What follows belongs to an exercise in optimizing a design on an open flow for small area; a production flow would make more cautious choices. At most, simulation tests tie the RTL to the original design; equivalence was not proved. Some runs may be left out. An edit can pass the tests and still lose a function that they never use. No functional check of the RTL was part of run 5. Power is estimated from default activity; no workload was simulated.

File: design/flow/design.v
`timescale 1ns / 1ps
`default_nettype none
module rv32i_alu (
    i_clk,
    i_rst_n,
    i_alu,
    i_rs1_addr,
    i_rs1,
    i_rs2,
    i_imm,
    i_funct3,
    i_opcode,
    i_exception,
    i_pc,
    i_rd_addr,
    i_ce,
    i_stall,
    i_force_stall,
    i_flush,
    o_rs1_addr,
    o_rs1,
    o_rs2,
    o_imm,
    o_funct3,
    o_opcode,
    o_exception,
    o_y,
    o_pc,
    o_next_pc,
    o_change_pc,
    o_wr_rd,
    o_rd_addr,
    o_rd,
    o_rd_valid,
    o_stall_from_alu,
    o_ce,
    o_stall,
    o_flush
);
    input logic i_clk, i_rst_n;
    input logic [14-1:0] i_alu;   
    input logic [4:0] i_rs1_addr;   
    input logic [31:0] i_rs1;   
    input logic [31:0] i_rs2;   
    input logic [31:0] i_imm;   
    input logic [2:0] i_funct3;   
    input logic [11-1:0] i_opcode;   
    input logic [4-1:0] i_exception;   
    input logic [31:0] i_pc;   
    input logic [4:0] i_rd_addr;   
    input logic i_ce;   
    input logic i_stall;   
    input logic i_force_stall;   
    input logic i_flush;   
    output logic [4:0] o_rs1_addr;   
    output logic [31:0] o_rs1;   
    output logic [31:0] o_rs2;   
    output logic [11:0] o_imm;   
    output logic [2:0] o_funct3;   
    output logic [11-1:0] o_opcode;   
    output logic [4-1:0] o_exception;   
    output logic [31:0] o_y;   
    output logic [31:0] o_pc;   
    output logic [31:0] o_next_pc;   
    output logic o_change_pc;   
    output logic o_wr_rd;   
    output logic [4:0] o_rd_addr;   
    output logic [31:0] o_rd;   
    output logic o_rd_valid;   
    output logic o_stall_from_alu;  
    output logic o_ce;   
    output logic o_stall;   
    output logic o_flush;   
    logic alu_add;
    logic alu_sub;
    logic alu_slt;
    logic alu_sltu;
    logic alu_xor;
    logic alu_or;
    logic alu_and;
    logic alu_sll;
    logic alu_srl;
    logic alu_sra;
    logic alu_eq;
    logic alu_neq;
    logic alu_ge;
    logic alu_geu;
    logic opcode_rtype;
    logic opcode_itype;
    logic opcode_load;
    logic opcode_store;
    logic opcode_branch;
    logic opcode_jal;
    logic opcode_jalr;
    logic opcode_lui;
    logic opcode_auipc;
    logic opcode_system;
    logic opcode_fence;
    logic [31:0] a;   
    logic [31:0] b;   
    logic [31:0] y_d;   
    logic [31:0] rd_d;   
    logic wr_rd_d;   
    logic rd_valid_d;   
    logic [31:0] a_pc;
    logic [31:0] sum;
    logic stall_bit;
    always_ff @(posedge i_clk, negedge i_rst_n) begin
        if (!i_rst_n) begin
            o_exception      <= 0;
            o_ce             <= 0;
            o_stall_from_alu <= 0;
        end else begin
            if (i_ce && !stall_bit) begin   
                o_opcode <= i_opcode;
                o_exception <= i_exception;
                o_y <= y_d;
                o_rs1_addr <= i_rs1_addr;
                o_rs1 <= i_rs1;
                o_rs2 <= i_rs2;
                o_rd_addr <= i_rd_addr;
                o_imm <= i_imm[11:0];
                o_funct3 <= i_funct3;
                o_rd <= rd_d;
                o_rd_valid <= rd_valid_d;
                o_wr_rd <= wr_rd_d;
                o_stall_from_alu <= i_opcode[3] || i_opcode[2];  
                o_pc <= i_pc;   
            end
            if(i_flush && !stall_bit) begin  
                o_ce <= 0;
            end else if (!stall_bit) begin   
                o_ce <= i_ce;
            end else if (stall_bit && !i_stall)
                o_ce <= 0;   
        end
    end
    always_comb begin
        y_d = 0;
        a   = (opcode_jal || opcode_auipc) ? i_pc : i_rs1;   
        b   = (opcode_rtype || opcode_branch) ? i_rs2 : i_imm;   
        if (alu_add) y_d = a + b;
        if (alu_sub) y_d = a - b;
        if (alu_slt || alu_sltu) begin
            y_d = {31'b0, (a < b)};
            if (alu_slt) y_d = (a[31] ^ b[31]) ? {31'b0, a[31]} : y_d;
        end
        if (alu_xor) y_d = a ^ b;
        if (alu_or) y_d = a | b;
        if (alu_and) y_d = a & b;
        if (alu_sll) y_d = a << b[4:0];
        if (alu_srl) y_d = a >> b[4:0];
        if (alu_sra) y_d = $signed(a) >>> b[4:0];
        if (alu_eq || alu_neq) begin
            y_d = {31'b0, (a == b)};
            if (alu_neq) y_d = {31'b0, !y_d[0]};
        end
        if (alu_ge || alu_geu) begin
            y_d = {31'b0, (a >= b)};
            if (alu_ge) y_d = (a[31] ^ b[31]) ? {31'b0, b[31]} : y_d;
        end
    end
    always_comb begin
        o_flush = i_flush;   
        rd_d = 0;
        rd_valid_d = 0;
        o_change_pc = 0;
        o_next_pc = 0;
        wr_rd_d = 0;
        a_pc = i_pc;
        if (!i_flush) begin
            if (opcode_rtype || opcode_itype) rd_d = y_d;
            if (opcode_branch && y_d[0]) begin
                o_next_pc = sum;   
                o_change_pc = i_ce;   
                o_flush = i_ce;
            end
            if (opcode_jal || opcode_jalr) begin
                if (opcode_jalr) a_pc = i_rs1;
                o_next_pc = sum;   
                o_change_pc = i_ce;   
                o_flush = i_ce;
                rd_d = i_pc + 4;   
            end
        end
        if (opcode_lui) rd_d = i_imm;
        if (opcode_auipc) rd_d = sum;
        if (opcode_branch || opcode_store || (opcode_system && i_funct3 == 0) || opcode_fence)
            wr_rd_d = 0;   
        else
            wr_rd_d = 1;  
        if (opcode_load || (opcode_system && i_funct3 != 0))
            rd_valid_d = 0;   
        else rd_valid_d = 1;
        o_stall = (i_stall || i_force_stall) && !i_flush;   
    end
    assign sum = a_pc + i_imm;   
    assign stall_bit = o_stall || i_stall;
    assign alu_add = i_alu[0];
    assign alu_sub = i_alu[1];
    assign alu_slt = i_alu[2];
    assign alu_sltu = i_alu[3];
    assign alu_xor = i_alu[4];
    assign alu_or = i_alu[5];
    assign alu_and = i_alu[6];
    assign alu_sll = i_alu[7];
    assign alu_srl = i_alu[8];
    assign alu_sra = i_alu[9];
    assign alu_eq = i_alu[10];
    assign alu_neq = i_alu[11];
    assign alu_ge = i_alu[12];
    assign alu_geu = i_alu[13];
    assign opcode_rtype = i_opcode[0];
    assign opcode_itype = i_opcode[1];
    assign opcode_load = i_opcode[2];
    assign opcode_store = i_opcode[3];
    assign opcode_branch = i_opcode[4];
    assign opcode_jal = i_opcode[5];
    assign opcode_jalr = i_opcode[6];
    assign opcode_lui = i_opcode[7];
    assign opcode_auipc = i_opcode[8];
    assign opcode_system = i_opcode[9];
    assign opcode_fence = i_opcode[10];
endmodule
File: design/flow/run.sh
#!/bin/bash
# synth_recipe.tcl (not shown) runs the flow's synth.tcl, then flattens the netlist and writes it again
# the make line also repeats each setting of config.mk as NAME=value (left out here)
make -C /OpenROAD-flow-scripts/flow DESIGN_CONFIG=/design/flow/config.mk WORK_HOME=/design/flow/orfs CLKGATE_MAP_FILE= SYNTH_SCRIPT=/design/flow/synth_recipe.tcl finish
File: design/flow/config.mk
export PLATFORM = sky130hd
export DESIGN_NAME = rv32i_alu
export DESIGN_NICKNAME = rv32i_alu
export VERILOG_FILES = /design/flow/design.v
export SDC_FILE = /design/flow/constraint.sdc
export NUM_CORES = 4
export LEC_CHECK = 0
export CAP_MARGIN = 20
export CORE_MARGIN = 2
export CORE_UTILIZATION = 40
export SLEW_MARGIN = 20
File: design/flow/constraint.sdc
create_clock -name core_clock -period 9.0 [get_ports {i_clk}]
set_input_delay 1.8000 -clock core_clock [delete_from_list [all_inputs] [get_ports {i_clk}]]
set_output_delay 1.8000 -clock core_clock [all_outputs]
set_load 0.01 [all_outputs]
run_1/util_map.png
23 x 23 tiles, from dark blue (low) to red (high), 0 to 100% covered.
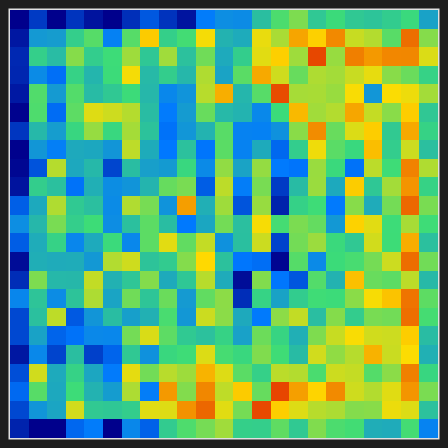
nearly empty tiles: 1.9%
mean over tiles: 49%
tiles over 75% full: 9.5%
fullest tile: 92%

run_1/congestion_map.png
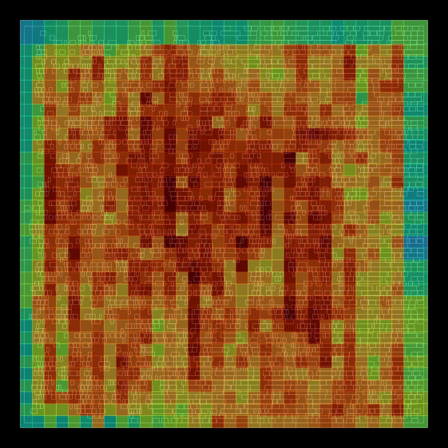
met3 Use GR: 9.68%
grt peak-use layer: met2
grt met1 use: 54.8%
Total GRT Usage: 42.8%

run_1/gates.png
Bar = 50 um.
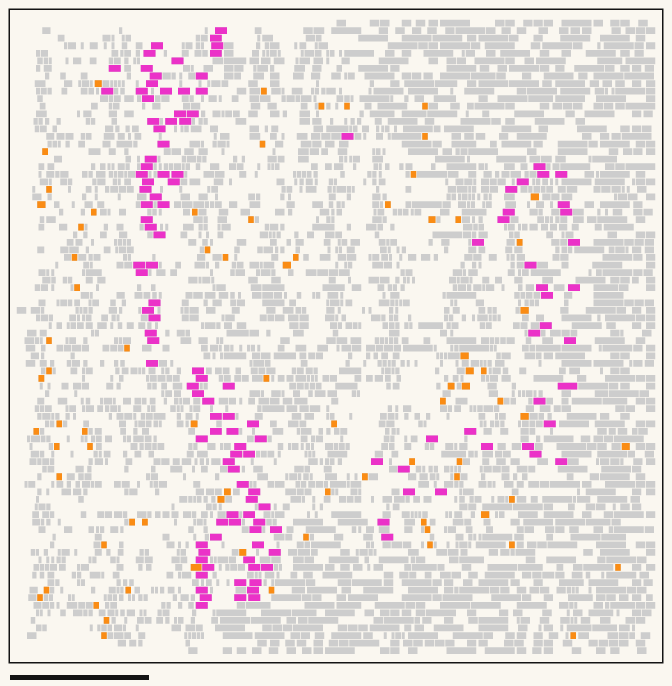
| color | family | cells | where |
|---|---|---|---|
| magenta | fa/ha/maj cells | 130 | spread over the die |
| orange | and/or cells | 77 | spread over the die |

run_1/closeup.png
Bar = 5 um. Window x 107 to 127, y 60 to 80 um. Cells in gray, sequential cells in the stronger gray; small squares are vias.
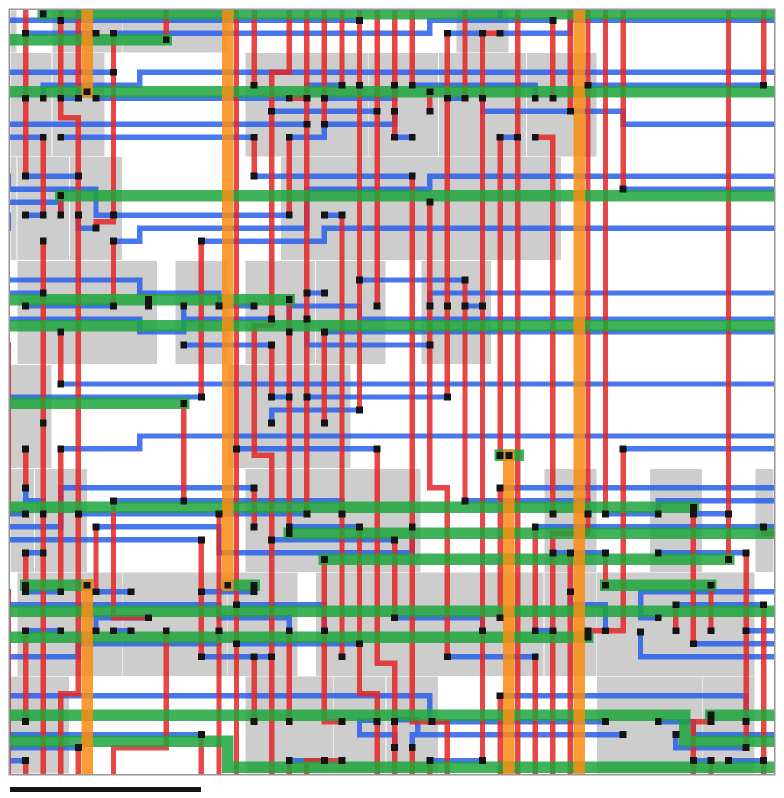
| color | layer |
|---|---|
| green | M3 |
| red | M2 |
| orange | M4 |
| blue | M1 |
cells with their middle in the window: 31
most frequent: nor2_1 (9), a21oi_1 (3)
sequential cells in the window: 0

==> key figures, run 1 <==
Cells and area
  – Nonclk buf count: 592
  – Diodes inserted: 2
  – Non-clk buf share: 19.9%
  – Multi-input gates: 2,000
  – Final instance area: 27,700 sq um
  – Clock buf count: 27
  – Multi-input gate area: 14,100 sq um
  – Seq area share: 22.0%
  – Most common cell after layout, fill and taps aside: clkdlybuf4s50_1
  – Seq cells: 204
  – Clock-cell share of area: 2.30%
  – Dominant kind of cell by area: multi-input combinational cells
  – Final-layout fill cell count: 4,942
  – Layout Nets: 3,262
  – Non-Filler Instances: 3,661
  – Fraction of area in multi-input gates: 50.8%

Detailed routing
  – Initial DRT Pass Iterations: 8
  – Max Used Layer: met5
  – Routed wire length: 123 mm
  – # DRC: 0
  – Routed wl met2: 53.8 mm

Placement
  – Placed inst area: 26,900 sq um
  – Dpl ws: 14.3 ps
  – GPL Wtd Cong: 1.10

Logic synthesis
  – Compound-Gate Fraction of Synth Area: 24.8%
  – Post-synth top flop: edfxtp_1
  – Post-synth EDFFs: 198
  – Xor-xnor portion of the synthesized cell area: 3.17%
  – Adder-cell share of the synthesized area: 7.69%
  – Syn Nets: 2,807

Global route
  – Initial antenna violation count: 12
  – First-pass GRT wire length: 168 mm
  – Met2 Usage GRT: 67.5%
  – Largest net degree at the start of global routing: 81
  – Total gr overflow: 0

Worst setup path
  – Kind of critical path: input pin to primary output
  – CP Launch Point: i_opcode[4]
  – Crit path arrival time: 6980 ps
  – WP depth: 19
  – Worst Path Buf+Inv: 9
  – Most used cell, CP: buf_4
  – Slowest cell on crit path: or4_1
  – R2R cell count: 1
  – Critical path's top delay family: buffers and inverters

Pwr
  – Pleak: 10.6 nW

Die
  – Io pins: 415
  – Rows: 84
  – Die Width: 235 um
  – N_taps: 688

Timing
  – Final period utilization: 97.5%
  – Fmax achieved: 0.114 GHz
  – Final setup vio count: 0
  – Final worst slack: 225 ps
  – Min cycle time layout: 8780 ps
  – Final slew viol count: 0
  – Hold Violations, Final: 0
  – Worst slew margin: 20.2%

Clock network
  – Clock latency (worst-skew pair): 520 ps
  – Clock-pin slew on the worst setup and hold paths: 60 ps
  – CTS tree: built
  – Cts bufs inserted: 21

Status
  – Status: timing/DRC/antenna clean

Min path
  – Worst hold start: o_ce
  – Hold path cells: 2

Flow run
  – Max Cap Viol: 0
-- run 1: tightest hold or removal path, cell delays in order, from the launching register on --
cell	delay [ps]
dfrtp_1	350
nand2_1	50
o21ai_0	60
-- run 1: power breakdown --
group | switching, W | total [W] | internal [W]
sequential | 0.0000130 | 0.00110 | 0.00109
clock | 0.000385 | 0.000840 | 0.000455
combinational | 0.00121 | 0.00192 | 0.000715
total | 0.00160 | 0.00387 | 0.00226
-- run 1: timing repair --
item | CTS | global route
hold buffers | 0 | 0
endpoints found under the setup margin | 1 | 34
setup buffers | 0 | 5
gates resized for setup | 0 | 5
gates cloned | 0 | 1
pin swaps | 1 | 3
-- run 1: synth_stat cells (8+ instances only) --
cell type    n  area [sq um]
a2111oi_0    9          78.8
a211o_1     18           158
a211oi_1    39           293
a21boi_0     9          67.6
a21o_1      32           240
a21oi_1    194           971
a221o_1     13           130
a221oi_1    33           289
a22oi_1     16           120
a311o_1      8          80.1
a31oi_1     36           225
and2_1      16           100
and3_1      17           106
buf_1       19          71.3
buf_2       19          95.1
clkbuf_1   113           424
edfxtp_1   198          5950
ha_1       129          1610
inv_1      131           492
mux2_2     108          1220
mux2i_1    128          1280
mux4_2      12           270
nand2_1    186           698
nand2b_1    17           106
nand3_1     55           275
nand4_1     28           175
nor2_1     262           983
nor2b_1     30           188
nor3_1      70           350
nor4_1      17           106
o211ai_1    42           315
o21a_1      34           255
o21ai_0    135           676
o21bai_1    18           135
o221a_2      9           101
o221ai_1    11          96.3
o22ai_1     17           106
o31a_1       8          70.1
o31ai_1     28           210
or2_2       10          62.6
or3_1       14          87.6
xnor2_1     46           403
xor2_1      31           272
-- run 1: cell families (layout without fill, tap and decap cells) --
family | Yosys count | after routing
XOR/XNOR | 77 | 77
flip-flops | 204 | 204
other | 0 | 2
buffers and inverters | 298 | 767
multiplexers | 251 | 251
AND/OR/NAND/NOR | 761 | 762
adder cells (fa/ha/maj) | 130 | 130
AO/OA/AOI/OAI | 780 | 780
-- run 1: sequential cells by signal (all words and copies together) (netlist names) --
register	flops
o_pc	32
o_rd	32
o_rs1	32
o_rs2	32
o_y	32
o_imm	12
o_opcode	11
o_rd_addr	5
o_rs1_addr	5
o_exception	4
o_funct3	3
o_ce	1
o_rd_valid	1
o_stall_from_alu	1
o_wr_rd	1
--- run 2 (changed files replaced; the others as in run 1) ---
==> design/flow/design.v <==
`timescale 1ns / 1ps
`default_nettype none
module rv32i_alu (
    input  logic                        i_clk,
    input  logic                        i_rst_n,
    input  logic [14-1:0]       i_alu,
    input  logic [4:0]                  i_rs1_addr,
    input  logic [31:0]                 i_rs1,
    input  logic [31:0]                 i_rs2,
    input  logic [31:0]                 i_imm,
    input  logic [2:0]                  i_funct3,
    input  logic [11-1:0]    i_opcode,
    input  logic [4-1:0] i_exception,
    input  logic [31:0]                 i_pc,
    input  logic [4:0]                  i_rd_addr,
    input  logic                        i_ce,
    input  logic                        i_stall,
    input  logic                        i_force_stall,
    input  logic                        i_flush,
    output logic [4:0]                  o_rs1_addr,
    output logic [31:0]                 o_rs1,
    output logic [31:0]                 o_rs2,
    output logic [11:0]                 o_imm,
    output logic [2:0]                  o_funct3,
    output logic [11-1:0]    o_opcode,
    output logic [4-1:0] o_exception,
    output logic [31:0]                 o_y,
    output logic [31:0]                 o_pc,
    output logic [31:0]                 o_next_pc,
    output logic                        o_change_pc,
    output logic                        o_wr_rd,
    output logic [4:0]                  o_rd_addr,
    output logic [31:0]                 o_rd,
    output logic                        o_rd_valid,
    output logic                        o_stall_from_alu,
    output logic                        o_ce,
    output logic                        o_stall,
    output logic                        o_flush
);
    logic op_rtype, op_itype, op_load, op_store, op_branch, op_jal, op_jalr;
    logic op_lui, op_auipc, op_system, op_fence;
    assign op_rtype  = i_opcode[0];
    assign op_itype  = i_opcode[1];
    assign op_load   = i_opcode[2];
    assign op_store  = i_opcode[3];
    assign op_branch = i_opcode[4];
    assign op_jal    = i_opcode[5];
    assign op_jalr   = i_opcode[6];
    assign op_lui    = i_opcode[7];
    assign op_auipc  = i_opcode[8];
    assign op_system = i_opcode[9];
    assign op_fence  = i_opcode[10];
    logic [31:0] a, b;
    assign a = (op_jal | op_auipc) ? i_pc : i_rs1;
    assign b = (op_rtype | op_branch) ? i_rs2 : i_imm;
    logic        do_sub;
    logic [31:0] bx, sum;
    logic        cout;
    assign do_sub = i_alu[1] | i_alu[2] | i_alu[3] | i_alu[12] | i_alu[13];
    assign bx = b ^ {32{do_sub}};
    logic [31:0] a_p, a_g; logic [32:0] a_c;
    assign a_p = a ^ bx; assign a_g = a & bx; assign a_c[0] = do_sub;
    logic a_G0, a_P0; assign a_G0 = (a_g[3] | (a_p[3] & (a_g[2] | (a_p[2] & (a_g[1] | (a_p[1] & a_g[0])))))); assign a_P0 = (a_p[3] & (a_p[2] & (a_p[1] & a_p[0])));
    assign sum[0] = a_p[0] ^ a_c[0];
    assign a_c[1] = a_g[0] | (a_p[0] & a_c[0]);
    assign sum[1] = a_p[1] ^ a_c[1];
    assign a_c[2] = a_g[1] | (a_p[1] & a_c[1]);
    assign sum[2] = a_p[2] ^ a_c[2];
    assign a_c[3] = a_g[2] | (a_p[2] & a_c[2]);
    assign sum[3] = a_p[3] ^ a_c[3];
    assign a_c[4] = a_G0 | (a_P0 & a_c[0]);
    logic a_G1, a_P1; assign a_G1 = (a_g[7] | (a_p[7] & (a_g[6] | (a_p[6] & (a_g[5] | (a_p[5] & a_g[4])))))); assign a_P1 = (a_p[7] & (a_p[6] & (a_p[5] & a_p[4])));
    assign sum[4] = a_p[4] ^ a_c[4];
    assign a_c[5] = a_g[4] | (a_p[4] & a_c[4]);
    assign sum[5] = a_p[5] ^ a_c[5];
    assign a_c[6] = a_g[5] | (a_p[5] & a_c[5]);
    assign sum[6] = a_p[6] ^ a_c[6];
    assign a_c[7] = a_g[6] | (a_p[6] & a_c[6]);
    assign sum[7] = a_p[7] ^ a_c[7];
    assign a_c[8] = a_G1 | (a_P1 & a_c[4]);
    logic a_G2, a_P2; assign a_G2 = (a_g[11] | (a_p[11] & (a_g[10] | (a_p[10] & (a_g[9] | (a_p[9] & a_g[8])))))); assign a_P2 = (a_p[11] & (a_p[10] & (a_p[9] & a_p[8])));
    assign sum[8] = a_p[8] ^ a_c[8];
    assign a_c[9] = a_g[8] | (a_p[8] & a_c[8]);
    assign sum[9] = a_p[9] ^ a_c[9];
    assign a_c[10] = a_g[9] | (a_p[9] & a_c[9]);
    assign sum[10] = a_p[10] ^ a_c[10];
    assign a_c[11] = a_g[10] | (a_p[10] & a_c[10]);
    assign sum[11] = a_p[11] ^ a_c[11];
    assign a_c[12] = a_G2 | (a_P2 & a_c[8]);
    logic a_G3, a_P3; assign a_G3 = (a_g[15] | (a_p[15] & (a_g[14] | (a_p[14] & (a_g[13] | (a_p[13] & a_g[12])))))); assign a_P3 = (a_p[15] & (a_p[14] & (a_p[13] & a_p[12])));
    assign sum[12] = a_p[12] ^ a_c[12];
    assign a_c[13] = a_g[12] | (a_p[12] & a_c[12]);
    assign sum[13] = a_p[13] ^ a_c[13];
    assign a_c[14] = a_g[13] | (a_p[13] & a_c[13]);
    assign sum[14] = a_p[14] ^ a_c[14];
    assign a_c[15] = a_g[14] | (a_p[14] & a_c[14]);
    assign sum[15] = a_p[15] ^ a_c[15];
    assign a_c[16] = a_G3 | (a_P3 & a_c[12]);
    logic a_G4, a_P4; assign a_G4 = (a_g[19] | (a_p[19] & (a_g[18] | (a_p[18] & (a_g[17] | (a_p[17] & a_g[16])))))); assign a_P4 = (a_p[19] & (a_p[18] & (a_p[17] & a_p[16])));
    assign sum[16] = a_p[16] ^ a_c[16];
    assign a_c[17] = a_g[16] | (a_p[16] & a_c[16]);
    assign sum[17] = a_p[17] ^ a_c[17];
    assign a_c[18] = a_g[17] | (a_p[17] & a_c[17]);
    assign sum[18] = a_p[18] ^ a_c[18];
    assign a_c[19] = a_g[18] | (a_p[18] & a_c[18]);
    assign sum[19] = a_p[19] ^ a_c[19];
    assign a_c[20] = a_G4 | (a_P4 & a_c[16]);
    logic a_G5, a_P5; assign a_G5 = (a_g[23] | (a_p[23] & (a_g[22] | (a_p[22] & (a_g[21] | (a_p[21] & a_g[20])))))); assign a_P5 = (a_p[23] & (a_p[22] & (a_p[21] & a_p[20])));
    assign sum[20] = a_p[20] ^ a_c[20];
    assign a_c[21] = a_g[20] | (a_p[20] & a_c[20]);
    assign sum[21] = a_p[21] ^ a_c[21];
    assign a_c[22] = a_g[21] | (a_p[21] & a_c[21]);
    assign sum[22] = a_p[22] ^ a_c[22];
    assign a_c[23] = a_g[22] | (a_p[22] & a_c[22]);
    assign sum[23] = a_p[23] ^ a_c[23];
    assign a_c[24] = a_G5 | (a_P5 & a_c[20]);
    logic a_G6, a_P6; assign a_G6 = (a_g[27] | (a_p[27] & (a_g[26] | (a_p[26] & (a_g[25] | (a_p[25] & a_g[24])))))); assign a_P6 = (a_p[27] & (a_p[26] & (a_p[25] & a_p[24])));
    assign sum[24] = a_p[24] ^ a_c[24];
    assign a_c[25] = a_g[24] | (a_p[24] & a_c[24]);
    assign sum[25] = a_p[25] ^ a_c[25];
    assign a_c[26] = a_g[25] | (a_p[25] & a_c[25]);
    assign sum[26] = a_p[26] ^ a_c[26];
    assign a_c[27] = a_g[26] | (a_p[26] & a_c[26]);
    assign sum[27] = a_p[27] ^ a_c[27];
    assign a_c[28] = a_G6 | (a_P6 & a_c[24]);
    logic a_G7, a_P7; assign a_G7 = (a_g[31] | (a_p[31] & (a_g[30] | (a_p[30] & (a_g[29] | (a_p[29] & a_g[28])))))); assign a_P7 = (a_p[31] & (a_p[30] & (a_p[29] & a_p[28])));
    assign sum[28] = a_p[28] ^ a_c[28];
    assign a_c[29] = a_g[28] | (a_p[28] & a_c[28]);
    assign sum[29] = a_p[29] ^ a_c[29];
    assign a_c[30] = a_g[29] | (a_p[29] & a_c[29]);
    assign sum[30] = a_p[30] ^ a_c[30];
    assign a_c[31] = a_g[30] | (a_p[30] & a_c[30]);
    assign sum[31] = a_p[31] ^ a_c[31];
    assign a_c[32] = a_G7 | (a_P7 & a_c[28]);
    assign cout = a_c[32];
    logic ltu, lt, eq;
    assign ltu = ~cout;
    assign lt  = (a[31] ^ b[31]) ? a[31] : ltu;
    assign eq  = ~|a_p;   
    logic [31:0] a_rev, sh_in, sh_out, sh_rev;
    logic        fill;
    always_comb for (int i = 0; i < 32; i++) a_rev[i] = a[31-i];
    assign sh_in  = i_alu[7] ? a_rev : a;
    assign fill   = i_alu[9] & a[31];
    assign sh_out = 32'($signed({fill, sh_in}) >>> b[4:0]);
    always_comb for (int i = 0; i < 32; i++) sh_rev[i] = sh_out[31-i];
    logic cmp;
    assign cmp = (i_alu[2] & lt) | (i_alu[3] & ltu) | (i_alu[12] & ~lt) |
                 (i_alu[13] & ~ltu) | (i_alu[10] & eq) | (i_alu[11] & ~eq);
    logic [31:0] y;
    assign y = ({32{i_alu[0] | i_alu[1]}} & sum) |
               ({32{i_alu[4] | i_alu[5]}} & a_p) |
               ({32{i_alu[6] | i_alu[5]}} & a_g) |
               ({32{i_alu[7]}} & sh_rev) |
               ({32{i_alu[8] | i_alu[9]}} & sh_out) |
               {31'b0, cmp};
    logic [31:0] ta, target;
    assign ta = op_jalr ? i_rs1 : i_pc;
    logic [31:0] t_p, t_g; logic [32:0] t_c;
    assign t_p = ta ^ i_imm; assign t_g = ta & i_imm; assign t_c[0] = 1'b0;
    logic t_G0, t_P0; assign t_G0 = (t_g[3] | (t_p[3] & (t_g[2] | (t_p[2] & (t_g[1] | (t_p[1] & t_g[0])))))); assign t_P0 = (t_p[3] & (t_p[2] & (t_p[1] & t_p[0])));
    assign target[0] = t_p[0] ^ t_c[0];
    assign t_c[1] = t_g[0] | (t_p[0] & t_c[0]);
    assign target[1] = t_p[1] ^ t_c[1];
    assign t_c[2] = t_g[1] | (t_p[1] & t_c[1]);
    assign target[2] = t_p[2] ^ t_c[2];
    assign t_c[3] = t_g[2] | (t_p[2] & t_c[2]);
    assign target[3] = t_p[3] ^ t_c[3];
    assign t_c[4] = t_G0 | (t_P0 & t_c[0]);
    logic t_G1, t_P1; assign t_G1 = (t_g[7] | (t_p[7] & (t_g[6] | (t_p[6] & (t_g[5] | (t_p[5] & t_g[4])))))); assign t_P1 = (t_p[7] & (t_p[6] & (t_p[5] & t_p[4])));
    assign target[4] = t_p[4] ^ t_c[4];
    assign t_c[5] = t_g[4] | (t_p[4] & t_c[4]);
    assign target[5] = t_p[5] ^ t_c[5];
    assign t_c[6] = t_g[5] | (t_p[5] & t_c[5]);
    assign target[6] = t_p[6] ^ t_c[6];
    assign t_c[7] = t_g[6] | (t_p[6] & t_c[6]);
    assign target[7] = t_p[7] ^ t_c[7];
    assign t_c[8] = t_G1 | (t_P1 & t_c[4]);
    logic t_G2, t_P2; assign t_G2 = (t_g[11] | (t_p[11] & (t_g[10] | (t_p[10] & (t_g[9] | (t_p[9] & t_g[8])))))); assign t_P2 = (t_p[11] & (t_p[10] & (t_p[9] & t_p[8])));
    assign target[8] = t_p[8] ^ t_c[8];
    assign t_c[9] = t_g[8] | (t_p[8] & t_c[8]);
    assign target[9] = t_p[9] ^ t_c[9];
    assign t_c[10] = t_g[9] | (t_p[9] & t_c[9]);
    assign target[10] = t_p[10] ^ t_c[10];
    assign t_c[11] = t_g[10] | (t_p[10] & t_c[10]);
    assign target[11] = t_p[11] ^ t_c[11];
    assign t_c[12] = t_G2 | (t_P2 & t_c[8]);
    logic t_G3, t_P3; assign t_G3 = (t_g[15] | (t_p[15] & (t_g[14] | (t_p[14] & (t_g[13] | (t_p[13] & t_g[12])))))); assign t_P3 = (t_p[15] & (t_p[14] & (t_p[13] & t_p[12])));
    assign target[12] = t_p[12] ^ t_c[12];
    assign t_c[13] = t_g[12] | (t_p[12] & t_c[12]);
    assign target[13] = t_p[13] ^ t_c[13];
    assign t_c[14] = t_g[13] | (t_p[13] & t_c[13]);
    assign target[14] = t_p[14] ^ t_c[14];
    assign t_c[15] = t_g[14] | (t_p[14] & t_c[14]);
    assign target[15] = t_p[15] ^ t_c[15];
    assign t_c[16] = t_G3 | (t_P3 & t_c[12]);
    logic t_G4, t_P4; assign t_G4 = (t_g[19] | (t_p[19] & (t_g[18] | (t_p[18] & (t_g[17] | (t_p[17] & t_g[16])))))); assign t_P4 = (t_p[19] & (t_p[18] & (t_p[17] & t_p[16])));
    assign target[16] = t_p[16] ^ t_c[16];
    assign t_c[17] = t_g[16] | (t_p[16] & t_c[16]);
    assign target[17] = t_p[17] ^ t_c[17];
    assign t_c[18] = t_g[17] | (t_p[17] & t_c[17]);
    assign target[18] = t_p[18] ^ t_c[18];
    assign t_c[19] = t_g[18] | (t_p[18] & t_c[18]);
    assign target[19] = t_p[19] ^ t_c[19];
    assign t_c[20] = t_G4 | (t_P4 & t_c[16]);
    logic t_G5, t_P5; assign t_G5 = (t_g[23] | (t_p[23] & (t_g[22] | (t_p[22] & (t_g[21] | (t_p[21] & t_g[20])))))); assign t_P5 = (t_p[23] & (t_p[22] & (t_p[21] & t_p[20])));
    assign target[20] = t_p[20] ^ t_c[20];
    assign t_c[21] = t_g[20] | (t_p[20] & t_c[20]);
    assign target[21] = t_p[21] ^ t_c[21];
    assign t_c[22] = t_g[21] | (t_p[21] & t_c[21]);
    assign target[22] = t_p[22] ^ t_c[22];
    assign t_c[23] = t_g[22] | (t_p[22] & t_c[22]);
    assign target[23] = t_p[23] ^ t_c[23];
    assign t_c[24] = t_G5 | (t_P5 & t_c[20]);
    logic t_G6, t_P6; assign t_G6 = (t_g[27] | (t_p[27] & (t_g[26] | (t_p[26] & (t_g[25] | (t_p[25] & t_g[24])))))); assign t_P6 = (t_p[27] & (t_p[26] & (t_p[25] & t_p[24])));
    assign target[24] = t_p[24] ^ t_c[24];
    assign t_c[25] = t_g[24] | (t_p[24] & t_c[24]);
    assign target[25] = t_p[25] ^ t_c[25];
    assign t_c[26] = t_g[25] | (t_p[25] & t_c[25]);
    assign target[26] = t_p[26] ^ t_c[26];
    assign t_c[27] = t_g[26] | (t_p[26] & t_c[26]);
    assign target[27] = t_p[27] ^ t_c[27];
    assign t_c[28] = t_G6 | (t_P6 & t_c[24]);
    logic t_G7, t_P7; assign t_G7 = (t_g[31] | (t_p[31] & (t_g[30] | (t_p[30] & (t_g[29] | (t_p[29] & t_g[28])))))); assign t_P7 = (t_p[31] & (t_p[30] & (t_p[29] & t_p[28])));
    assign target[28] = t_p[28] ^ t_c[28];
    assign t_c[29] = t_g[28] | (t_p[28] & t_c[28]);
    assign target[29] = t_p[29] ^ t_c[29];
    assign t_c[30] = t_g[29] | (t_p[29] & t_c[29]);
    assign target[30] = t_p[30] ^ t_c[30];
    assign t_c[31] = t_g[30] | (t_p[30] & t_c[30]);
    assign target[31] = t_p[31] ^ t_c[31];
    assign t_c[32] = t_G7 | (t_P7 & t_c[28]);
    logic take;
    assign take = ~i_flush & ((op_branch & y[0]) | op_jal | op_jalr);
    assign o_next_pc   = take ? target : 32'b0;
    assign o_change_pc = take & i_ce;
    assign o_flush     = i_flush | (take & i_ce);
    assign o_stall     = (i_stall | i_force_stall) & ~i_flush;
    logic [31:0] pc4, ic;
    assign pc4[1:0] = i_pc[1:0];
    assign ic[2] = 1'b1;
    for (genvar i = 2; i < 32; i++) begin : g_inc
        assign pc4[i] = i_pc[i] ^ ic[i];
        if (i < 31) assign ic[i+1] = ic[i] & i_pc[i];
    end
    logic [31:0] rd;
    always_comb begin
        rd = 32'b0;
        if (~i_flush & (op_rtype | op_itype)) rd = y;
        if (~i_flush & (op_jal | op_jalr)) rd = pc4;
        if (op_lui) rd = i_imm;
        if (op_auipc) rd = target;
    end
    logic stall, capture;
    assign stall   = i_stall | o_stall;
    assign capture = i_ce & ~stall;
    always_ff @(posedge i_clk, negedge i_rst_n) begin
        if (!i_rst_n) begin
            o_exception      <= 0;
            o_ce             <= 0;
            o_stall_from_alu <= 0;
        end else begin
            if (capture) begin
                o_exception      <= i_exception;
                o_stall_from_alu <= op_store | op_load;
            end
            if (!stall) o_ce <= i_ce & ~i_flush;
            else if (!i_stall) o_ce <= 0;
        end
    end
    always_ff @(posedge i_clk) begin
        if (i_rst_n && capture) begin
            o_opcode   <= i_opcode;
            o_y        <= y;
            o_rs1_addr <= i_rs1_addr;
            o_rs1      <= i_rs1;
            o_rs2      <= i_rs2;
            o_rd_addr  <= i_rd_addr;
            o_imm      <= i_imm[11:0];
            o_funct3   <= i_funct3;
            o_rd       <= rd;
            o_pc       <= i_pc;
        end
    end
    assign o_wr_rd    = ~(o_opcode[4] | o_opcode[3] | o_opcode[10] |
                          (o_opcode[9] & (o_funct3 == 3'd0)));
    assign o_rd_valid = ~(o_opcode[2] | (o_opcode[9] & (o_funct3 != 3'd0)));
endmodule
==> run 2 against run 1 <==
Via count fell by 33%. Non-clock buffer count fell by 20. Clock power rose by about 10%. Wire length fell by 35%. Synthesized cell count fell by 38%. Sequential power barely moved. Setup slack got worse by 37 ps. First-iteration DRC count fell by 38%. Clock-buffer cell count fell by 2. Cell count fell by 29%. Register-to-register slack barely moved. Die area fell by 23%. Critical path type unchanged.
==> key figures, run 2 <==
Logic synthesis
  – Post-synth EDFFs: 196 (was 198)
  – Warnings, synthesis: 1 (unchanged)
  – Syn Nets: 1,864 (was 2,807)
  – Yosys top cell area share: 36.1% (was 28.0%)
  – Area leader, netlist: edfxtp_1 (unchanged)
  – Most common cell in the netlist: edfxtp_1 (was nor2_1)
  – Post-synth top flop: edfxtp_1 (unchanged)
  – Largest cells by area after synthesis: edfxtp_1 (36%), ha_1 (6.5%), fa_1 (5.8%) (was edfxtp_1 (28%), ha_1 (7.6%), mux2i_1 (6.0%))
  – Post-synth top cells: edfxtp_1 (196), nand2_1 (128), nor2_1 (127) (was nor2_1 (262), edfxtp_1 (198), a21oi_1 (194))

Pwr
  – Pleak: 8.92 nW (was 10.6 nW)
  – Overall Power: 0.00350 W (was 0.00387 W)

Global route
  – Total gr overflow: 0 (unchanged)
  – First-pass GRT wire length: 113 mm (was 168 mm)
  – Initial antenna violation count: 5 (was 12)
  – Largest net degree at the start of global routing: 180 (was 81)

Die
  – Rows: 73 (was 84)
  – Die Width: 206 um (was 235 um)
  – Core ar.: 40,000 sq um (was 52,600 sq um)
  – Io pins: 415 (unchanged)

Detailed routing
  – # DRC: 0 (unchanged)
  – Routed wire length: 80.4 mm (was 123 mm)
  – Starting DRT DRC Count: 2,185 (was 3,543)
  – Initial DRT Pass Iterations: 9 (was 8)

Timing
  – Slew @ Worst Pin: 1230 ps (was 1190 ps)
  – Final slew viol count: 0 (unchanged)
  – Final setup vio count: 0 (unchanged)
  – Fmax achieved: 0.113 GHz (was 0.114 GHz)
  – Final period utilization: 97.9% (was 97.5%)
  – Final worst slack: 188 ps (was 225 ps)
  – Hold Violations, Final: 0 (unchanged)

Worst setup path
  – WP depth: 25 (was 19)
  – Kind of critical path: input pin to primary output (unchanged)
  – Slowest cell on crit path: clkdlybuf4s50_1 (was or4_1)
  – Most used cell, CP: fa_2 (was buf_4)
  – R2R cell count: 1 (unchanged)
  – Critical path's top delay family: adder cells (was buffers and inverters)

Clock network
  – CTS tree: built (unchanged)
  – Cts bufs inserted: 24 (was 21)
  – Clock-pin slew on the worst setup and hold paths: 60 ps (about the same)
  – # hold bufs at CTS: 0 (unchanged)
  – Clock latency (worst-skew pair): 540 ps (was 520 ps)

Min path
  – Hold path cells: 2 (unchanged)

Flow run
  – Max Cap Viol: 0 (unchanged)

Cells and area
  – Final-layout fill cell count: 3,564 (was 4,942)
  – Most common cell after layout, fill and taps aside: clkdlybuf4s50_1 (unchanged)
  – Layout Nets: 2,366 (was 3,262)

Status
  – Status: timing/DRC/antenna clean (unchanged)

Placement
  – Dpl ws: -863 ps (was 14.3 ps)
[run 2: cell count changes in the layout (fill, tap and decap cells not counted), sizes merged, moves of 31 or more]
cell   change
o21ai     -60
nand2     -57
nor2     -136
fa        +46
mux2      -57
a21oi     -99
nor3      -52
nand3     -31
inv       -75
ha        -44
[run 2: timing repair]
item                                    in CTS  in global routing
gates resized for setup                     27                 10
gates cloned                                 0                  0
buffers inserted                             2                  3
pin swaps                                    5                  5
endpoints found under the setup margin      12                 11
[run 2: metal layers]
metal / track usage (%) / up-vias / routed length (um)
li1: - / 6987 / -
met1: 48.4 / 8012 / 30900
met2: 60.0 / 1147 / 36200
met3: 8.34 / 177 / 8850
met4: 18.2 / 0 / 4410
met5: 0 / - / 0
[run 2: kinds of logic after synthesis]
group | Yosys count | share of synthesized area (%)
AOI/OAI and AO/OA | 422 | 17.9
and+or+nand+nor | 410 | 11.6
DFF | 202 | 37.0
muxes | 188 | 14.7
buffers and inverters | 157 | 4.01
adders and majority gates | 134 | 12.4
xor gates and xnor gates | 43 | 2.31
[run 2: path summary, 6_finish.rpt]
path                               endpoint            from  slack (ps)
min in group asynchronous    o_exception[1]         i_rst_n        1520
setup / recovery              o_next_pc[31]         i_pc[0]         190
hold / removal                         o_ce            o_ce         500
setup reg to reg             o_exception[2]  o_exception[2]        8230
max in group asynchronous  o_stall_from_alu         i_rst_n        7230
hold reg to reg                        o_ce            o_ce         500
[run 2: area by class of cell]
cell class,count,area (sq um),area share [%]
repair buffers,572,5370,23.6
inverters,61,229,1.01
diodes,5,12.5,0.0549
flip-flops and latches,202,6040,26.5
clock inverters,15,131,0.577
clock buffers,25,604,2.65
multi-input cells,1197,9740,42.7
well taps,525,657,2.88
[run 2: report_power, final]
group          switching [W]  leakage (nW)  internal [W]
Combinational       0.000860          6.65      0.000612
Clock               0.000406         0.363      0.000518
Sequential         0.0000131          1.91       0.00109
[run 2: per-stage QoR]
step,std cells,cell area (sq um)
final,2602,22800
after global placement,2552,21900
after floorplan,1556,16300
after CTS,2594,22700
after detailed placement,2552,21900
after global routing,2599,22800
run_2/m4.png
Bar = 50 um. Cells faint in the background.
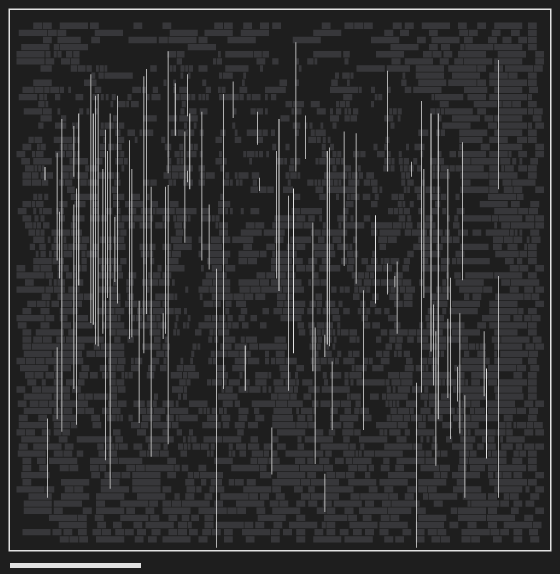
nets with wire on the layer: 75
main direction: vertical
wire length on this layer: 4,410 um
share of all routed wire: 5.5%
longest straight run: 143 um

run_2/congestion_map.png
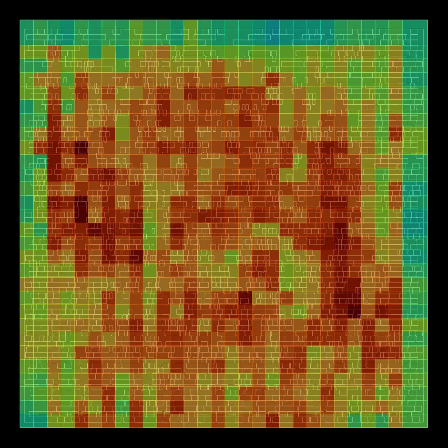
met2 Usage GRT: 60.0%
Total GRT Usage: 37.6%
grt met1 use: 48.4%
WL per Instance: 30.9 um

==> run 3: changes to the inputs <==
==> design/flow/flow/run.sh (new file) <==
#!/bin/bash
# The standard layout (standard.sh: standard synthesis, ORFS from floorplan to finish),
# with one change: the buffer that global placement puts on every input and output port is
# sky130_fd_sc_hd__buf_1 instead of the one OpenROAD picks by default.
set -euo pipefail
cd "$(dirname "$0")/.."
bash standard.sh "BUFFER_PORTS_ARGS=-buffer_cell sky130_fd_sc_hd__buf_1" finish > flow_make.log 2>&1
==> design/flow/standard.sh (new file) <==
#!/bin/bash
# synth_recipe.tcl (not shown) runs the flow's synth.tcl, then flattens the netlist and writes it again
# the make line also repeats each setting of config.mk as NAME=value (left out here)
make -C /OpenROAD-flow-scripts/flow DESIGN_CONFIG=/design/flow/config.mk WORK_HOME=/design/flow/orfs CLKGATE_MAP_FILE= SYNTH_SCRIPT=/design/flow/synth_recipe.tcl "${@:-finish}"
removed: design/flow/run.sh
==> run 3 against run 2 <==
Still clean. Via count is 2.6% lower. Synthesized area stayed put. Hold slack worse by 17 ps. First-iteration DRC count is 18% lower. Clock skew stayed put. Critical path type unchanged. Critical endpoint unchanged.
==> key figures, run 3 <==
Timing
  – Slew @ Worst Pin: 1040 ps (was 1230 ps)
  – Setup total negative slack: 0 ps (unchanged)
  – Final slew viol count: 0 (unchanged)
  – Worst slew margin: 30.6% (was 17.6%)
  – WHS: 484 ps (was 500 ps)
  – Final period utilization: 97.2% (was 97.9%)
  – Setup Skew: 0 ps (unchanged)
  – Final setup vio count: 0 (unchanged)
  – Hold Violations, Final: 0 (unchanged)
  – Min cycle time layout: 8750 ps (was 8810 ps)
  – RSZ-0062 raised after global routing: no
  – Fmax achieved: 0.114 GHz (was 0.113 GHz)

Logic synthesis
  – Largest cells by area after synthesis: edfxtp_1 (36%), ha_1 (6.5%), fa_1 (5.8%) (unchanged)
  – Post-synth top cells: edfxtp_1 (196), nand2_1 (128), nor2_1 (127) (unchanged)
  – Post-synth EDFFs: 196 (unchanged)
  – Most common cell in the netlist: edfxtp_1 (unchanged)
  – Distinct cells, synth: 75 (unchanged)
  – Post-synth top flop: edfxtp_1 (unchanged)
  – Syn Nets: 1,864 (unchanged)
  – Area leader, netlist: edfxtp_1 (unchanged)
  – Warnings, synthesis: 1 (unchanged)
  – Synth Register Bits: 202 (unchanged)
  – Yosys top cell area share: 36.1% (unchanged)
  – Syn avg cell area: 10.5 sq um (unchanged)
  – Async S/R FF share, synth: 2.97% (unchanged)
  – Post-synthesis sequential area ratio: 37.0% (unchanged)

Clock network
  – Clock Tree Root: clkbuf_16 (unchanged)
  – CTS Sinks: 202 (unchanged)
  – Clock-pin slew on the worst setup and hold paths: 60 ps (about the same)
  – H-tree Lvls: 1 (unchanged)
  – CTS tree: built (unchanged)
  – CTS Buffer Depth: 3 (unchanged)
  – # hold bufs at CTS: 0 (unchanged)
  – CTS resizes: 1 (was 27)
  – Clock latency (worst-skew pair): 530 ps (was 540 ps)
  – Number of setup buffers added after CTS: 1 (was 2)
  – Cts bufs inserted: 22 (was 24)

Pwr
  – Sequential fraction of design power: 33.7% (was 31.6%)
  – Max IR drop VDD: 0.135 mV (was 0.159 mV)
  – Sw Pwr: 0.00124 W (was 0.00128 W)
  – Pwr dens: 168 nW/um^2 (was 154 nW/um^2)
  – Int Pwr: 0.00203 W (was 0.00222 W)
  – Net Sw Frac: 38.0% (was 36.5%)
  – Clock power share: 26.9% (was 26.4%)
  – Comb power frac: 39.3% (was 42.0%)
  – Overall Power: 0.00328 W (was 0.00350 W)
  – Pleak: 7.40 nW (was 8.92 nW)

Die
  – Core ar.: 40,000 sq um (unchanged)
  – Die Width: 206 um (unchanged)
  – Rows: 73 (unchanged)
  – Die height: 206 um (unchanged)
  – Die area: 42,400 sq um (unchanged)
  – Io pins: 415 (unchanged)

Placement
  – Final HPWL from detailed placement: 63.3 mm (was 65.7 mm)
  – Port buffer count: 414 (unchanged)
  – GPL Wtd Cong: 1.02 (was 1.07)

Min path
  – Worst min path class: flop to flop (unchanged)
  – Hold path cells: 2 (unchanged)

Cells and area
  – Most common cell after layout, fill and taps aside: buf_1 (was clkdlybuf4s50_1)
  – Layout Nets: 2,288 (was 2,366)
  – Multi-input gate area: 9710 sq um (was 9740 sq um)
  – Commonest cells after routing, fill and taps aside: buf_1 (408), edfxtp_1 (196), nand2_1 (128) (was clkdlybuf4s50_1 (401), edfxtp_1 (196), buf_4 (153))
  – Final-layout fill cell count: 3,889 (was 3,564)
  – Layout area overhead: 19.8% (was 39.7%)
  – Layout cell share with drive strength beyond 1: 12.9% (was 16.6%)
  – Register cell area after layout: 6040 sq um (unchanged)

Detailed routing
  – Routed wire length: 78.0 mm (was 80.4 mm)
  – WL per Instance: 30.9 um (about the same)
  – Initial DRT Pass Iterations: 8 (was 9)
  – Final antenna-violating net count: 0 (unchanged)
  – Starting DRT DRC Count: 1,792 (was 2,185)
  – Vias per cell: 6.30 (was 6.27)
  – # DRC: 0 (unchanged)

Worst setup path
  – Crit path max fanout: 2 (unchanged)
  – R2R cell count: 1 (unchanged)
  – R2R Setup Slk: 8250 ps (was 8230 ps)
  – Critical path launch point type: input pin (unchanged)
  – Critical Path Sink Type: primary output (unchanged)
  – Worst Path Required: 7200 ps (about the same)
  – Crit path arrival time: 6950 ps (was 7010 ps)
  – Kind of critical path: input pin to primary output (unchanged)

Global route
  – Grt peak-use layer: met2 (unchanged)
  – Initial antenna violation count: 3 (was 5)
  – Grt met1 use: 46.6% (was 48.4%)
  – Total gr overflow: 0 (unchanged)
  – Number of global-route vias before repair: 15,500 (was 15,900)
  – Met2 Usage GRT: 57.9% (was 60.0%)
  – First-pass GRT wire length: 110 mm (was 113 mm)
  – Largest net degree at the start of global routing: 80 (was 180)

Flow run
  – Max Cap Viol: 0 (unchanged)

Status
  – Status: timing/DRC/antenna clean (unchanged)
[run 3: logic make-up after synthesis]
kind of cell             synth area share [%]
AO/OA/AOI/OAI                            17.9
AND/OR/NAND/NOR                          11.6
flip-flops                               37.0
adder cells (fa/ha/maj)                  12.4
multiplexers                             14.7
buffers and inverters                    4.01
XOR/XNOR                                 2.31
[run 3: worst paths after layout]
check	to	from
min in group asynchronous	o_exception[3]	i_rst_n
hold / removal	o_stall_from_alu	o_stall_from_alu
setup reg to reg	o_exception[1]	o_exception[1]
hold reg to reg	o_stall_from_alu	o_stall_from_alu
max in group asynchronous	o_stall_from_alu	i_rst_n
setup / recovery	o_next_pc[31]	i_opcode[6]
[run 3: final cells by class]
cell class,count,share of cell area [%]
diodes,2,0.0256
clock buffers,27,2.97
clock inverters,13,0.609
inverters,61,1.17
flip-flops and latches,202,30.9
repair buffers,496,11.3
well taps,525,3.36
multi-input cells,1197,49.7
[run 3: routing by layer]
| metal | routed length [um] | share of wire, % |
|---|---|---|
| met3 | 7990 | 10 |
| met5 | 49 | 0.063 |
| met4 | 4540 | 5.8 |
| met2 | 35400 | 45 |
| met1 | 30000 | 38 |
[run 3: power by group through the flow]
| stage | clock, W | sequential (W) | combinational [W] |
|---|---|---|---|
| after detailed placement | 0 | 0.00113 | 0.00124 |
| final | 0.000881 | 0.00111 | 0.00129 |
| after floorplan | 0 | 0.00115 | 0.000689 |
| after global placement | 0 | 0.00112 | 0.00125 |
| after CTS | 0.000890 | 0.00111 | 0.00125 |
| after global routing | 0.000932 | 0.00111 | 0.00136 |
[run 3: worst max-delay path, stage by stage]
cell and delay, ps:
clkbuf_2 90, mux2_2 330, ha_1 170, inv_1 70
fa_1 180, inv_1 60, fa_1 420, fa_2 380
a21o_1 190, a21o_1 170, a21o_1 170, a21o_1 220
a31o_2 270, nand3_1 90, a31oi_2 130, a41oi_2 220
buf_4 150, o31ai_1 100, fa_2 380, fa_2 380
fa_2 380, xnor2_2 150, xnor2_2 160, nor2b_1 120
buf_2 140
[run 3: through the flow]
step / cell area (sq um) / setup WS (ps) / utilization [%] / instances
floorplan: 16300 / 241 / - / 1556
global placement: 18800 / 50.2 / 46.9 / 2480
detailed placement: 18800 / -50.7 / 46.9 / 2480
CTS: 19500 / 12.5 / 48.7 / 2521
global route: 19500 / 32.5 / 48.8 / 2522
finish: 19500 / 250 / 48.8 / 2523
run_3/congestion_map.png
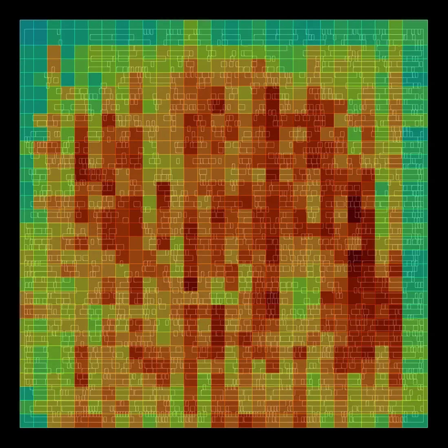
met3 Use GR: 7.76%
Total GRT Usage: 36.2%

run_3/m4.png
Bar = 50 um. Cells faint in the background.
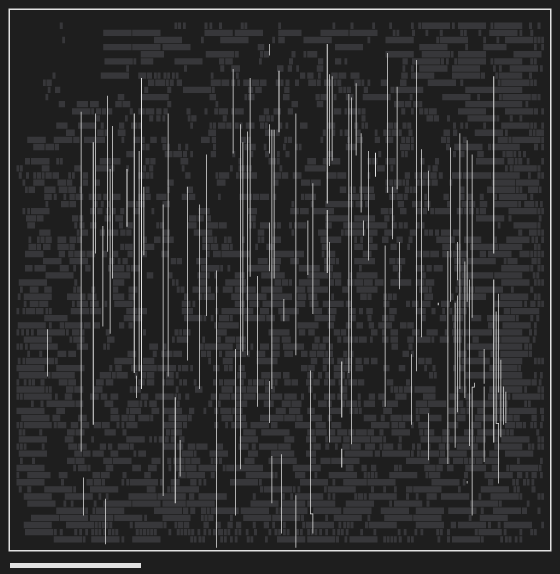
wire length on this layer: 4,540 um
nets with wire on the layer: 77
main direction: vertical
share of all routed wire: 5.8%

==> run 4: changes to the inputs <==
--- a/design/flow/design.v
+++ b/design/flow/design.v
@@ -155,7 +155,7 @@
                ({32{i_alu[8] | i_alu[9]}} & sh_out) |
                {31'b0, cmp};
     logic [31:0] ta, target;
-    assign ta = op_jalr ? i_rs1 : i_pc;
+    assign ta = op_jalr ? i_rs1 : (op_lui ? 32'b0 : i_pc);
     logic [31:0] t_p, t_g; logic [32:0] t_c;
     assign t_p = ta ^ i_imm; assign t_g = ta & i_imm; assign t_c[0] = 1'b0;
     logic t_G0, t_P0; assign t_G0 = (t_g[3] | (t_p[3] & (t_g[2] | (t_p[2] & (t_g[1] | (t_p[1] & t_g[0])))))); assign t_P0 = (t_p[3] & (t_p[2] & (t_p[1] & t_p[0])));
@@ -248,8 +248,7 @@
         rd = 32'b0;
         if (~i_flush & (op_rtype | op_itype)) rd = y;
         if (~i_flush & (op_jal | op_jalr)) rd = pc4;
-        if (op_lui) rd = i_imm;
-        if (op_auipc) rd = target;
+        if (op_lui | op_auipc) rd = target;
     end
     logic stall, capture;
     assign stall   = i_stall | o_stall;
--- a/design/flow/config.mk
+++ b/design/flow/config.mk
@@ -5,7 +5,10 @@
 export SDC_FILE = /design/flow/constraint.sdc
 export NUM_CORES = 4
 export LEC_CHECK = 0
+export ABC_AREA = 1
 export CAP_MARGIN = 20
 export CORE_MARGIN = 2
 export CORE_UTILIZATION = 40
+export CTS_CLUSTER_DIAMETER = 150
+export CTS_CLUSTER_SIZE = 25
 export SLEW_MARGIN = 20
==> run 4 against run 3 <==
Largest power group is now registers. First-iteration DRC count down 20%. Via count decreased by 9.5%. Highest routed layer unchanged. Clock skew unchanged. Die area fell by 8.1%. Clock-buffer cell count down 11. Sequential share of layout area rose by 3.8 points. Fmax grew 0.53%.
==> key figures, run 4 <==
Status
  – Status: timing/DRC/antenna clean (unchanged)

Die
  – Io pins: 415 (unchanged)
  – Rows: 70 (was 73)
  – Die Width: 197 um (was 206 um)
  – Die height: 197 um (was 206 um)
  – Die area: 39,000 sq um (was 42,400 sq um)
  – Initial core utilization: 40.8% (about the same)
  – Core ar.: 36,700 sq um (was 40,000 sq um)

Pwr
  – Max IR drop VDD: 0.103 mV (was 0.135 mV)
  – Pwr dens: 154 nW/um^2 (was 168 nW/um^2)
  – Pleak: 7.04 nW (was 7.40 nW)

Logic synthesis
  – Yosys top cell area share: 39.3% (was 36.1%)
  – Synth Register Bits: 202 (unchanged)
  – Adder-cell share of the synthesized area: 13.4% (was 12.4%)
  – Post-synthesis sequential area ratio: 40.3% (was 37.0%)
  – Warnings, synthesis: 1 (unchanged)
  – Async S/R FF share, synth: 2.97% (unchanged)
  – Distinct cells, synth: 57 (was 75)
  – Synth Area in Simple Gates: 16.4% (was 11.6%)
  – Synth Cell Area: 15,000 sq um (was 16,300 sq um)
  – Post-synth top flop: edfxtp_1 (unchanged)
  – Post-synth EDFFs: 196 (unchanged)
  – Largest cells by area after synthesis: edfxtp_1 (39%), nand2_1 (10%), ha_1 (7.1%) (was edfxtp_1 (36%), ha_1 (6.5%), fa_1 (5.8%))
  – Post-synth top cells: nand2_1 (402), inv_1 (208), edfxtp_1 (196) (was edfxtp_1 (196), nand2_1 (128), nor2_1 (127))
  – Syn Nets: 2,053 (was 1,864)
  – Syn avg cell area: 8.58 sq um (was 10.5 sq um)
  – Most common cell in the netlist: nand2_1 (was edfxtp_1)
  – Compound-Gate Fraction of Synth Area: 18.0% (was 17.9%)
  – Mapped Cells: 1,745 (was 1,556)
  – Xor-xnor portion of the synthesized cell area: 2.81% (was 2.31%)
  – Main combinational cell family by area after synthesis: compound AO/OA/AOI/OAI gates (unchanged)
  – Area leader, netlist: edfxtp_1 (unchanged)
  – Mux share of post-synthesis cell area: 0.936% (was 14.7%)

Min path
  – Worst Hold Endpoint: o_exception[0] (was o_stall_from_alu)
  – Worst hold start: o_exception[0] (was o_stall_from_alu)
  – Hold path cells: 2 (unchanged)
  – Worst min path class: flop to flop (unchanged)

Clock network
  – CTS Buffer Depth: 3 (unchanged)
  – Clock-pin slew on the worst setup and hold paths: 70 ps (was 60 ps)
  – Clock latency (worst-skew pair): 480 ps (was 530 ps)
  – CTS tree: built (unchanged)
  – Clock Tree Root: clkbuf_16 (unchanged)
  – CTS Sinks: 202 (unchanged)
  – H-tree Lvls: 1 (unchanged)
  – Number of setup buffers added after CTS: 0 (was 1)
  – Cts bufs inserted: 12 (was 22)

Worst setup path
  – Reg-to-Reg End: o_ce (was o_exception[1])
  – R2R Setup Slk: 8320 ps (was 8250 ps)
  – Slowest cell on crit path: fa_1 (unchanged)
  – CP Cell Sequence: clkbuf_2, o31ai_1, ha_1, fa_1, inv_1, fa_1, fa_1, nand3b_1, nand3_1, a221o_1, nand3_1, nand2_1, nand3_1, nand3_1, nand3_1, nand3_1, a31oi_1, fa_1, fa_1, fa_1, xor2_1, xor2_1, a21oi_2, buf_1
  – RR Startpoint: o_ce (was o_exception[1])
  – Critical Path Sink Type: primary output (unchanged)
  – Crit path max fanout: 7 (was 2)
  – Kind of critical path: input pin to primary output (unchanged)
  – R2R cell count: 2 (was 1)
  – Critical path launch point type: input pin (unchanged)
  – Worst Path Buf+Inv: 3 (was 5)
  – Crit path arrival time: 6900 ps (was 6950 ps)
  – Worst Path Required: 7200 ps (about the same)
  – Crit path largest cell delay: 440 ps (was 420 ps)
  – Critical path's top delay family: adder cells (unchanged)

Flow run
  – Max Cap Viol: 0 (unchanged)

Detailed routing
  – Vias: 14,400 (was 15,900)
  – Final antenna-violating net count: 0 (unchanged)
  – Routed wire length: 58.7 mm (was 78.0 mm)
  – Vias per cell: 5.55 (was 6.30)
  – # DRC: 0 (unchanged)
  – Starting DRT DRC Count: 1,433 (was 1,792)
  – Initial DRT Pass Iterations: 6 (was 8)

Global route
  – First-pass GRT wire length: 84.0 mm (was 110 mm)
  – Total GRT Usage: 29.1% (was 36.2%)
  – Initial antenna violation count: 4 (was 3)
  – Total gr overflow: 0 (unchanged)
  – Number of global-route vias before repair: 13,400 (was 15,500)
  – Largest net degree at the start of global routing: 79 (was 80)

Cells and area
  – Commonest cells after routing, fill and taps aside: buf_1 (411), nand2_1 (402), inv_1 (208) (was buf_1 (408), edfxtp_1 (196), nand2_1 (128))
  – Final-layout fill cell count: 3,678 (was 3,889)
  – Layout area overhead: 16.1% (was 19.8%)
  – Most common cell after layout, fill and taps aside: buf_1 (unchanged)
  – Multi-input gate area: 7720 sq um (was 9710 sq um)
  – Register cell area after layout: 6040 sq um (unchanged)
  – Layout cell share with drive strength beyond 1: 5.94% (was 12.9%)
  – Layout Nets: 2,427 (was 2,288)
  – Final instance area: 17,400 sq um (was 19,500 sq um)

Timing
  – Worst slew margin: 31.0% (was 30.6%)
  – Setup Skew: 0 ps (unchanged)
  – Fmax achieved: 0.115 GHz (was 0.114 GHz)
  – Min cycle time layout: 8700 ps (was 8750 ps)
  – Hold Violations, Final: 0 (unchanged)
  – RSZ-0062 raised after global routing: no (unchanged)
  – Slew @ Worst Pin: 1030 ps (was 1040 ps)
  – Setup total negative slack: 0 ps (unchanged)
  – Final setup vio count: 0 (unchanged)
  – Final slew viol count: 0 (unchanged)
  – Final period utilization: 96.7% (was 97.2%)

Placement
  – GPL Wtd Cong: 0.969 (was 1.02)
  – Placed inst area: 17,000 sq um (was 18,800 sq um)
  – Port buffer count: 414 (unchanged)
  – Final HPWL from detailed placement: 47.6 mm (was 63.3 mm)
[run 4: layer usage]
layer	up-vias	global-route usage (%)	routed length, um
met5	-	0	26
li1	6675	-	-
met1	6924	40.2	24700
met2	707	46.8	26900
met4	4	8.41	1550
met3	83	5.04	5550
[run 4: metrics by stage]
step	total power [W]	hold WS, ps	setup slack [ps]	std cells	utilization (%)
final	0.00268	482	297	2593	47.4
after CTS	0.00268	483	210	2589	47.3
after detailed placement	0.00210	460	196	2572	46.3
after global routing	0.00282	510	57.1	2591	47.3
after global placement	0.00209	454	301	2572	46.3
after floorplan	0.00175	509	832	1745	-
[run 4: worst max path at each step]
stage,start,cells after the start,endpoint,slack [ps]
after floorplan,i_force_stall,5,o_funct3[0],830
after global placement,i_opcode[7],24,o_next_pc[31],300
after detailed placement,i_opcode[7],24,o_next_pc[31],200
after CTS,i_opcode[7],24,o_next_pc[31],210
after global routing,i_opcode[7],24,o_next_pc[31],60
final,i_opcode[7],24,o_next_pc[31],300
[run 4: worst register-to-register path, stage by stage, from the launching register on]
cell and delay (ps):
dfrtp_1 400, nand2_1 60, o21ai_0 90
[run 4: power by group]
| part | switching, W | internal, W |
|---|---|---|
| combinational | 0.000671 | 0.000322 |
| sequential | 0.0000135 | 0.00109 |
| clock | 0.000314 | 0.000271 |
[run 4: timing repair]
item	4_1_cts	5_1_grt
hold buffers	0	0
hold endpoints to repair	0	0
setup endpoints to repair	0	1
gates resized for setup	0	1
[run 4: area by class of cell]
type                            instances  area share, %
Multi-Input combinational cell       1236           44.5
Sequential cell                       202           34.7
Timing Repair Buffer                  449           10.6
Inverter                              218           4.71
Tap cell                              468           3.37
Clock buffer                           16           1.94
Clock inverter                          1          0.173
Antenna cell                            3         0.0432
[run 4: cells by family after synthesis]
logic type,after synthesis
xor+xnor,48
compound gates,450
flops,202
mux,14
buf+inv,307
fa+ha+maj,132
simple gates,592
run_4/congestion_map.png
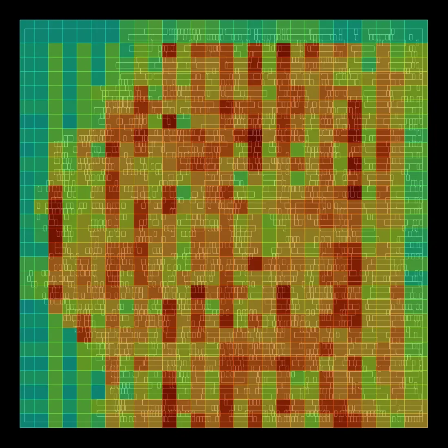
met2 Usage GRT: 46.8%
Final Util: 47.4%
met3 Use GR: 5.04%
WL per Instance: 22.6 um
grt met1 use: 40.2%

run_4/m4.png
Bar = 50 um. Cells faint in the background.
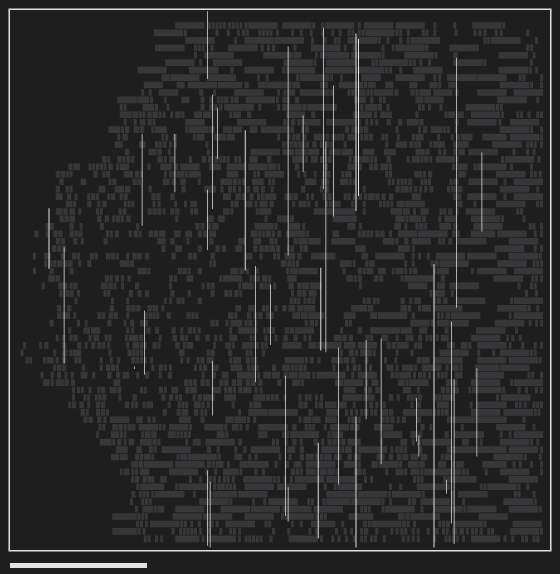
share of all routed wire: 2.6%
wire length on this layer: 1,550 um
nets with wire on the layer: 38
longest straight run: 103 um

==> run 5: a larger rewrite; changed files in full <==
==> design/flow/design.v <==
`timescale 1ns / 1ps
`default_nettype none
module rv32i_alu (
    input  logic                        i_clk,
    input  logic                        i_rst_n,
    input  logic [14-1:0]       i_alu,
    input  logic [4:0]                  i_rs1_addr,
    input  logic [31:0]                 i_rs1,
    input  logic [31:0]                 i_rs2,
    input  logic [31:0]                 i_imm,
    input  logic [2:0]                  i_funct3,
    input  logic [11-1:0]    i_opcode,
    input  logic [4-1:0] i_exception,
    input  logic [31:0]                 i_pc,
    input  logic [4:0]                  i_rd_addr,
    input  logic                        i_ce,
    input  logic                        i_stall,
    input  logic                        i_force_stall,
    input  logic                        i_flush,
    output logic [4:0]                  o_rs1_addr,
    output logic [31:0]                 o_rs1,
    output logic [31:0]                 o_rs2,
    output logic [11:0]                 o_imm,
    output logic [2:0]                  o_funct3,
    output logic [11-1:0]    o_opcode,
    output logic [4-1:0] o_exception,
    output logic [31:0]                 o_y,
    output logic [31:0]                 o_pc,
    output logic [31:0]                 o_next_pc,
    output logic                        o_change_pc,
    output logic                        o_wr_rd,
    output logic [4:0]                  o_rd_addr,
    output logic [31:0]                 o_rd,
    output logic                        o_rd_valid,
    output logic                        o_stall_from_alu,
    output logic                        o_ce,
    output logic                        o_stall,
    output logic                        o_flush
);
    logic op_rtype, op_itype, op_load, op_store, op_branch, op_jal, op_jalr;
    logic op_lui, op_auipc, op_system, op_fence;
    assign op_rtype  = i_opcode[0];
    assign op_itype  = i_opcode[1];
    assign op_load   = i_opcode[2];
    assign op_store  = i_opcode[3];
    assign op_branch = i_opcode[4];
    assign op_jal    = i_opcode[5];
    assign op_jalr   = i_opcode[6];
    assign op_lui    = i_opcode[7];
    assign op_auipc  = i_opcode[8];
    assign op_system = i_opcode[9];
    assign op_fence  = i_opcode[10];
    logic [31:0] a, b;
    assign a = (op_jal | op_auipc) ? i_pc : i_rs1;
    assign b = (op_rtype | op_branch) ? i_rs2 : i_imm;
    logic        do_sub;
    logic [31:0] bx, sum;
    logic        cout;
    assign do_sub = i_alu[1] | i_alu[2] | i_alu[3] | i_alu[12] | i_alu[13];
    assign bx = b ^ {32{do_sub}};
    logic [31:0] a_p, a_g; logic [32:0] a_c;
    assign a_p = a ^ bx; assign a_g = a & bx; assign a_c[0] = do_sub;
    logic a_G0, a_P0; assign a_G0 = (a_g[3] | (a_p[3] & (a_g[2] | (a_p[2] & (a_g[1] | (a_p[1] & a_g[0])))))); assign a_P0 = (a_p[3] & (a_p[2] & (a_p[1] & a_p[0])));
    assign sum[0] = a_p[0] ^ a_c[0];
    assign a_c[1] = a_g[0] | (a_p[0] & a_c[0]);
    assign sum[1] = a_p[1] ^ a_c[1];
    assign a_c[2] = a_g[1] | (a_p[1] & a_c[1]);
    assign sum[2] = a_p[2] ^ a_c[2];
    assign a_c[3] = a_g[2] | (a_p[2] & a_c[2]);
    assign sum[3] = a_p[3] ^ a_c[3];
    logic a_G1, a_P1; assign a_G1 = (a_g[7] | (a_p[7] & (a_g[6] | (a_p[6] & (a_g[5] | (a_p[5] & a_g[4])))))); assign a_P1 = (a_p[7] & (a_p[6] & (a_p[5] & a_p[4])));
    assign sum[4] = a_p[4] ^ a_c[4];
    assign a_c[5] = a_g[4] | (a_p[4] & a_c[4]);
    assign sum[5] = a_p[5] ^ a_c[5];
    assign a_c[6] = a_g[5] | (a_p[5] & a_c[5]);
    assign sum[6] = a_p[6] ^ a_c[6];
    assign a_c[7] = a_g[6] | (a_p[6] & a_c[6]);
    assign sum[7] = a_p[7] ^ a_c[7];
    logic a_G2, a_P2; assign a_G2 = (a_g[11] | (a_p[11] & (a_g[10] | (a_p[10] & (a_g[9] | (a_p[9] & a_g[8])))))); assign a_P2 = (a_p[11] & (a_p[10] & (a_p[9] & a_p[8])));
    assign sum[8] = a_p[8] ^ a_c[8];
    assign a_c[9] = a_g[8] | (a_p[8] & a_c[8]);
    assign sum[9] = a_p[9] ^ a_c[9];
    assign a_c[10] = a_g[9] | (a_p[9] & a_c[9]);
    assign sum[10] = a_p[10] ^ a_c[10];
    assign a_c[11] = a_g[10] | (a_p[10] & a_c[10]);
    assign sum[11] = a_p[11] ^ a_c[11];
    logic a_G3, a_P3; assign a_G3 = (a_g[15] | (a_p[15] & (a_g[14] | (a_p[14] & (a_g[13] | (a_p[13] & a_g[12])))))); assign a_P3 = (a_p[15] & (a_p[14] & (a_p[13] & a_p[12])));
    assign sum[12] = a_p[12] ^ a_c[12];
    assign a_c[13] = a_g[12] | (a_p[12] & a_c[12]);
    assign sum[13] = a_p[13] ^ a_c[13];
    assign a_c[14] = a_g[13] | (a_p[13] & a_c[13]);
    assign sum[14] = a_p[14] ^ a_c[14];
    assign a_c[15] = a_g[14] | (a_p[14] & a_c[14]);
    assign sum[15] = a_p[15] ^ a_c[15];
    logic a_G4, a_P4; assign a_G4 = (a_g[19] | (a_p[19] & (a_g[18] | (a_p[18] & (a_g[17] | (a_p[17] & a_g[16])))))); assign a_P4 = (a_p[19] & (a_p[18] & (a_p[17] & a_p[16])));
    assign sum[16] = a_p[16] ^ a_c[16];
    assign a_c[17] = a_g[16] | (a_p[16] & a_c[16]);
    assign sum[17] = a_p[17] ^ a_c[17];
    assign a_c[18] = a_g[17] | (a_p[17] & a_c[17]);
    assign sum[18] = a_p[18] ^ a_c[18];
    assign a_c[19] = a_g[18] | (a_p[18] & a_c[18]);
    assign sum[19] = a_p[19] ^ a_c[19];
    logic a_G5, a_P5; assign a_G5 = (a_g[23] | (a_p[23] & (a_g[22] | (a_p[22] & (a_g[21] | (a_p[21] & a_g[20])))))); assign a_P5 = (a_p[23] & (a_p[22] & (a_p[21] & a_p[20])));
    assign sum[20] = a_p[20] ^ a_c[20];
    assign a_c[21] = a_g[20] | (a_p[20] & a_c[20]);
    assign sum[21] = a_p[21] ^ a_c[21];
    assign a_c[22] = a_g[21] | (a_p[21] & a_c[21]);
    assign sum[22] = a_p[22] ^ a_c[22];
    assign a_c[23] = a_g[22] | (a_p[22] & a_c[22]);
    assign sum[23] = a_p[23] ^ a_c[23];
    logic a_G6, a_P6; assign a_G6 = (a_g[27] | (a_p[27] & (a_g[26] | (a_p[26] & (a_g[25] | (a_p[25] & a_g[24])))))); assign a_P6 = (a_p[27] & (a_p[26] & (a_p[25] & a_p[24])));
    assign sum[24] = a_p[24] ^ a_c[24];
    assign a_c[25] = a_g[24] | (a_p[24] & a_c[24]);
    assign sum[25] = a_p[25] ^ a_c[25];
    assign a_c[26] = a_g[25] | (a_p[25] & a_c[25]);
    assign sum[26] = a_p[26] ^ a_c[26];
    assign a_c[27] = a_g[26] | (a_p[26] & a_c[26]);
    assign sum[27] = a_p[27] ^ a_c[27];
    logic a_G7, a_P7; assign a_G7 = (a_g[31] | (a_p[31] & (a_g[30] | (a_p[30] & (a_g[29] | (a_p[29] & a_g[28])))))); assign a_P7 = (a_p[31] & (a_p[30] & (a_p[29] & a_p[28])));
    assign sum[28] = a_p[28] ^ a_c[28];
    assign a_c[29] = a_g[28] | (a_p[28] & a_c[28]);
    assign sum[29] = a_p[29] ^ a_c[29];
    assign a_c[30] = a_g[29] | (a_p[29] & a_c[29]);
    assign sum[30] = a_p[30] ^ a_c[30];
    assign a_c[31] = a_g[30] | (a_p[30] & a_c[30]);
    assign sum[31] = a_p[31] ^ a_c[31];
    logic a_X0; assign a_X0 = a_G0 | (a_P0 & a_c[0]);
    logic a_G1_0; assign a_G1_0 = a_G1 | (a_P1 & a_X0);
    logic a_G2_0; assign a_G2_0 = a_G2 | (a_P2 & a_G1);
    logic a_P2_0; assign a_P2_0 = a_P2 & a_P1;
    logic a_G3_0; assign a_G3_0 = a_G3 | (a_P3 & a_G2);
    logic a_P3_0; assign a_P3_0 = a_P3 & a_P2;
    logic a_G4_0; assign a_G4_0 = a_G4 | (a_P4 & a_G3);
    logic a_P4_0; assign a_P4_0 = a_P4 & a_P3;
    logic a_G5_0; assign a_G5_0 = a_G5 | (a_P5 & a_G4);
    logic a_P5_0; assign a_P5_0 = a_P5 & a_P4;
    logic a_G6_0; assign a_G6_0 = a_G6 | (a_P6 & a_G5);
    logic a_P6_0; assign a_P6_0 = a_P6 & a_P5;
    logic a_G7_0; assign a_G7_0 = a_G7 | (a_P7 & a_G6);
    logic a_P7_0; assign a_P7_0 = a_P7 & a_P6;
    logic a_G2_1; assign a_G2_1 = a_G2_0 | (a_P2_0 & a_X0);
    logic a_G3_1; assign a_G3_1 = a_G3_0 | (a_P3_0 & a_G1_0);
    logic a_G4_1; assign a_G4_1 = a_G4_0 | (a_P4_0 & a_G2_0);
    logic a_P4_1; assign a_P4_1 = a_P4_0 & a_P2_0;
    logic a_G5_1; assign a_G5_1 = a_G5_0 | (a_P5_0 & a_G3_0);
    logic a_P5_1; assign a_P5_1 = a_P5_0 & a_P3_0;
    logic a_G6_1; assign a_G6_1 = a_G6_0 | (a_P6_0 & a_G4_0);
    logic a_P6_1; assign a_P6_1 = a_P6_0 & a_P4_0;
    logic a_G7_1; assign a_G7_1 = a_G7_0 | (a_P7_0 & a_G5_0);
    logic a_P7_1; assign a_P7_1 = a_P7_0 & a_P5_0;
    logic a_G4_2; assign a_G4_2 = a_G4_1 | (a_P4_1 & a_X0);
    logic a_G5_2; assign a_G5_2 = a_G5_1 | (a_P5_1 & a_G1_0);
    logic a_G6_2; assign a_G6_2 = a_G6_1 | (a_P6_1 & a_G2_1);
    logic a_G7_2; assign a_G7_2 = a_G7_1 | (a_P7_1 & a_G3_1);
    assign a_c[4] = a_X0;
    assign a_c[8] = a_G1_0;
    assign a_c[12] = a_G2_1;
    assign a_c[16] = a_G3_1;
    assign a_c[20] = a_G4_2;
    assign a_c[24] = a_G5_2;
    assign a_c[28] = a_G6_2;
    assign a_c[32] = a_G7_2;
    assign cout = a_c[32];
    logic ltu, lt, eq;
    assign ltu = ~cout;
    assign lt  = (a[31] ^ b[31]) ? a[31] : ltu;
    assign eq  = ~|a_p;   
    logic [31:0] a_rev, sh_in, sh_out, sh_rev;
    logic        fill;
    always_comb for (int i = 0; i < 32; i++) a_rev[i] = a[31-i];
    assign sh_in  = i_alu[7] ? a_rev : a;
    assign fill   = i_alu[9] & a[31];
    assign sh_out = 32'($signed({fill, sh_in}) >>> b[4:0]);
    always_comb for (int i = 0; i < 32; i++) sh_rev[i] = sh_out[31-i];
    logic cmp;
    assign cmp = (i_alu[2] & lt) | (i_alu[3] & ltu) | (i_alu[12] & ~lt) |
                 (i_alu[13] & ~ltu) | (i_alu[10] & eq) | (i_alu[11] & ~eq);
    logic stall, capture, cap;
    assign stall   = i_stall | o_stall;
    assign capture = i_ce & ~stall;
    assign cap     = i_rst_n & capture;
    logic s_sum, s_p, s_g, s_sll, s_sr;
    assign s_sum = i_alu[0] | i_alu[1];
    assign s_p   = i_alu[4] | i_alu[5];
    assign s_g   = i_alu[6] | i_alu[5];
    assign s_sll = i_alu[7];
    assign s_sr  = i_alu[8] | i_alu[9];
    logic [31:0] yc;
    assign yc = ({32{cap & s_sum}} & sum) |
                ({32{cap & s_p}} & a_p) |
                ({32{cap & s_g}} & a_g) |
                ({32{cap & s_sll}} & sh_rev) |
                ({32{cap & s_sr}} & sh_out) |
                {31'b0, cap & cmp};
    logic y0;
    assign y0 = (s_sum & sum[0]) | (s_p & a_p[0]) | (s_g & a_g[0]) | (s_sll & sh_rev[0]) |
                (s_sr & sh_out[0]) | cmp;
    logic [31:0] ta, target;
    assign ta = op_jalr ? i_rs1 : (op_lui ? 32'b0 : i_pc);
    logic [31:0] t_p, t_g; logic [32:0] t_c;
    assign t_p = ta ^ i_imm; assign t_g = ta & i_imm; assign t_c[0] = 1'b0;
    logic t_G0, t_P0; assign t_G0 = (t_g[3] | (t_p[3] & (t_g[2] | (t_p[2] & (t_g[1] | (t_p[1] & t_g[0])))))); assign t_P0 = (t_p[3] & (t_p[2] & (t_p[1] & t_p[0])));
    assign target[0] = t_p[0] ^ t_c[0];
    assign t_c[1] = t_g[0] | (t_p[0] & t_c[0]);
    assign target[1] = t_p[1] ^ t_c[1];
    assign t_c[2] = t_g[1] | (t_p[1] & t_c[1]);
    assign target[2] = t_p[2] ^ t_c[2];
    assign t_c[3] = t_g[2] | (t_p[2] & t_c[2]);
    assign target[3] = t_p[3] ^ t_c[3];
    logic t_G1, t_P1; assign t_G1 = (t_g[7] | (t_p[7] & (t_g[6] | (t_p[6] & (t_g[5] | (t_p[5] & t_g[4])))))); assign t_P1 = (t_p[7] & (t_p[6] & (t_p[5] & t_p[4])));
    assign target[4] = t_p[4] ^ t_c[4];
    assign t_c[5] = t_g[4] | (t_p[4] & t_c[4]);
    assign target[5] = t_p[5] ^ t_c[5];
    assign t_c[6] = t_g[5] | (t_p[5] & t_c[5]);
    assign target[6] = t_p[6] ^ t_c[6];
    assign t_c[7] = t_g[6] | (t_p[6] & t_c[6]);
    assign target[7] = t_p[7] ^ t_c[7];
    logic t_G2, t_P2; assign t_G2 = (t_g[11] | (t_p[11] & (t_g[10] | (t_p[10] & (t_g[9] | (t_p[9] & t_g[8])))))); assign t_P2 = (t_p[11] & (t_p[10] & (t_p[9] & t_p[8])));
    assign target[8] = t_p[8] ^ t_c[8];
    assign t_c[9] = t_g[8] | (t_p[8] & t_c[8]);
    assign target[9] = t_p[9] ^ t_c[9];
    assign t_c[10] = t_g[9] | (t_p[9] & t_c[9]);
    assign target[10] = t_p[10] ^ t_c[10];
    assign t_c[11] = t_g[10] | (t_p[10] & t_c[10]);
    assign target[11] = t_p[11] ^ t_c[11];
    logic t_G3, t_P3; assign t_G3 = (t_g[15] | (t_p[15] & (t_g[14] | (t_p[14] & (t_g[13] | (t_p[13] & t_g[12])))))); assign t_P3 = (t_p[15] & (t_p[14] & (t_p[13] & t_p[12])));
    assign target[12] = t_p[12] ^ t_c[12];
    assign t_c[13] = t_g[12] | (t_p[12] & t_c[12]);
    assign target[13] = t_p[13] ^ t_c[13];
    assign t_c[14] = t_g[13] | (t_p[13] & t_c[13]);
    assign target[14] = t_p[14] ^ t_c[14];
    assign t_c[15] = t_g[14] | (t_p[14] & t_c[14]);
    assign target[15] = t_p[15] ^ t_c[15];
    logic t_G4, t_P4; assign t_G4 = (t_g[19] | (t_p[19] & (t_g[18] | (t_p[18] & (t_g[17] | (t_p[17] & t_g[16])))))); assign t_P4 = (t_p[19] & (t_p[18] & (t_p[17] & t_p[16])));
    assign target[16] = t_p[16] ^ t_c[16];
    assign t_c[17] = t_g[16] | (t_p[16] & t_c[16]);
    assign target[17] = t_p[17] ^ t_c[17];
    assign t_c[18] = t_g[17] | (t_p[17] & t_c[17]);
    assign target[18] = t_p[18] ^ t_c[18];
    assign t_c[19] = t_g[18] | (t_p[18] & t_c[18]);
    assign target[19] = t_p[19] ^ t_c[19];
    logic t_G5, t_P5; assign t_G5 = (t_g[23] | (t_p[23] & (t_g[22] | (t_p[22] & (t_g[21] | (t_p[21] & t_g[20])))))); assign t_P5 = (t_p[23] & (t_p[22] & (t_p[21] & t_p[20])));
    assign target[20] = t_p[20] ^ t_c[20];
    assign t_c[21] = t_g[20] | (t_p[20] & t_c[20]);
    assign target[21] = t_p[21] ^ t_c[21];
    assign t_c[22] = t_g[21] | (t_p[21] & t_c[21]);
    assign target[22] = t_p[22] ^ t_c[22];
    assign t_c[23] = t_g[22] | (t_p[22] & t_c[22]);
    assign target[23] = t_p[23] ^ t_c[23];
    logic t_G6, t_P6; assign t_G6 = (t_g[27] | (t_p[27] & (t_g[26] | (t_p[26] & (t_g[25] | (t_p[25] & t_g[24])))))); assign t_P6 = (t_p[27] & (t_p[26] & (t_p[25] & t_p[24])));
    assign target[24] = t_p[24] ^ t_c[24];
    assign t_c[25] = t_g[24] | (t_p[24] & t_c[24]);
    assign target[25] = t_p[25] ^ t_c[25];
    assign t_c[26] = t_g[25] | (t_p[25] & t_c[25]);
    assign target[26] = t_p[26] ^ t_c[26];
    assign t_c[27] = t_g[26] | (t_p[26] & t_c[26]);
    assign target[27] = t_p[27] ^ t_c[27];
    logic t_G7, t_P7; assign t_G7 = (t_g[31] | (t_p[31] & (t_g[30] | (t_p[30] & (t_g[29] | (t_p[29] & t_g[28])))))); assign t_P7 = (t_p[31] & (t_p[30] & (t_p[29] & t_p[28])));
    assign target[28] = t_p[28] ^ t_c[28];
    assign t_c[29] = t_g[28] | (t_p[28] & t_c[28]);
    assign target[29] = t_p[29] ^ t_c[29];
    assign t_c[30] = t_g[29] | (t_p[29] & t_c[29]);
    assign target[30] = t_p[30] ^ t_c[30];
    assign t_c[31] = t_g[30] | (t_p[30] & t_c[30]);
    assign target[31] = t_p[31] ^ t_c[31];
    logic t_X0; assign t_X0 = t_G0 | (t_P0 & t_c[0]);
    logic t_G1_0; assign t_G1_0 = t_G1 | (t_P1 & t_X0);
    logic t_G2_0; assign t_G2_0 = t_G2 | (t_P2 & t_G1);
    logic t_P2_0; assign t_P2_0 = t_P2 & t_P1;
    logic t_G3_0; assign t_G3_0 = t_G3 | (t_P3 & t_G2);
    logic t_P3_0; assign t_P3_0 = t_P3 & t_P2;
    logic t_G4_0; assign t_G4_0 = t_G4 | (t_P4 & t_G3);
    logic t_P4_0; assign t_P4_0 = t_P4 & t_P3;
    logic t_G5_0; assign t_G5_0 = t_G5 | (t_P5 & t_G4);
    logic t_P5_0; assign t_P5_0 = t_P5 & t_P4;
    logic t_G6_0; assign t_G6_0 = t_G6 | (t_P6 & t_G5);
    logic t_P6_0; assign t_P6_0 = t_P6 & t_P5;
    logic t_G7_0; assign t_G7_0 = t_G7 | (t_P7 & t_G6);
    logic t_P7_0; assign t_P7_0 = t_P7 & t_P6;
    logic t_G2_1; assign t_G2_1 = t_G2_0 | (t_P2_0 & t_X0);
    logic t_G3_1; assign t_G3_1 = t_G3_0 | (t_P3_0 & t_G1_0);
    logic t_G4_1; assign t_G4_1 = t_G4_0 | (t_P4_0 & t_G2_0);
    logic t_P4_1; assign t_P4_1 = t_P4_0 & t_P2_0;
    logic t_G5_1; assign t_G5_1 = t_G5_0 | (t_P5_0 & t_G3_0);
    logic t_P5_1; assign t_P5_1 = t_P5_0 & t_P3_0;
    logic t_G6_1; assign t_G6_1 = t_G6_0 | (t_P6_0 & t_G4_0);
    logic t_P6_1; assign t_P6_1 = t_P6_0 & t_P4_0;
    logic t_G7_1; assign t_G7_1 = t_G7_0 | (t_P7_0 & t_G5_0);
    logic t_P7_1; assign t_P7_1 = t_P7_0 & t_P5_0;
    logic t_G4_2; assign t_G4_2 = t_G4_1 | (t_P4_1 & t_X0);
    logic t_G5_2; assign t_G5_2 = t_G5_1 | (t_P5_1 & t_G1_0);
    logic t_G6_2; assign t_G6_2 = t_G6_1 | (t_P6_1 & t_G2_1);
    logic t_G7_2; assign t_G7_2 = t_G7_1 | (t_P7_1 & t_G3_1);
    assign t_c[4] = t_X0;
    assign t_c[8] = t_G1_0;
    assign t_c[12] = t_G2_1;
    assign t_c[16] = t_G3_1;
    assign t_c[20] = t_G4_2;
    assign t_c[24] = t_G5_2;
    assign t_c[28] = t_G6_2;
    assign t_c[32] = t_G7_2;
    logic take;
    assign take = ~i_flush & ((op_branch & y0) | op_jal | op_jalr);
    assign o_next_pc   = take ? target : 32'b0;
    assign o_change_pc = take & i_ce;
    assign o_flush     = i_flush | (take & i_ce);
    assign o_stall     = (i_stall | i_force_stall) & ~i_flush;
    logic [31:0] pc4, ic;
    assign pc4[1:0] = i_pc[1:0];
    assign ic[2] = 1'b1;
    for (genvar i = 2; i < 32; i++) begin : g_inc
        assign pc4[i] = i_pc[i] ^ ic[i];
        if (i < 31) assign ic[i+1] = ic[i] & i_pc[i];
    end
    logic s_rdy, s_rdt, s_rdp;
    assign s_rdy = ~i_flush & (op_rtype | op_itype);
    assign s_rdt = op_lui | op_auipc;
    assign s_rdp = ~i_flush & (op_jal | op_jalr);
    logic [31:0] y_d, rd_d;
    assign y_d  = yc | ({32{~cap}} & o_y);
    assign rd_d = ({32{s_rdy}} & yc) | ({32{cap & s_rdt}} & target) |
                  ({32{cap & s_rdp}} & pc4) | ({32{~cap}} & o_rd);
    always_ff @(posedge i_clk, negedge i_rst_n) begin
        if (!i_rst_n) begin
            o_exception      <= 0;
            o_ce             <= 0;
            o_stall_from_alu <= 0;
        end else begin
            if (capture) begin
                o_exception      <= i_exception;
                o_stall_from_alu <= op_store | op_load;
            end
            if (!stall) o_ce <= i_ce & ~i_flush;
            else if (!i_stall) o_ce <= 0;
        end
    end
    always_ff @(posedge i_clk) begin
        if (i_rst_n && capture) begin
            o_opcode   <= i_opcode;
            o_rs1_addr <= i_rs1_addr;
            o_rs1      <= i_rs1;
            o_rs2      <= i_rs2;
            o_rd_addr  <= i_rd_addr;
            o_imm      <= i_imm[11:0];
            o_funct3   <= i_funct3;
            o_pc       <= i_pc;
        end
    end
    always_ff @(posedge i_clk) begin
        o_y  <= y_d;
        o_rd <= rd_d;
    end
    assign o_wr_rd    = ~(o_opcode[4] | o_opcode[3] | o_opcode[10] |
                          (o_opcode[9] & (o_funct3 == 3'd0)));
    assign o_rd_valid = ~(o_opcode[2] | (o_opcode[9] & (o_funct3 != 3'd0)));
endmodule
==> design/flow/flow/run.sh <==
#!/bin/bash
# The standard layout (standard.sh), with two changes:
#  - synthesis runs flow/synth.tcl: the standard synthesis script with an area-oriented ABC script;
#  - the buffer that global placement puts on every input and output port is
#    sky130_fd_sc_hd__buf_1 instead of the one OpenROAD picks by default.
# The make output goes to flow_make.log; each ORFS step logs to orfs/logs/.
set -euo pipefail
cd "$(dirname "$0")/.."
bash standard.sh "SYNTH_SCRIPT=$PWD/flow/synth.tcl" \
  "BUFFER_PORTS_ARGS=-buffer_cell sky130_fd_sc_hd__buf_1" finish > flow_make.log 2>&1
==> design/flow/flow/area.abc <==
strash
dch
amap
topo
stime -c
buffer -c
upsize -c
dnsize -c
==> design/flow/flow/synth.tcl <==
# The standard synthesis script (synth_recipe.tcl in the work folder), with one change: the
# ABC pass maps the logic with flow/area.abc, an area-oriented script, instead of ORFS's own.
# Flip-flops are mapped before ABC runs, so the registers are those of the standard synthesis.
set my_flow_dir [file dirname [file normalize [info script]]]
proc abc {args} {
  set i [lsearch -exact $args -script]
  if {$i >= 0} { lset args [expr {$i + 1}] [file join $::my_flow_dir area.abc] }
  yosys abc {*}$args
}
source [file join [file dirname $my_flow_dir] synth_recipe.tcl]
==> run 5 against run 4 <==
Hold slack got worse by 3.4 ps. Non-clock buffer count rose by 23. Wire length fell by 14%. Sequential cell count did not move. Sequential share of layout area fell by 1.2 points. Die area fell by 10%. Total power rose by 4.8%. Highest routed layer unchanged. Synthesized cell count fell by 21%.
==> key figures, run 5 <==
Worst setup path
  – Crit path max fanout: 4 (was 7)
  – Slowest cell on crit path: fa_2 (was fa_1)
  – Most used cell, CP: inv_1
  – Critical path's top delay family: adder cells (unchanged)
  – Worst Path Required: 7200 ps (about the same)
  – Crit path largest cell delay: 530 ps (was 440 ps)

Global route
  – Largest net degree at the start of global routing: 66 (was 79)
  – Initial antenna violation count: 2 (was 4)
  – Number of global-route vias before repair: 12,500 (was 13,400)
  – Total gr overflow: 0 (unchanged)

Pwr
  – Overall Power: 0.00281 W (was 0.00268 W)
  – Pleak: 6.22 nW (was 7.04 nW)
  – Max IR drop VDD: 0.102 mV (was 0.103 mV)
  – Pwr dens: 175 nW/um^2 (was 154 nW/um^2)

Logic synthesis
  – Synth Register Bits: 202 (unchanged)
  – Largest cells by area after synthesis: edfxtp_1 (30%), dfxtp_1 (9.6%), ha_1 (7.9%) (was edfxtp_1 (39%), nand2_1 (10%), ha_1 (7.1%))
  – Post-synth EDFFs: 132 (was 196)
  – Syn avg cell area: 9.78 sq um (was 8.58 sq um)
  – Yosys top cell area share: 29.6% (was 39.3%)
  – Syn Nets: 1,678 (was 2,053)
  – Mapped Cells: 1,370 (was 1,745)
  – Most common cell in the netlist: inv_1 (was nand2_1)
  – Post-synth top cells: inv_1 (158), o22ai_1 (146), edfxtp_1 (132) (was nand2_1 (402), inv_1 (208), edfxtp_1 (196))
  – Synth Cell Area: 13,400 sq um (was 15,000 sq um)
  – Post-synthesis sequential area ratio: 40.2% (was 40.3%)
  – Post-synth top flop: edfxtp_1 (unchanged)
  – Distinct cells, synth: 52 (was 57)
  – Area leader, netlist: edfxtp_1 (unchanged)

Cells and area
  – Layout area overhead: 20.0% (was 16.1%)
  – Final-layout fill cell count: 3,277 (was 3,678)
  – Non-Filler Instances: 2,215 (was 2,593)
  – Layout Nets: 2,068 (was 2,427)
  – Most common cell after layout, fill and taps aside: buf_1 (unchanged)
  – Layout cell share with drive strength beyond 1: 8.61% (was 5.94%)
  – Commonest cells after routing, fill and taps aside: buf_1 (406), inv_1 (157), o22ai_1 (142) (was buf_1 (411), nand2_1 (402), inv_1 (208))
  – Final instance area: 16,100 sq um (was 17,400 sq um)

Timing
  – Fmax achieved: 0.114 GHz (was 0.115 GHz)
  – WHS: 479 ps (was 482 ps)
  – Setup Skew: 0 ps (unchanged)
  – Min cycle time layout: 8780 ps (was 8700 ps)
  – Slew @ Worst Pin: 1230 ps (was 1030 ps)
  – Worst slew margin: 18.0% (was 31.0%)
  – Final worst slack: 215 ps (was 297 ps)
  – Final period utilization: 97.6% (was 96.7%)
  – Hold Violations, Final: 0 (unchanged)
  – Setup total negative slack: 0 ps (unchanged)
  – Final setup vio count: 0 (unchanged)

Min path
  – Worst min path class: flop to flop (unchanged)

Placement
  – Total placed cells including tap cells: 2,193 (was 2,572)
  – Final HPWL from detailed placement: 39.9 mm (was 47.6 mm)
  – Port buffer count: 414 (unchanged)
  – Dpl ws: -382 ps (was 196 ps)
  – Placed inst area: 15,700 sq um (was 17,000 sq um)
  – GPL Wtd Cong: 0.943 (was 0.969)

Clock network
  – H-tree Lvls: 1 (unchanged)
  – Clock latency (worst-skew pair): 480 ps (about the same)
  – # hold bufs at CTS: 0 (unchanged)
  – CTS tree: built (unchanged)
  – Cts bufs inserted: 12 (unchanged)
  – Clock Tree Root: clkbuf_16 (unchanged)
  – Clock-pin slew on the worst setup and hold paths: 100 ps (was 70 ps)
  – CTS Sinks: 202 (unchanged)

Die
  – Die height: 187 um (was 197 um)
  – Rows: 67 (was 70)
  – Die area: 35,000 sq um (was 39,000 sq um)
  – Core ar.: 33,300 sq um (was 36,700 sq um)
  – Io pins: 415 (unchanged)
  – Die Width: 187 um (was 197 um)
  – Initial core utilization: 40.3% (was 40.8%)

Detailed routing
  – Vias per cell: 5.86 (was 5.55)
  – Routed wire length: 50.8 mm (was 58.7 mm)
  – WL per Instance: 22.9 um (was 22.6 um)
  – Vias: 13,000 (was 14,400)
  – Starting DRT DRC Count: 1,320 (was 1,433)
  – Initial DRT Pass Iterations: 7 (was 6)
  – # DRC: 0 (unchanged)

Status
  – Status: timing/DRC/antenna clean (unchanged)
==> run 5: cell types whose count changed after synthesis, moves of 50 or more <==
cell      delta
nand2_1    -358
o22ai_1    +134
nand3_1     -88
o21ai_0     -88
o22a_1      +76
dfxtp_1     +64
edfxtp_1    -64
nor2_1      +59
inv_1       -50
==> run 5: layout make-up <==
class                           instances  area, sq um  share of cell area [%]
Clock inverter                          1         30.0                   0.187
Multi-Input combinational cell        907         7110                    44.2
Clock buffer                           19          348                    2.16
Sequential cell                       202         5400                    33.5
Timing Repair Buffer                  472         2020                    12.6
Tap cell                              448          561                    3.48
Antenna cell                            1         2.50                  0.0156
Inverter                              165          624                    3.88
==> run 5: path summary, 6_finish.rpt <==
path                             start              to  slack (ps)  cells past startpoint
setup / recovery           i_opcode[6]   o_next_pc[30]         220                     28
hold / removal                 o_y[20]         o_y[20]         480                      2
setup reg to reg              o_rd[21]        o_rd[21]        8260                      1
hold reg to reg                o_y[20]         o_y[20]         480                      2
max in group asynchronous      i_rst_n  o_exception[1]        7540                      1
min in group asynchronous      i_rst_n  o_exception[2]        1190                      1
==> run 5: timing repair <==
item / 4_1_cts / 5_1_grt
pin swaps: 1 / 4
setup buffers: 0 / 1
setup endpoints to repair: 6 / 6
resized for setup: 11 / 11
cloned: 0 / 0
hold endpoints to repair: 0 / 0
==> run 5: logic make-up (layout without fill, tap and decap cells) <==
family | Yosys count | after routing | share of synthesized area, %
compound gates | 563 | 563 | 30.6
fa+ha+maj | 132 | 132 | 15.0
buf+inv | 261 | 657 | 7.40
flops | 202 | 202 | 40.2
other cells | 0 | 1 | 0
simple gates | 212 | 212 | 6.79
==> run 5: layer usage <==
metal | track usage [%] | share of wire [%] | up-vias | routed length, um
met5 | 0 | 0.026 | - | 13
li1 | - | - | 6043 | -
met4 | 9.77 | 3.3 | 2 | 1660
met1 | 37.4 | 43 | 6262 | 21600
met2 | 45.4 | 47 | 579 | 23700
met3 | 5.20 | 7.4 | 87 | 3770
==> run 5: power breakdown <==
part           internal [W]  total, W  switching, W
Combinational      0.000390   0.00104      0.000646
Clock              0.000276  0.000599      0.000323
Sequential          0.00112   0.00118     0.0000618
run_5/gates.png
Bar = 50 um.
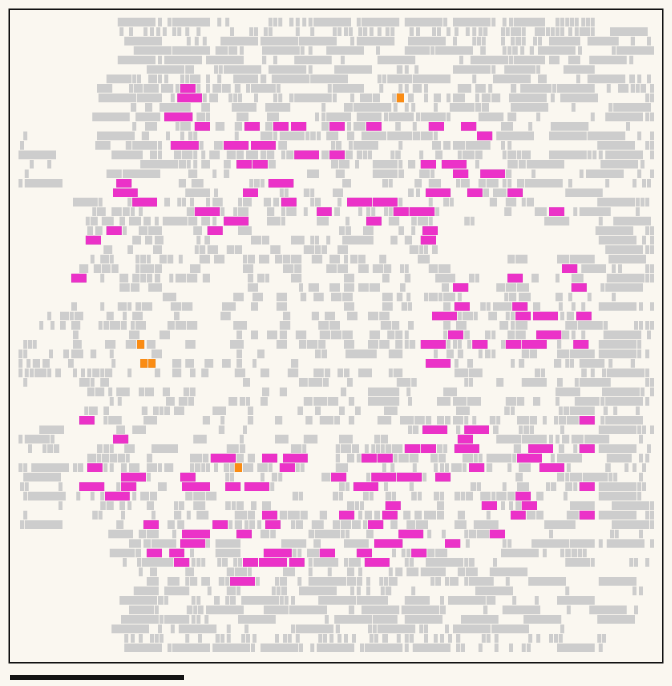
| color | family | cells |
|---|---|---|
| magenta | fa/ha/maj cells | 132 |
| orange | and/or cells | 5 |

run_5/congestion_map.png
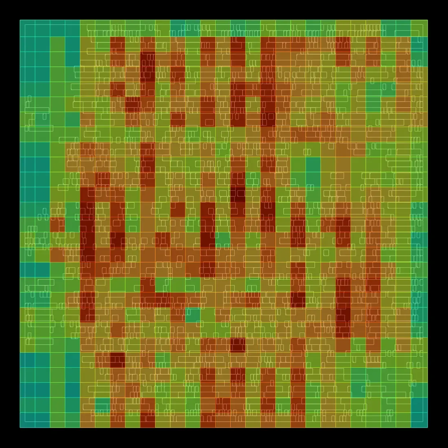
grt met1 use: 37.4%
Final Util: 48.4%
Total GRT Usage: 27.9%
met2 Usage GRT: 45.4%

==> run 6: changes to the inputs <==
--- a/design/flow/design.v
+++ b/design/flow/design.v
@@ -320,6 +320,12 @@
     assign y_d  = yc | ({32{~cap}} & o_y);
     assign rd_d = ({32{s_rdy}} & yc) | ({32{cap & s_rdt}} & target) |
                   ({32{cap & s_rdp}} & pc4) | ({32{~cap}} & o_rd);
+    logic [3:0] op_enc, op_code;
+    always_comb begin
+        op_enc = 4'd0;
+        for (int j = 0; j < 11; j++) op_enc = op_enc | (i_opcode[j] ? 4'(j + 1) : 4'd0);
+    end
+    always_comb for (int j = 0; j < 11; j++) o_opcode[j] = (op_code == 4'(j + 1));
     always_ff @(posedge i_clk, negedge i_rst_n) begin
         if (!i_rst_n) begin
             o_exception      <= 0;
@@ -336,7 +342,7 @@
     end
     always_ff @(posedge i_clk) begin
         if (i_rst_n && capture) begin
-            o_opcode   <= i_opcode;
+            op_code    <= op_enc;
             o_rs1_addr <= i_rs1_addr;
             o_rs1      <= i_rs1;
             o_rs2      <= i_rs2;
==> run 6 against run 5 <==
Cell count up 0.99%. Critical endpoint is now o_next_pc[26]. Total power up 6.9%. Clock-buffer cell count unchanged. Via count up 4.4%. Synthesized area down 0.67%. Register-to-register slack about the same. Highest routed layer is now met4. Non-clock buffer count down 6. Clock power up 32%.
==> key figures, run 6 <==
Status
  – Status: timing/DRC/antenna clean (unchanged)

Pwr
  – Sw Pwr: 0.00113 W (was 0.00103 W)
  – Overall Power: 0.00300 W (was 0.00281 W)
  – Net Sw Frac: 37.6% (was 36.6%)
  – Sequential fraction of design power: 38.0% (was 41.9%)
  – Max IR drop VDD: 0.114 mV (was 0.102 mV)
  – Pleak: 6.26 nW (was 6.22 nW)
  – Pwr dens: 186 nW/um^2 (was 175 nW/um^2)
  – Clock power share: 26.3% (was 21.3%)

Placement
  – Total placed cells including tap cells: 2,204 (was 2,193)
  – Dpl ws: -269 ps (was -382 ps)
  – Port buffer count: 414 (unchanged)
  – GPL Wtd Cong: 0.975 (was 0.943)

Logic synthesis
  – Warnings, synthesis: 1 (unchanged)
  – Synth Cell Area: 13,300 sq um (was 13,400 sq um)
  – Mapped Cells: 1,392 (was 1,370)
  – Post-synthesis sequential area ratio: 38.9% (was 40.2%)
  – Syn Nets: 1,700 (was 1,678)
  – Largest cells by area after synthesis: edfxtp_1 (28%), dfxtp_1 (9.6%), ha_1 (8.0%) (was edfxtp_1 (30%), dfxtp_1 (9.6%), ha_1 (7.9%))
  – Synth Register Bits: 195 (was 202)
  – Post-synth top flop: edfxtp_1 (unchanged)
  – Area leader, netlist: edfxtp_1 (unchanged)

Detailed routing
  – Vias: 13,500 (was 13,000)
  – Routed wire length: 55.8 mm (was 50.8 mm)
  – # DRC: 0 (unchanged)
  – Final antenna-violating net count: 0 (unchanged)

Cells and area
  – Commonest cells after routing, fill and taps aside: buf_1 (407), inv_1 (156), o22ai_1 (148) (was buf_1 (406), inv_1 (157), o22ai_1 (142))
  – Final instance area: 16,100 sq um (about the same)
  – Layout cell share with drive strength beyond 1: 9.08% (was 8.61%)
  – Layout Nets: 2,090 (was 2,068)
  – Layout area overhead: 21.2% (was 20.0%)

Worst setup path
  – Slowest cell on crit path: fa_2 (unchanged)
  – Critical path's top delay family: adder cells (unchanged)
  – Worst Path Buf+Inv: 8 (unchanged)

Global route
  – Initial antenna violation count: 1 (was 2)
  – Number of global-route vias before repair: 12,800 (was 12,500)
  – First-pass GRT wire length: 82.2 mm (was 75.9 mm)
  – Total gr overflow: 0 (unchanged)

Clock network
  – CTS Sinks: 195 (was 202)
  – Clock Tree Root: clkbuf_16 (unchanged)
  – CTS tree: built (unchanged)
  – Clock latency (worst-skew pair): 450 ps (was 480 ps)
  – H-tree Lvls: 4 (was 1)
  – Clock-pin slew on the worst setup and hold paths: 80 ps (was 100 ps)

Timing
  – Final period utilization: 98.1% (was 97.6%)
  – Final setup vio count: 0 (unchanged)
  – RSZ-0062 raised after global routing: yes
  – Hold Violations, Final: 0 (unchanged)
  – Setup Skew: 0 ps (unchanged)
  – Setup total negative slack: 0 ps (unchanged)

Die
  – Io pins: 415 (unchanged)
  – Core ar.: 32,600 sq um (was 33,300 sq um)

Min path
  – Worst min path class: flop to flop (unchanged)

Flow run
  – Max Cap Viol: 0 (unchanged)
run 6: cell count changes in the layout (fill, tap and decap cells not counted), moves of 5 or more:
cell / delta
nor2_1: +11
buf_4: -7
edfxtp_1: -7
clkbuf_1: -6
o22ai_1: +6
inv_6: +5
nand2_1: +5
nor3_1: +5
or2_2: +5
run 6: worst paths after layout:
check | from | end | slack, ps | cells past startpoint
worst max-delay path | i_opcode[6] | o_next_pc[26] | 170 | 28
worst min-delay path | o_y[17] | o_y[17] | 470 | 2
min in group asynchronous | i_rst_n | o_exception[1] | 1230 | 1
worst min register to register | o_y[17] | o_y[17] | 470 | 2
worst max register to register | o_rd[24] | o_rd[24] | 8250 | 1
max in group asynchronous | i_rst_n | o_exception[2] | 7510 | 1
run 6: cell families after synthesis:
group	synth area share [%]
buffers and inverters	7.56
adder cells (fa/ha/maj)	15.1
AND/OR/NAND/NOR	7.79
AO/OA/AOI/OAI	30.7
flip-flops	38.9
run 6: repair_timing:
item | 4_1_cts | 5_1_grt
gates cloned | 0 | 0
hold buffers | 0 | 0
setup endpoints to repair | 6 | 6
resized for setup | 11 | 10
pin swaps | 1 | 4
buffers inserted | 0 | 1
run 6: final cells by class:
| type | instances | area [sq um] |
|---|---|---|
| Clock inverter | 13 | 139 |
| Tap cell | 442 | 553 |
| Inverter | 167 | 632 |
| Clock buffer | 19 | 453 |
| Multi-Input combinational cell | 935 | 7190 |
| Fill cell | 3120 | 16500 |
| Timing Repair Buffer | 466 | 1990 |
| Sequential cell | 195 | 5180 |
run 6: metal layers:
metal | GRT usage (%) | routed length, um | vias up
met5 | 0 | 0 | -
met4 | 10.9 | 1840 | 0
met3 | 6.23 | 5180 | 100
met2 | 49.6 | 25700 | 774
met1 | 42.3 | 23100 | 6557
li1 | - | - | 6118
run 6: power groups by stage:
| stage | Clock, W | Sequential [W] | Combinational (W) |
|---|---|---|---|
| 6_report | 0.000789 | 0.00114 | 0.00107 |
| 5_1_grt | 0.000826 | 0.00115 | 0.00116 |
| 3_5_place_dp | 0 | 0.00116 | 0.00105 |
| 4_1_cts | 0.000795 | 0.00114 | 0.00105 |
| 3_3_place_gp | 0 | 0.00116 | 0.00104 |
| 2_1_floorplan | 0 | 0.00121 | 0.000565 |
run_6/closeup.png
Bar = 5 um. Window x 83 to 103, y 46 to 66 um. Cells in gray, sequential cells in the stronger gray; small squares are vias.
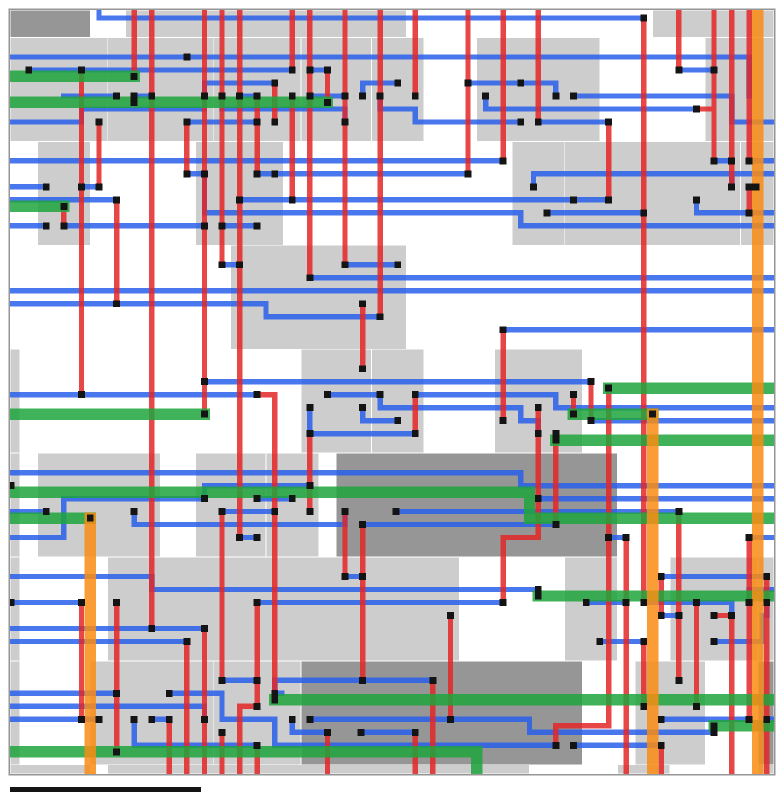
| color | layer |
|---|---|
| green | M3 |
| blue | M1 |
| red | M2 |
| orange | M4 |
sequential cells in the window: 2
netlist names of flops here include: `o_rd` (1), `o_y` (1)
cells with their middle in the window: 25

run_6/gates.png
Bar = 50 um.
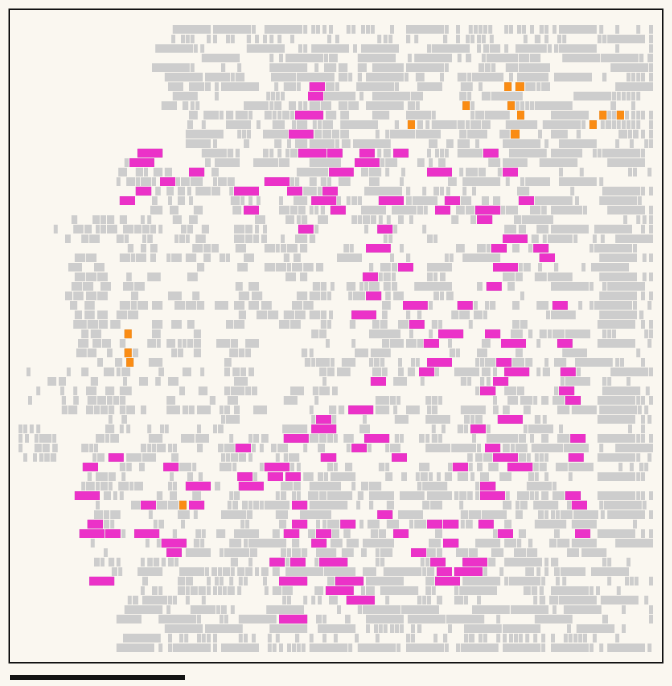
most common cell after layout, fill and taps aside: buf_1
Non-Filler Instances: 2,237
fraction of area in multi-input gates: 44.5%

==> run 7: changes to the inputs <==
==> design/flow/flow/area.abc (replaced) <==
strash
dch -f
amap
topo
stime -c
buffer -c
upsize -c
dnsize -c
--- a/design/flow/config.mk
+++ b/design/flow/config.mk
@@ -9,6 +9,5 @@
 export CAP_MARGIN = 20
 export CORE_MARGIN = 2
 export CORE_UTILIZATION = 40
-export CTS_CLUSTER_DIAMETER = 150
-export CTS_CLUSTER_SIZE = 25
+export CTS_BUF_LIST = sky130_fd_sc_hd__clkbuf_8
 export SLEW_MARGIN = 20
==> run 7 against run 6 <==
Sequential cell count unchanged. Sequential share of layout area increased by 0.26 points. Sequential power about the same. Via count decreased by 1.5%. Total power decreased by 7.1%. Design area decreased by 0.79%. Critical path depth increased by 1. Core utilization decreased by 0.27 points. Clock-buffer cell count unchanged. Cell count decreased by 0.45%.
==> key figures, run 7 <==
Timing
  – Worst slew margin: 29.1% (was 25.4%)
  – Fmax achieved: 0.114 GHz (was 0.113 GHz)
  – Final period utilization: 97.4% (was 98.1%)
  – Min cycle time layout: 8770 ps (was 8830 ps)
  – WHS: 473 ps (was 470 ps)
  – Hold Violations, Final: 0 (unchanged)
  – Setup total negative slack: 0 ps (unchanged)
  – Final setup vio count: 0 (unchanged)
  – Setup Skew: 0 ps (unchanged)
  – Final slew viol count: 0 (unchanged)

Clock network
  – CTS tree: built (unchanged)
  – Clock Tree Root: clkbuf_8 (was clkbuf_16)
  – CTS Buffer Depth: 2 (unchanged)
  – Cts bufs inserted: 17 (unchanged)
  – Clock latency (worst-skew pair): 510 ps (was 450 ps)
  – Clock-pin slew on the worst setup and hold paths: 90 ps (was 80 ps)

Pwr
  – Max IR drop VDD: 0.0853 mV (was 0.114 mV)
  – Overall Power: 0.00279 W (was 0.00300 W)
  – Pwr dens: 174 nW/um^2 (was 186 nW/um^2)

Global route
  – First-pass GRT wire length: 77.1 mm (was 82.2 mm)
  – Total GRT Usage: 30.1% (was 31.1%)
  – Total gr overflow: 0 (unchanged)
  – Initial antenna violation count: 1 (unchanged)
  – Number of global-route vias before repair: 12,600 (was 12,800)

Logic synthesis
  – Syn Nets: 1,670 (was 1,700)
  – Largest cells by area after synthesis: edfxtp_1 (28%), dfxtp_1 (9.7%), o22ai_1 (8.1%) (was edfxtp_1 (28%), dfxtp_1 (9.6%), ha_1 (8.0%))
  – Synth Register Bits: 195 (unchanged)
  – Post-synth EDFFs: 125 (unchanged)
  – Synth Cell Area: 13,200 sq um (was 13,300 sq um)
  – Syn avg cell area: 9.70 sq um (was 9.57 sq um)
  – Warnings, synthesis: 1 (unchanged)
  – Area leader, netlist: edfxtp_1 (unchanged)
  – Async S/R FF share, synth: 3.08% (unchanged)
  – Yosys top cell area share: 28.4% (was 28.2%)
  – Post-synthesis sequential area ratio: 39.3% (was 38.9%)
  – Mapped Cells: 1,362 (was 1,392)
  – Distinct cells, synth: 54 (was 53)

Worst setup path
  – Most used cell, CP: fa_2
  – Crit path capture: o_next_pc[31] (was o_next_pc[26])
  – Kind of critical path: input pin to primary output (unchanged)
  – CP Launch Point: i_opcode[7] (was i_opcode[6])
  – Worst Path Buf+Inv: 6 (was 8)
  – RR Startpoint: o_rd[16] (was o_rd[24])
  – Slowest cell on crit path: fa_1 (was fa_2)
  – Critical path's top delay family: adder cells (unchanged)
  – Crit path largest cell delay: 400 ps (was 540 ps)
  – Critical Path Sink Type: primary output (unchanged)
  – Crit path arrival time: 6970 ps (was 7030 ps)
  – R2R cell count: 1 (unchanged)
  – Crit path max fanout: 4 (unchanged)
  – R2R Setup Slk: 8260 ps (was 8250 ps)

Placement
  – Port buffer count: 414 (unchanged)
  – Total placed cells including tap cells: 2,191 (was 2,204)
  – Final HPWL from detailed placement: 41.3 mm (was 44.2 mm)

Detailed routing
  – Starting DRT DRC Count: 1,274 (was 1,539)
  – Vias per cell: 5.99 (was 6.06)
  – Routed wire length: 53.4 mm (was 55.8 mm)
  – # DRC: 0 (unchanged)

Cells and area
  – Diodes inserted: 0 (unchanged)
  – Layout area overhead: 21.2% (about the same)
  – Non-Filler Instances: 2,227 (was 2,237)
  – Commonest cells after routing, fill and taps aside: buf_1 (410), o22ai_1 (167), inv_1 (153) (was buf_1 (407), inv_1 (156), o22ai_1 (148))
  – Most common cell after layout, fill and taps aside: buf_1 (unchanged)
  – Layout cell share with drive strength beyond 1: 9.58% (was 9.08%)
  – Layout Nets: 2,080 (was 2,090)

Flow run
  – Max Cap Viol: 0 (unchanged)

Status
  – Status: timing/DRC/antenna clean (unchanged)

Die
  – Rows: 66 (unchanged)
  – Die Width: 186 um (about the same)
  – Io pins: 415 (unchanged)
run 7: metal layers:
metal	vias up	part of all wire [%]	routed length (um)	global-route usage [%]
met2	667	47	25000	49.0
met4	0	2.5	1340	8.85
met1	6509	43	22800	41.0
met3	81	8.0	4300	5.32
met5	-	0	0	0
li1	6085	-	-	-
run 7: power by group:
part	total [W]	switching, W	internal (W)	leakage [nW]
combinational	0.00107	0.000669	0.000402	4.20
clock	0.000577	0.000343	0.000234	0.197
sequential	0.00114	0.0000629	0.00108	1.75
run 7: final cells by class:
type,instances,area (sq um)
inverters,159,602
well taps,442,553
clock inverters,13,110
fillers,3178,16500
multi-input cells,913,7180
repair buffers,486,2120
flip-flops and latches,195,5180
clock buffers,19,262
run 7: worst min-delay path, delay by kind of cell (launching register included):
family | cells | cell delay [ps]
buf+inv | 1 | 40
flops | 1 | 320
compound gates | 1 | 70
run 7: worst min path at each step:
| stage | from | endpoint | slack [ps] | cells past startpoint |
|---|---|---|---|---|
| 3_5_place_dp | o_y[16] | o_y[16] | 460 | 2 |
| 3_3_place_gp | o_y[21] | o_y[21] | 450 | 2 |
| 6_report | o_y[13] | o_y[13] | 470 | 2 |
| 5_1_grt | o_y[0] | o_y[0] | 500 | 2 |
| 2_1_floorplan | o_y[0] | o_y[0] | 490 | 2 |
| 4_1_cts | o_y[16] | o_y[16] | 480 | 2 |
run 7: timing repair:
action	in CTS	in global routing
pin swaps	1	9
setup buffers	0	4
resized for setup	10	16
setup endpoints to repair	6	34
run 7: metrics by stage:
stage | setup slack (ps) | instance area (sq um)
after floorplan | 58.0 | 13200
after global placement | -336 | 15500
after detailed placement | -469 | 15500
after CTS | 21.6 | 15900
after global routing | -0.930 | 16000
final | 232 | 16000
run 7: cell families (layout without fill, tap and decap cells):
family / Yosys count / count (layout) / share of synthesized area, %
AOI/OAI and AO/OA: 554 / 554 / 30.7
buffers and inverters: 254 / 677 / 7.31
and+or+nand+nor: 222 / 222 / 7.23
DFF: 195 / 195 / 39.3
adders and majority gates: 132 / 132 / 15.2
xor gates and xnor gates: 5 / 5 / 0.332
run_7/m4.png
Bar = 50 um. Cells faint in the background.
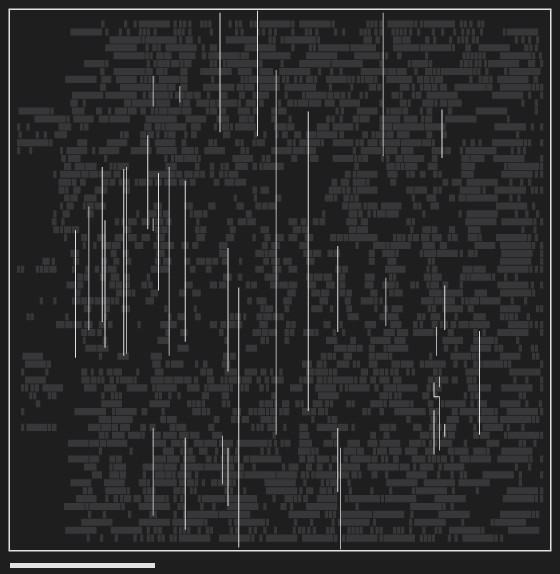
nets with wire on the layer: 32
wire length on this layer: 1,340 um

run_7/util_map.png
19 x 19 tiles, from dark blue (low) to red (high), 0 to 100% covered.
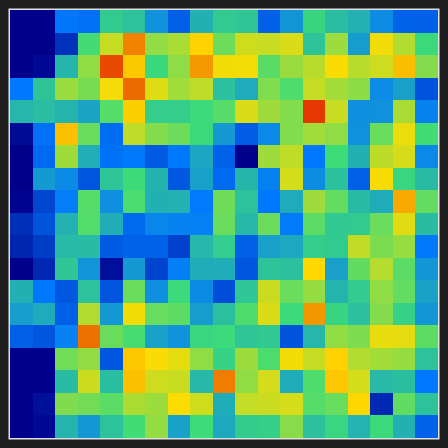
initial core utilization: 40.6%
Core ar.: 32,500 sq um
Final Util: 49.2%

==> run 8: changes to the inputs <==
==> design/flow/flow/run.sh (replaced) <==
#!/bin/bash
# The standard layout (standard.sh), with two changes:
#  - synthesis runs flow/synth.tcl: the standard synthesis script without extract_fa and with an
#    area-oriented ABC script;
#  - the buffer that global placement puts on every input and output port is
#    sky130_fd_sc_hd__buf_1 instead of the one OpenROAD picks by default.
# The make output goes to flow_make.log; each ORFS step logs to orfs/logs/.
set -euo pipefail
cd "$(dirname "$0")/.."
bash standard.sh "SYNTH_SCRIPT=$PWD/flow/synth.tcl" \
  "BUFFER_PORTS_ARGS=-buffer_cell sky130_fd_sc_hd__buf_1" finish > flow_make.log 2>&1
==> design/flow/flow/area.abc (replaced) <==
strash
dch
amap
topo
stime -c
buffer -c
upsize -c
dnsize -c
==> design/flow/flow/synth.tcl (replaced) <==
# The standard synthesis script (synth_recipe.tcl in the work folder), with two changes to the
# mapping of the logic: Yosys's extract_fa pass is skipped, so ABC maps the adders together with
# the rest of the logic, and the ABC pass uses flow/area.abc, an area-oriented script, instead of
# ORFS's own. Flip-flops are mapped before ABC runs and extract_fa never touches them, so the
# registers (names, count and cell types) are those of the standard synthesis.
set my_flow_dir [file dirname [file normalize [info script]]]
proc extract_fa {args} { puts "extract_fa skipped by flow/synth.tcl" }
proc abc {args} {
  set i [lsearch -exact $args -script]
  if {$i >= 0} { lset args [expr {$i + 1}] [file join $::my_flow_dir area.abc] }
  yosys abc {*}$args
}
source [file join [file dirname $my_flow_dir] synth_recipe.tcl]
==> run 8 against run 7 <==
Still clean on timing, DRC and antenna. First-iteration DRC count is 29% higher. Synthesized cell count rose by 18%. Setup slack gained 160 ps. Core utilization is 1.2 points lower. Wire length down 0.18%. Largest power group unchanged.
==> key figures, run 8 <==
Pwr
  – Pwr dens: 173 nW/um^2 (was 174 nW/um^2)
  – Pleak: 5.44 nW (was 6.15 nW)
  – Max IR drop VDD: 0.0913 mV (was 0.0853 mV)

Die
  – Rows: 65 (was 66)
  – Io pins: 415 (unchanged)
  – Die height: 183 um (was 186 um)
  – Core ar.: 31,600 sq um (was 32,500 sq um)
  – Initial core utilization: 40.6% (about the same)

Logic synthesis
  – Area leader, netlist: edfxtp_1 (unchanged)
  – Synth Cell Area: 12,900 sq um (was 13,200 sq um)
  – Syn Nets: 1,786 (was 1,670)
  – Largest cells by area after synthesis: edfxtp_1 (29%), dfxtp_1 (10%), nor2_1 (8.8%) (was edfxtp_1 (28%), dfxtp_1 (9.7%), o22ai_1 (8.1%))
  – Syn avg cell area: 7.98 sq um (was 9.70 sq um)
  – Post-synthesis sequential area ratio: 40.3% (was 39.3%)
  – Post-synth top cells: nor2_1 (301), o22ai_1 (152), o21ai_0 (142) (was o22ai_1 (172), inv_1 (151), edfxtp_1 (125))
  – Async S/R FF share, synth: 3.08% (unchanged)
  – Distinct cells, synth: 61 (was 54)
  – Most common cell in the netlist: nor2_1 (was o22ai_1)
  – Post-synth top flop: edfxtp_1 (unchanged)
  – Synth Register Bits: 195 (unchanged)
  – Warnings, synthesis: 1 (unchanged)
  – Yosys top cell area share: 29.2% (was 28.4%)
  – Post-synth EDFFs: 125 (unchanged)

Worst setup path
  – Critical path launch point type: input pin (unchanged)
  – Slowest cell on crit path: a221oi_2 (was fa_1)
  – R2R cell count: 1 (unchanged)
  – Reg-to-Reg End: o_rd[11] (was o_rd[16])
  – Kind of critical path: input pin to primary output (unchanged)
  – RR Startpoint: o_rd[11] (was o_rd[16])
  – Worst Path Buf+Inv: 10 (was 6)
  – R2R Setup Slk: 8260 ps (about the same)
  – WP depth: 31 (was 29)
  – Crit path arrival time: 6810 ps (was 6970 ps)
  – Critical path's top delay family: compound AO/OA/AOI/OAI gates (was adder cells)
  – Critical Path Sink Type: primary output (unchanged)
  – Worst Path Required: 7200 ps (about the same)

Clock network
  – Clock latency (worst-skew pair): 500 ps (was 510 ps)
  – # hold bufs at CTS: 0 (unchanged)
  – CTS Buffer Depth: 2 (unchanged)
  – Clock Tree Root: clkbuf_8 (unchanged)
  – CTS tree: built (unchanged)
  – Cts bufs inserted: 17 (unchanged)
  – H-tree Lvls: 4 (unchanged)

Timing
  – Final slew viol count: 0 (unchanged)
  – Fmax achieved: 0.116 GHz (was 0.114 GHz)
  – Final period utilization: 95.6% (was 97.4%)
  – Hold Violations, Final: 0 (unchanged)
  – Setup Skew: 0 ps (unchanged)
  – Setup total negative slack: 0 ps (unchanged)
  – Final setup vio count: 0 (unchanged)
  – Slew @ Worst Pin: 1110 ps (was 1060 ps)
  – Worst slew margin: 25.1% (was 29.1%)

Detailed routing
  – Routed wire length: 53.3 mm (was 53.4 mm)
  – Initial DRT Pass Iterations: 6 (was 5)
  – Vias: 14,500 (was 13,300)
  – Final antenna-violating net count: 0 (unchanged)
  – Starting DRT DRC Count: 1,641 (was 1,274)
  – Vias per cell: 6.04 (was 5.99)
  – Met1 WL: 22.6 mm (was 22.8 mm)
  – Wire length on met3: 5.01 mm (was 4.30 mm)

Placement
  – GPL Wtd Cong: 1.01 (was 0.971)
  – Final HPWL from detailed placement: 42.6 mm (was 41.3 mm)
  – Placed inst area: 14,800 sq um (was 15,500 sq um)
  – Total placed cells including tap cells: 2,364 (was 2,191)

Min path
  – Hold path cells: 2 (unchanged)
  – Worst hold start: o_y[12] (was o_y[13])
  – Worst min path class: flop to flop (unchanged)
  – Worst Hold Endpoint: o_y[12] (was o_y[13])

Cells and area
  – Non-Filler Instances: 2,396 (was 2,227)
  – Diodes inserted: 0 (unchanged)
  – Layout cell share with drive strength beyond 1: 6.37% (was 9.58%)
  – Layout area overhead: 18.2% (was 21.2%)
  – Most common cell after layout, fill and taps aside: buf_1 (unchanged)
  – Final-layout fill cell count: 3,265 (was 3,178)
  – Layout Nets: 2,157 (was 2,080)

Global route
  – Initial antenna violation count: 0 (was 1)
  – First-pass GRT wire length: 77.4 mm (was 77.1 mm)
  – Total gr overflow: 0 (unchanged)

Status
  – Status: timing/DRC/antenna clean (unchanged)
[run 8: changes by cell type after synthesis, sizes merged, moves of 18 or more]
cell,change
ha,-85
nand2,+57
fa,-47
a21oi,+71
a211oi,+31
inv,-27
nor2,+198
o21ai,+61
nor3,+20
nor4,+18
[run 8: logic make-up (layout without fill, tap and decap cells)]
logic type / Yosys count / after routing / synth area share (%)
buf+inv: 224 / 608 / 6.89
compound gates: 677 / 677 / 35.7
flops: 195 / 195 / 40.3
simple gates: 514 / 514 / 17.0
[run 8: timing repair]
| item | CTS | global route |
|---|---|---|
| setup endpoints to repair | 0 | 30 |
| hold endpoints to repair | 0 | 0 |
| resized for setup | 0 | 1 |
| buffers inserted | 0 | 0 |
[run 8: cell type report]
class / count / area [sq um] / share of cell area [%]
Clock inverter: 15 / 123 / 0.807
Timing Repair Buffer: 449 / 1830 / 12.0
Sequential cell: 195 / 5180 / 34.1
Multi-Input combinational cell: 1191 / 6830 / 45.0
Inverter: 127 / 484 / 3.19
Tap cell: 402 / 503 / 3.31
Clock buffer: 17 / 234 / 1.54
[run 8: metrics by stage]
stage | total power (W) | hold slack, ps | utilization (%) | worst slack [ps]
finish | 0.00263 | 474 | 48.0 | 392
global route | 0.00276 | 490 | 48.0 | 10.5
CTS | 0.00262 | 478 | 48.0 | 472
detailed placement | 0.00208 | 457 | 46.9 | 485
global placement | 0.00208 | 456 | 46.9 | 561
floorplan | 0.00172 | 489 | - | 1740
[run 8: power breakdown]
part,total [W],internal [W],switching (W)
clock,0.000544,0.000216,0.000327
combinational,0.000957,0.000316,0.000641
sequential,0.00113,0.00107,0.0000570
[run 8: metal layers]
layer / vias up / GRT usage, %
met5: - / 0
met4: 0 / 8.10
met3: 76 / 5.32
met2: 777 / 49.6
met1: 6781 / 42.1
li1: 6839 / -
[run 8: how the worst max path moves through the flow]
| stage | startpoint | endpoint | slack, ps |
|---|---|---|---|
| floorplan | i_alu[1] | o_next_pc[10] | 1740 |
| global placement | i_opcode[4] | o_next_pc[21] | 560 |
| detailed placement | i_opcode[4] | o_next_pc[21] | 480 |
| CTS | i_opcode[4] | o_next_pc[21] | 470 |
| global route | i_opcode[4] | o_next_pc[28] | 10 |
| finish | i_opcode[4] | o_next_pc[21] | 390 |
run_8/congestion_map.png
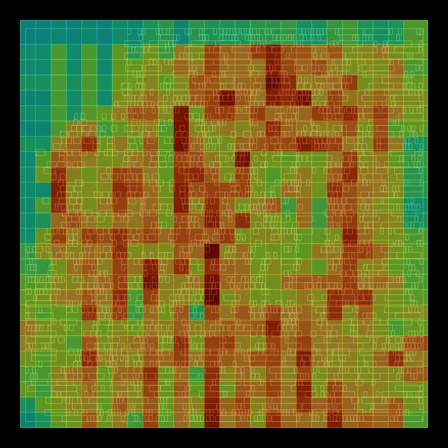
met2 Usage GRT: 49.6%
Total GRT Usage: 30.6%
grt met1 use: 42.1%
WL per Instance: 22.3 um
Final Util: 48.0%

run_8/m4.png
Bar = 50 um. Cells faint in the background.
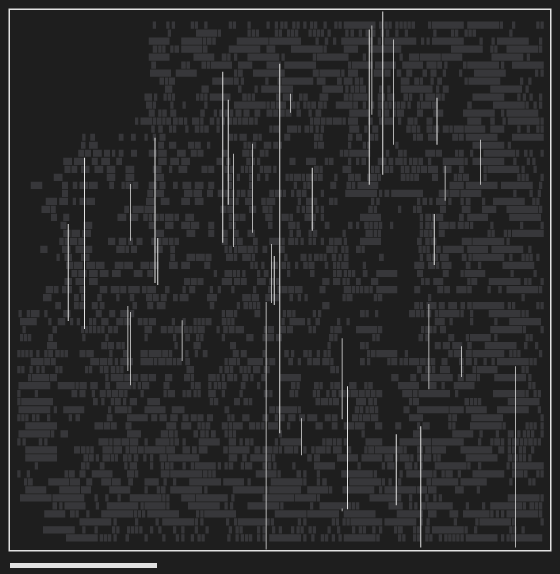
nets with wire on the layer: 32
wire length on this layer: 1,140 um
longest straight run: 125 um


## Gallery

Selected gate families.
Bar = 50 um.
(a)
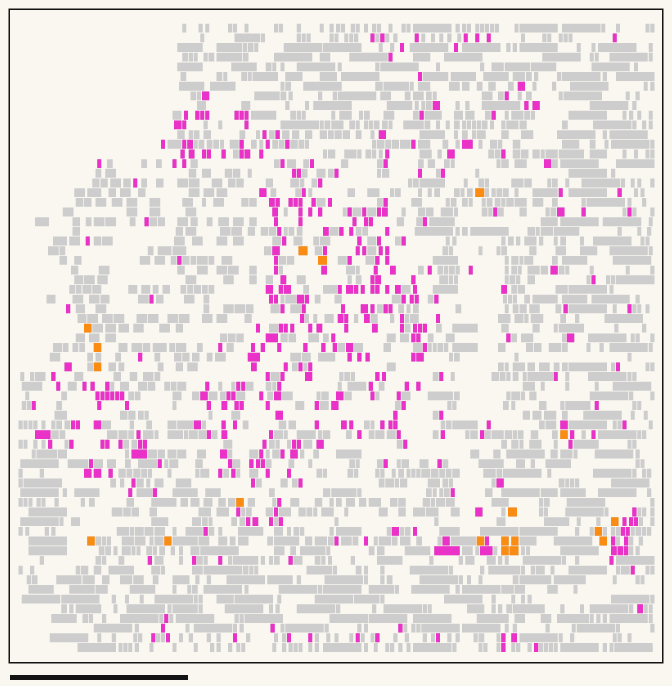
(b)
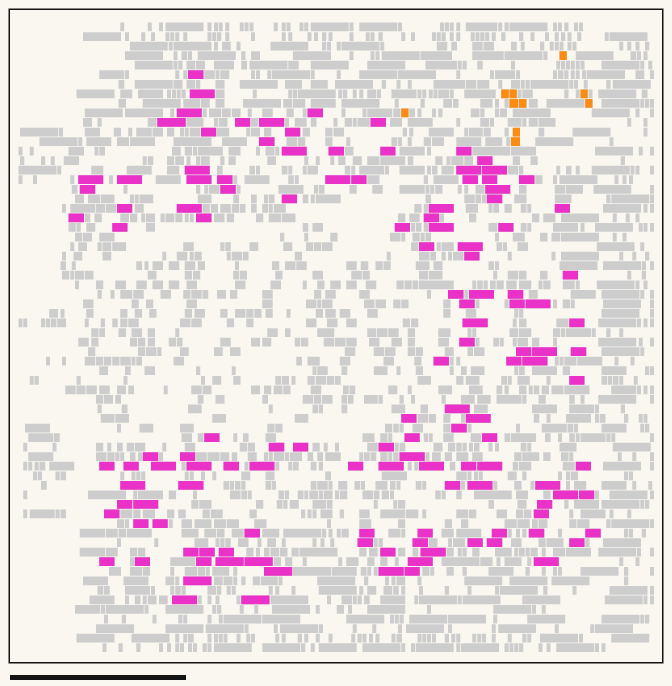
(c)
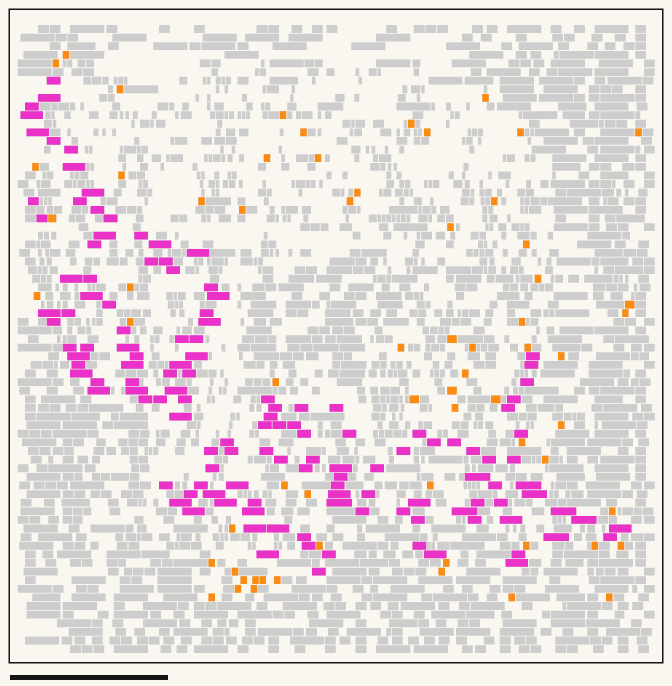
(d)
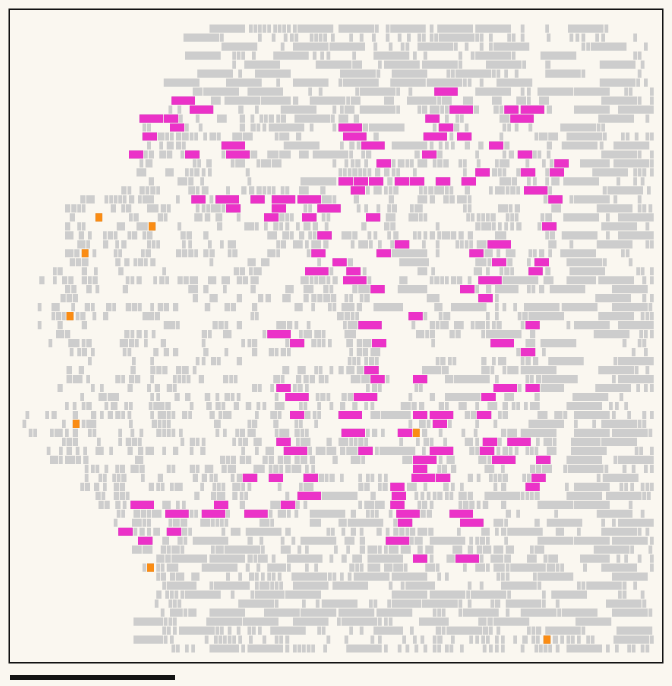
| picture | from |
|---|---|
| (a) | run 8 |
| (b) | run 7 |
| (c) | run 2 |
| (d) | run 4 |

port drivers added, routing unchanged:
The results above use ideal ports. As a check the final layouts listed here were re-extracted and re-timed, cells and wires unchanged.
Step 1, drivers: a clkbuf_16 drives i_clk and a buf_2 each remaining input, both assumed.
Step 2 moves the port delays by t, midway between the first and last clock arrival at a register: inputs arrive t later, outputs are due t later. That takes back most of the time a late clock gives input paths.
a / b / c = ideal ports / drivers / drivers and shift; a / b = the first two.
run | t, ns | setup WS [ns] | slew at the worst register clock pin (ns) | worst data-port slew with drivers (ns)
run 1 | 0.572 | 0.225 / 0.181 / 0.181 | 0.07 / 0.07 | 0.11
run 2 | 0.607 | 0.188 / 0.162 / 0.162 | 0.07 / 0.07 | 0.11
run 3 | 0.607 | 0.250 / 0.198 / 0.198 | 0.07 / 0.07 | 0.09
run 4 | 0.522 | 0.297 / 0.256 / 0.256 | 0.11 / 0.11 | 0.13
run 5 | 0.524 | 0.215 / 0.076 / 0.076 | 0.11 / 0.11 | 0.13
run 6 | 0.506 | 0.174 / 0.137 / 0.137 | 0.08 / 0.08 | 0.17
run 7 | 0.553 | 0.232 / 0.186 / 0.186 | 0.11 / 0.11 | 0.09
run 8 | 0.549 | 0.392 / 0.349 / 0.349 | 0.11 / 0.11 | 0.11
After both steps setup and hold are still met in every run listed. The setup slack of run 5, which loses most, moves by -0.139 ns with the drivers and by -0.139 ns with both steps.
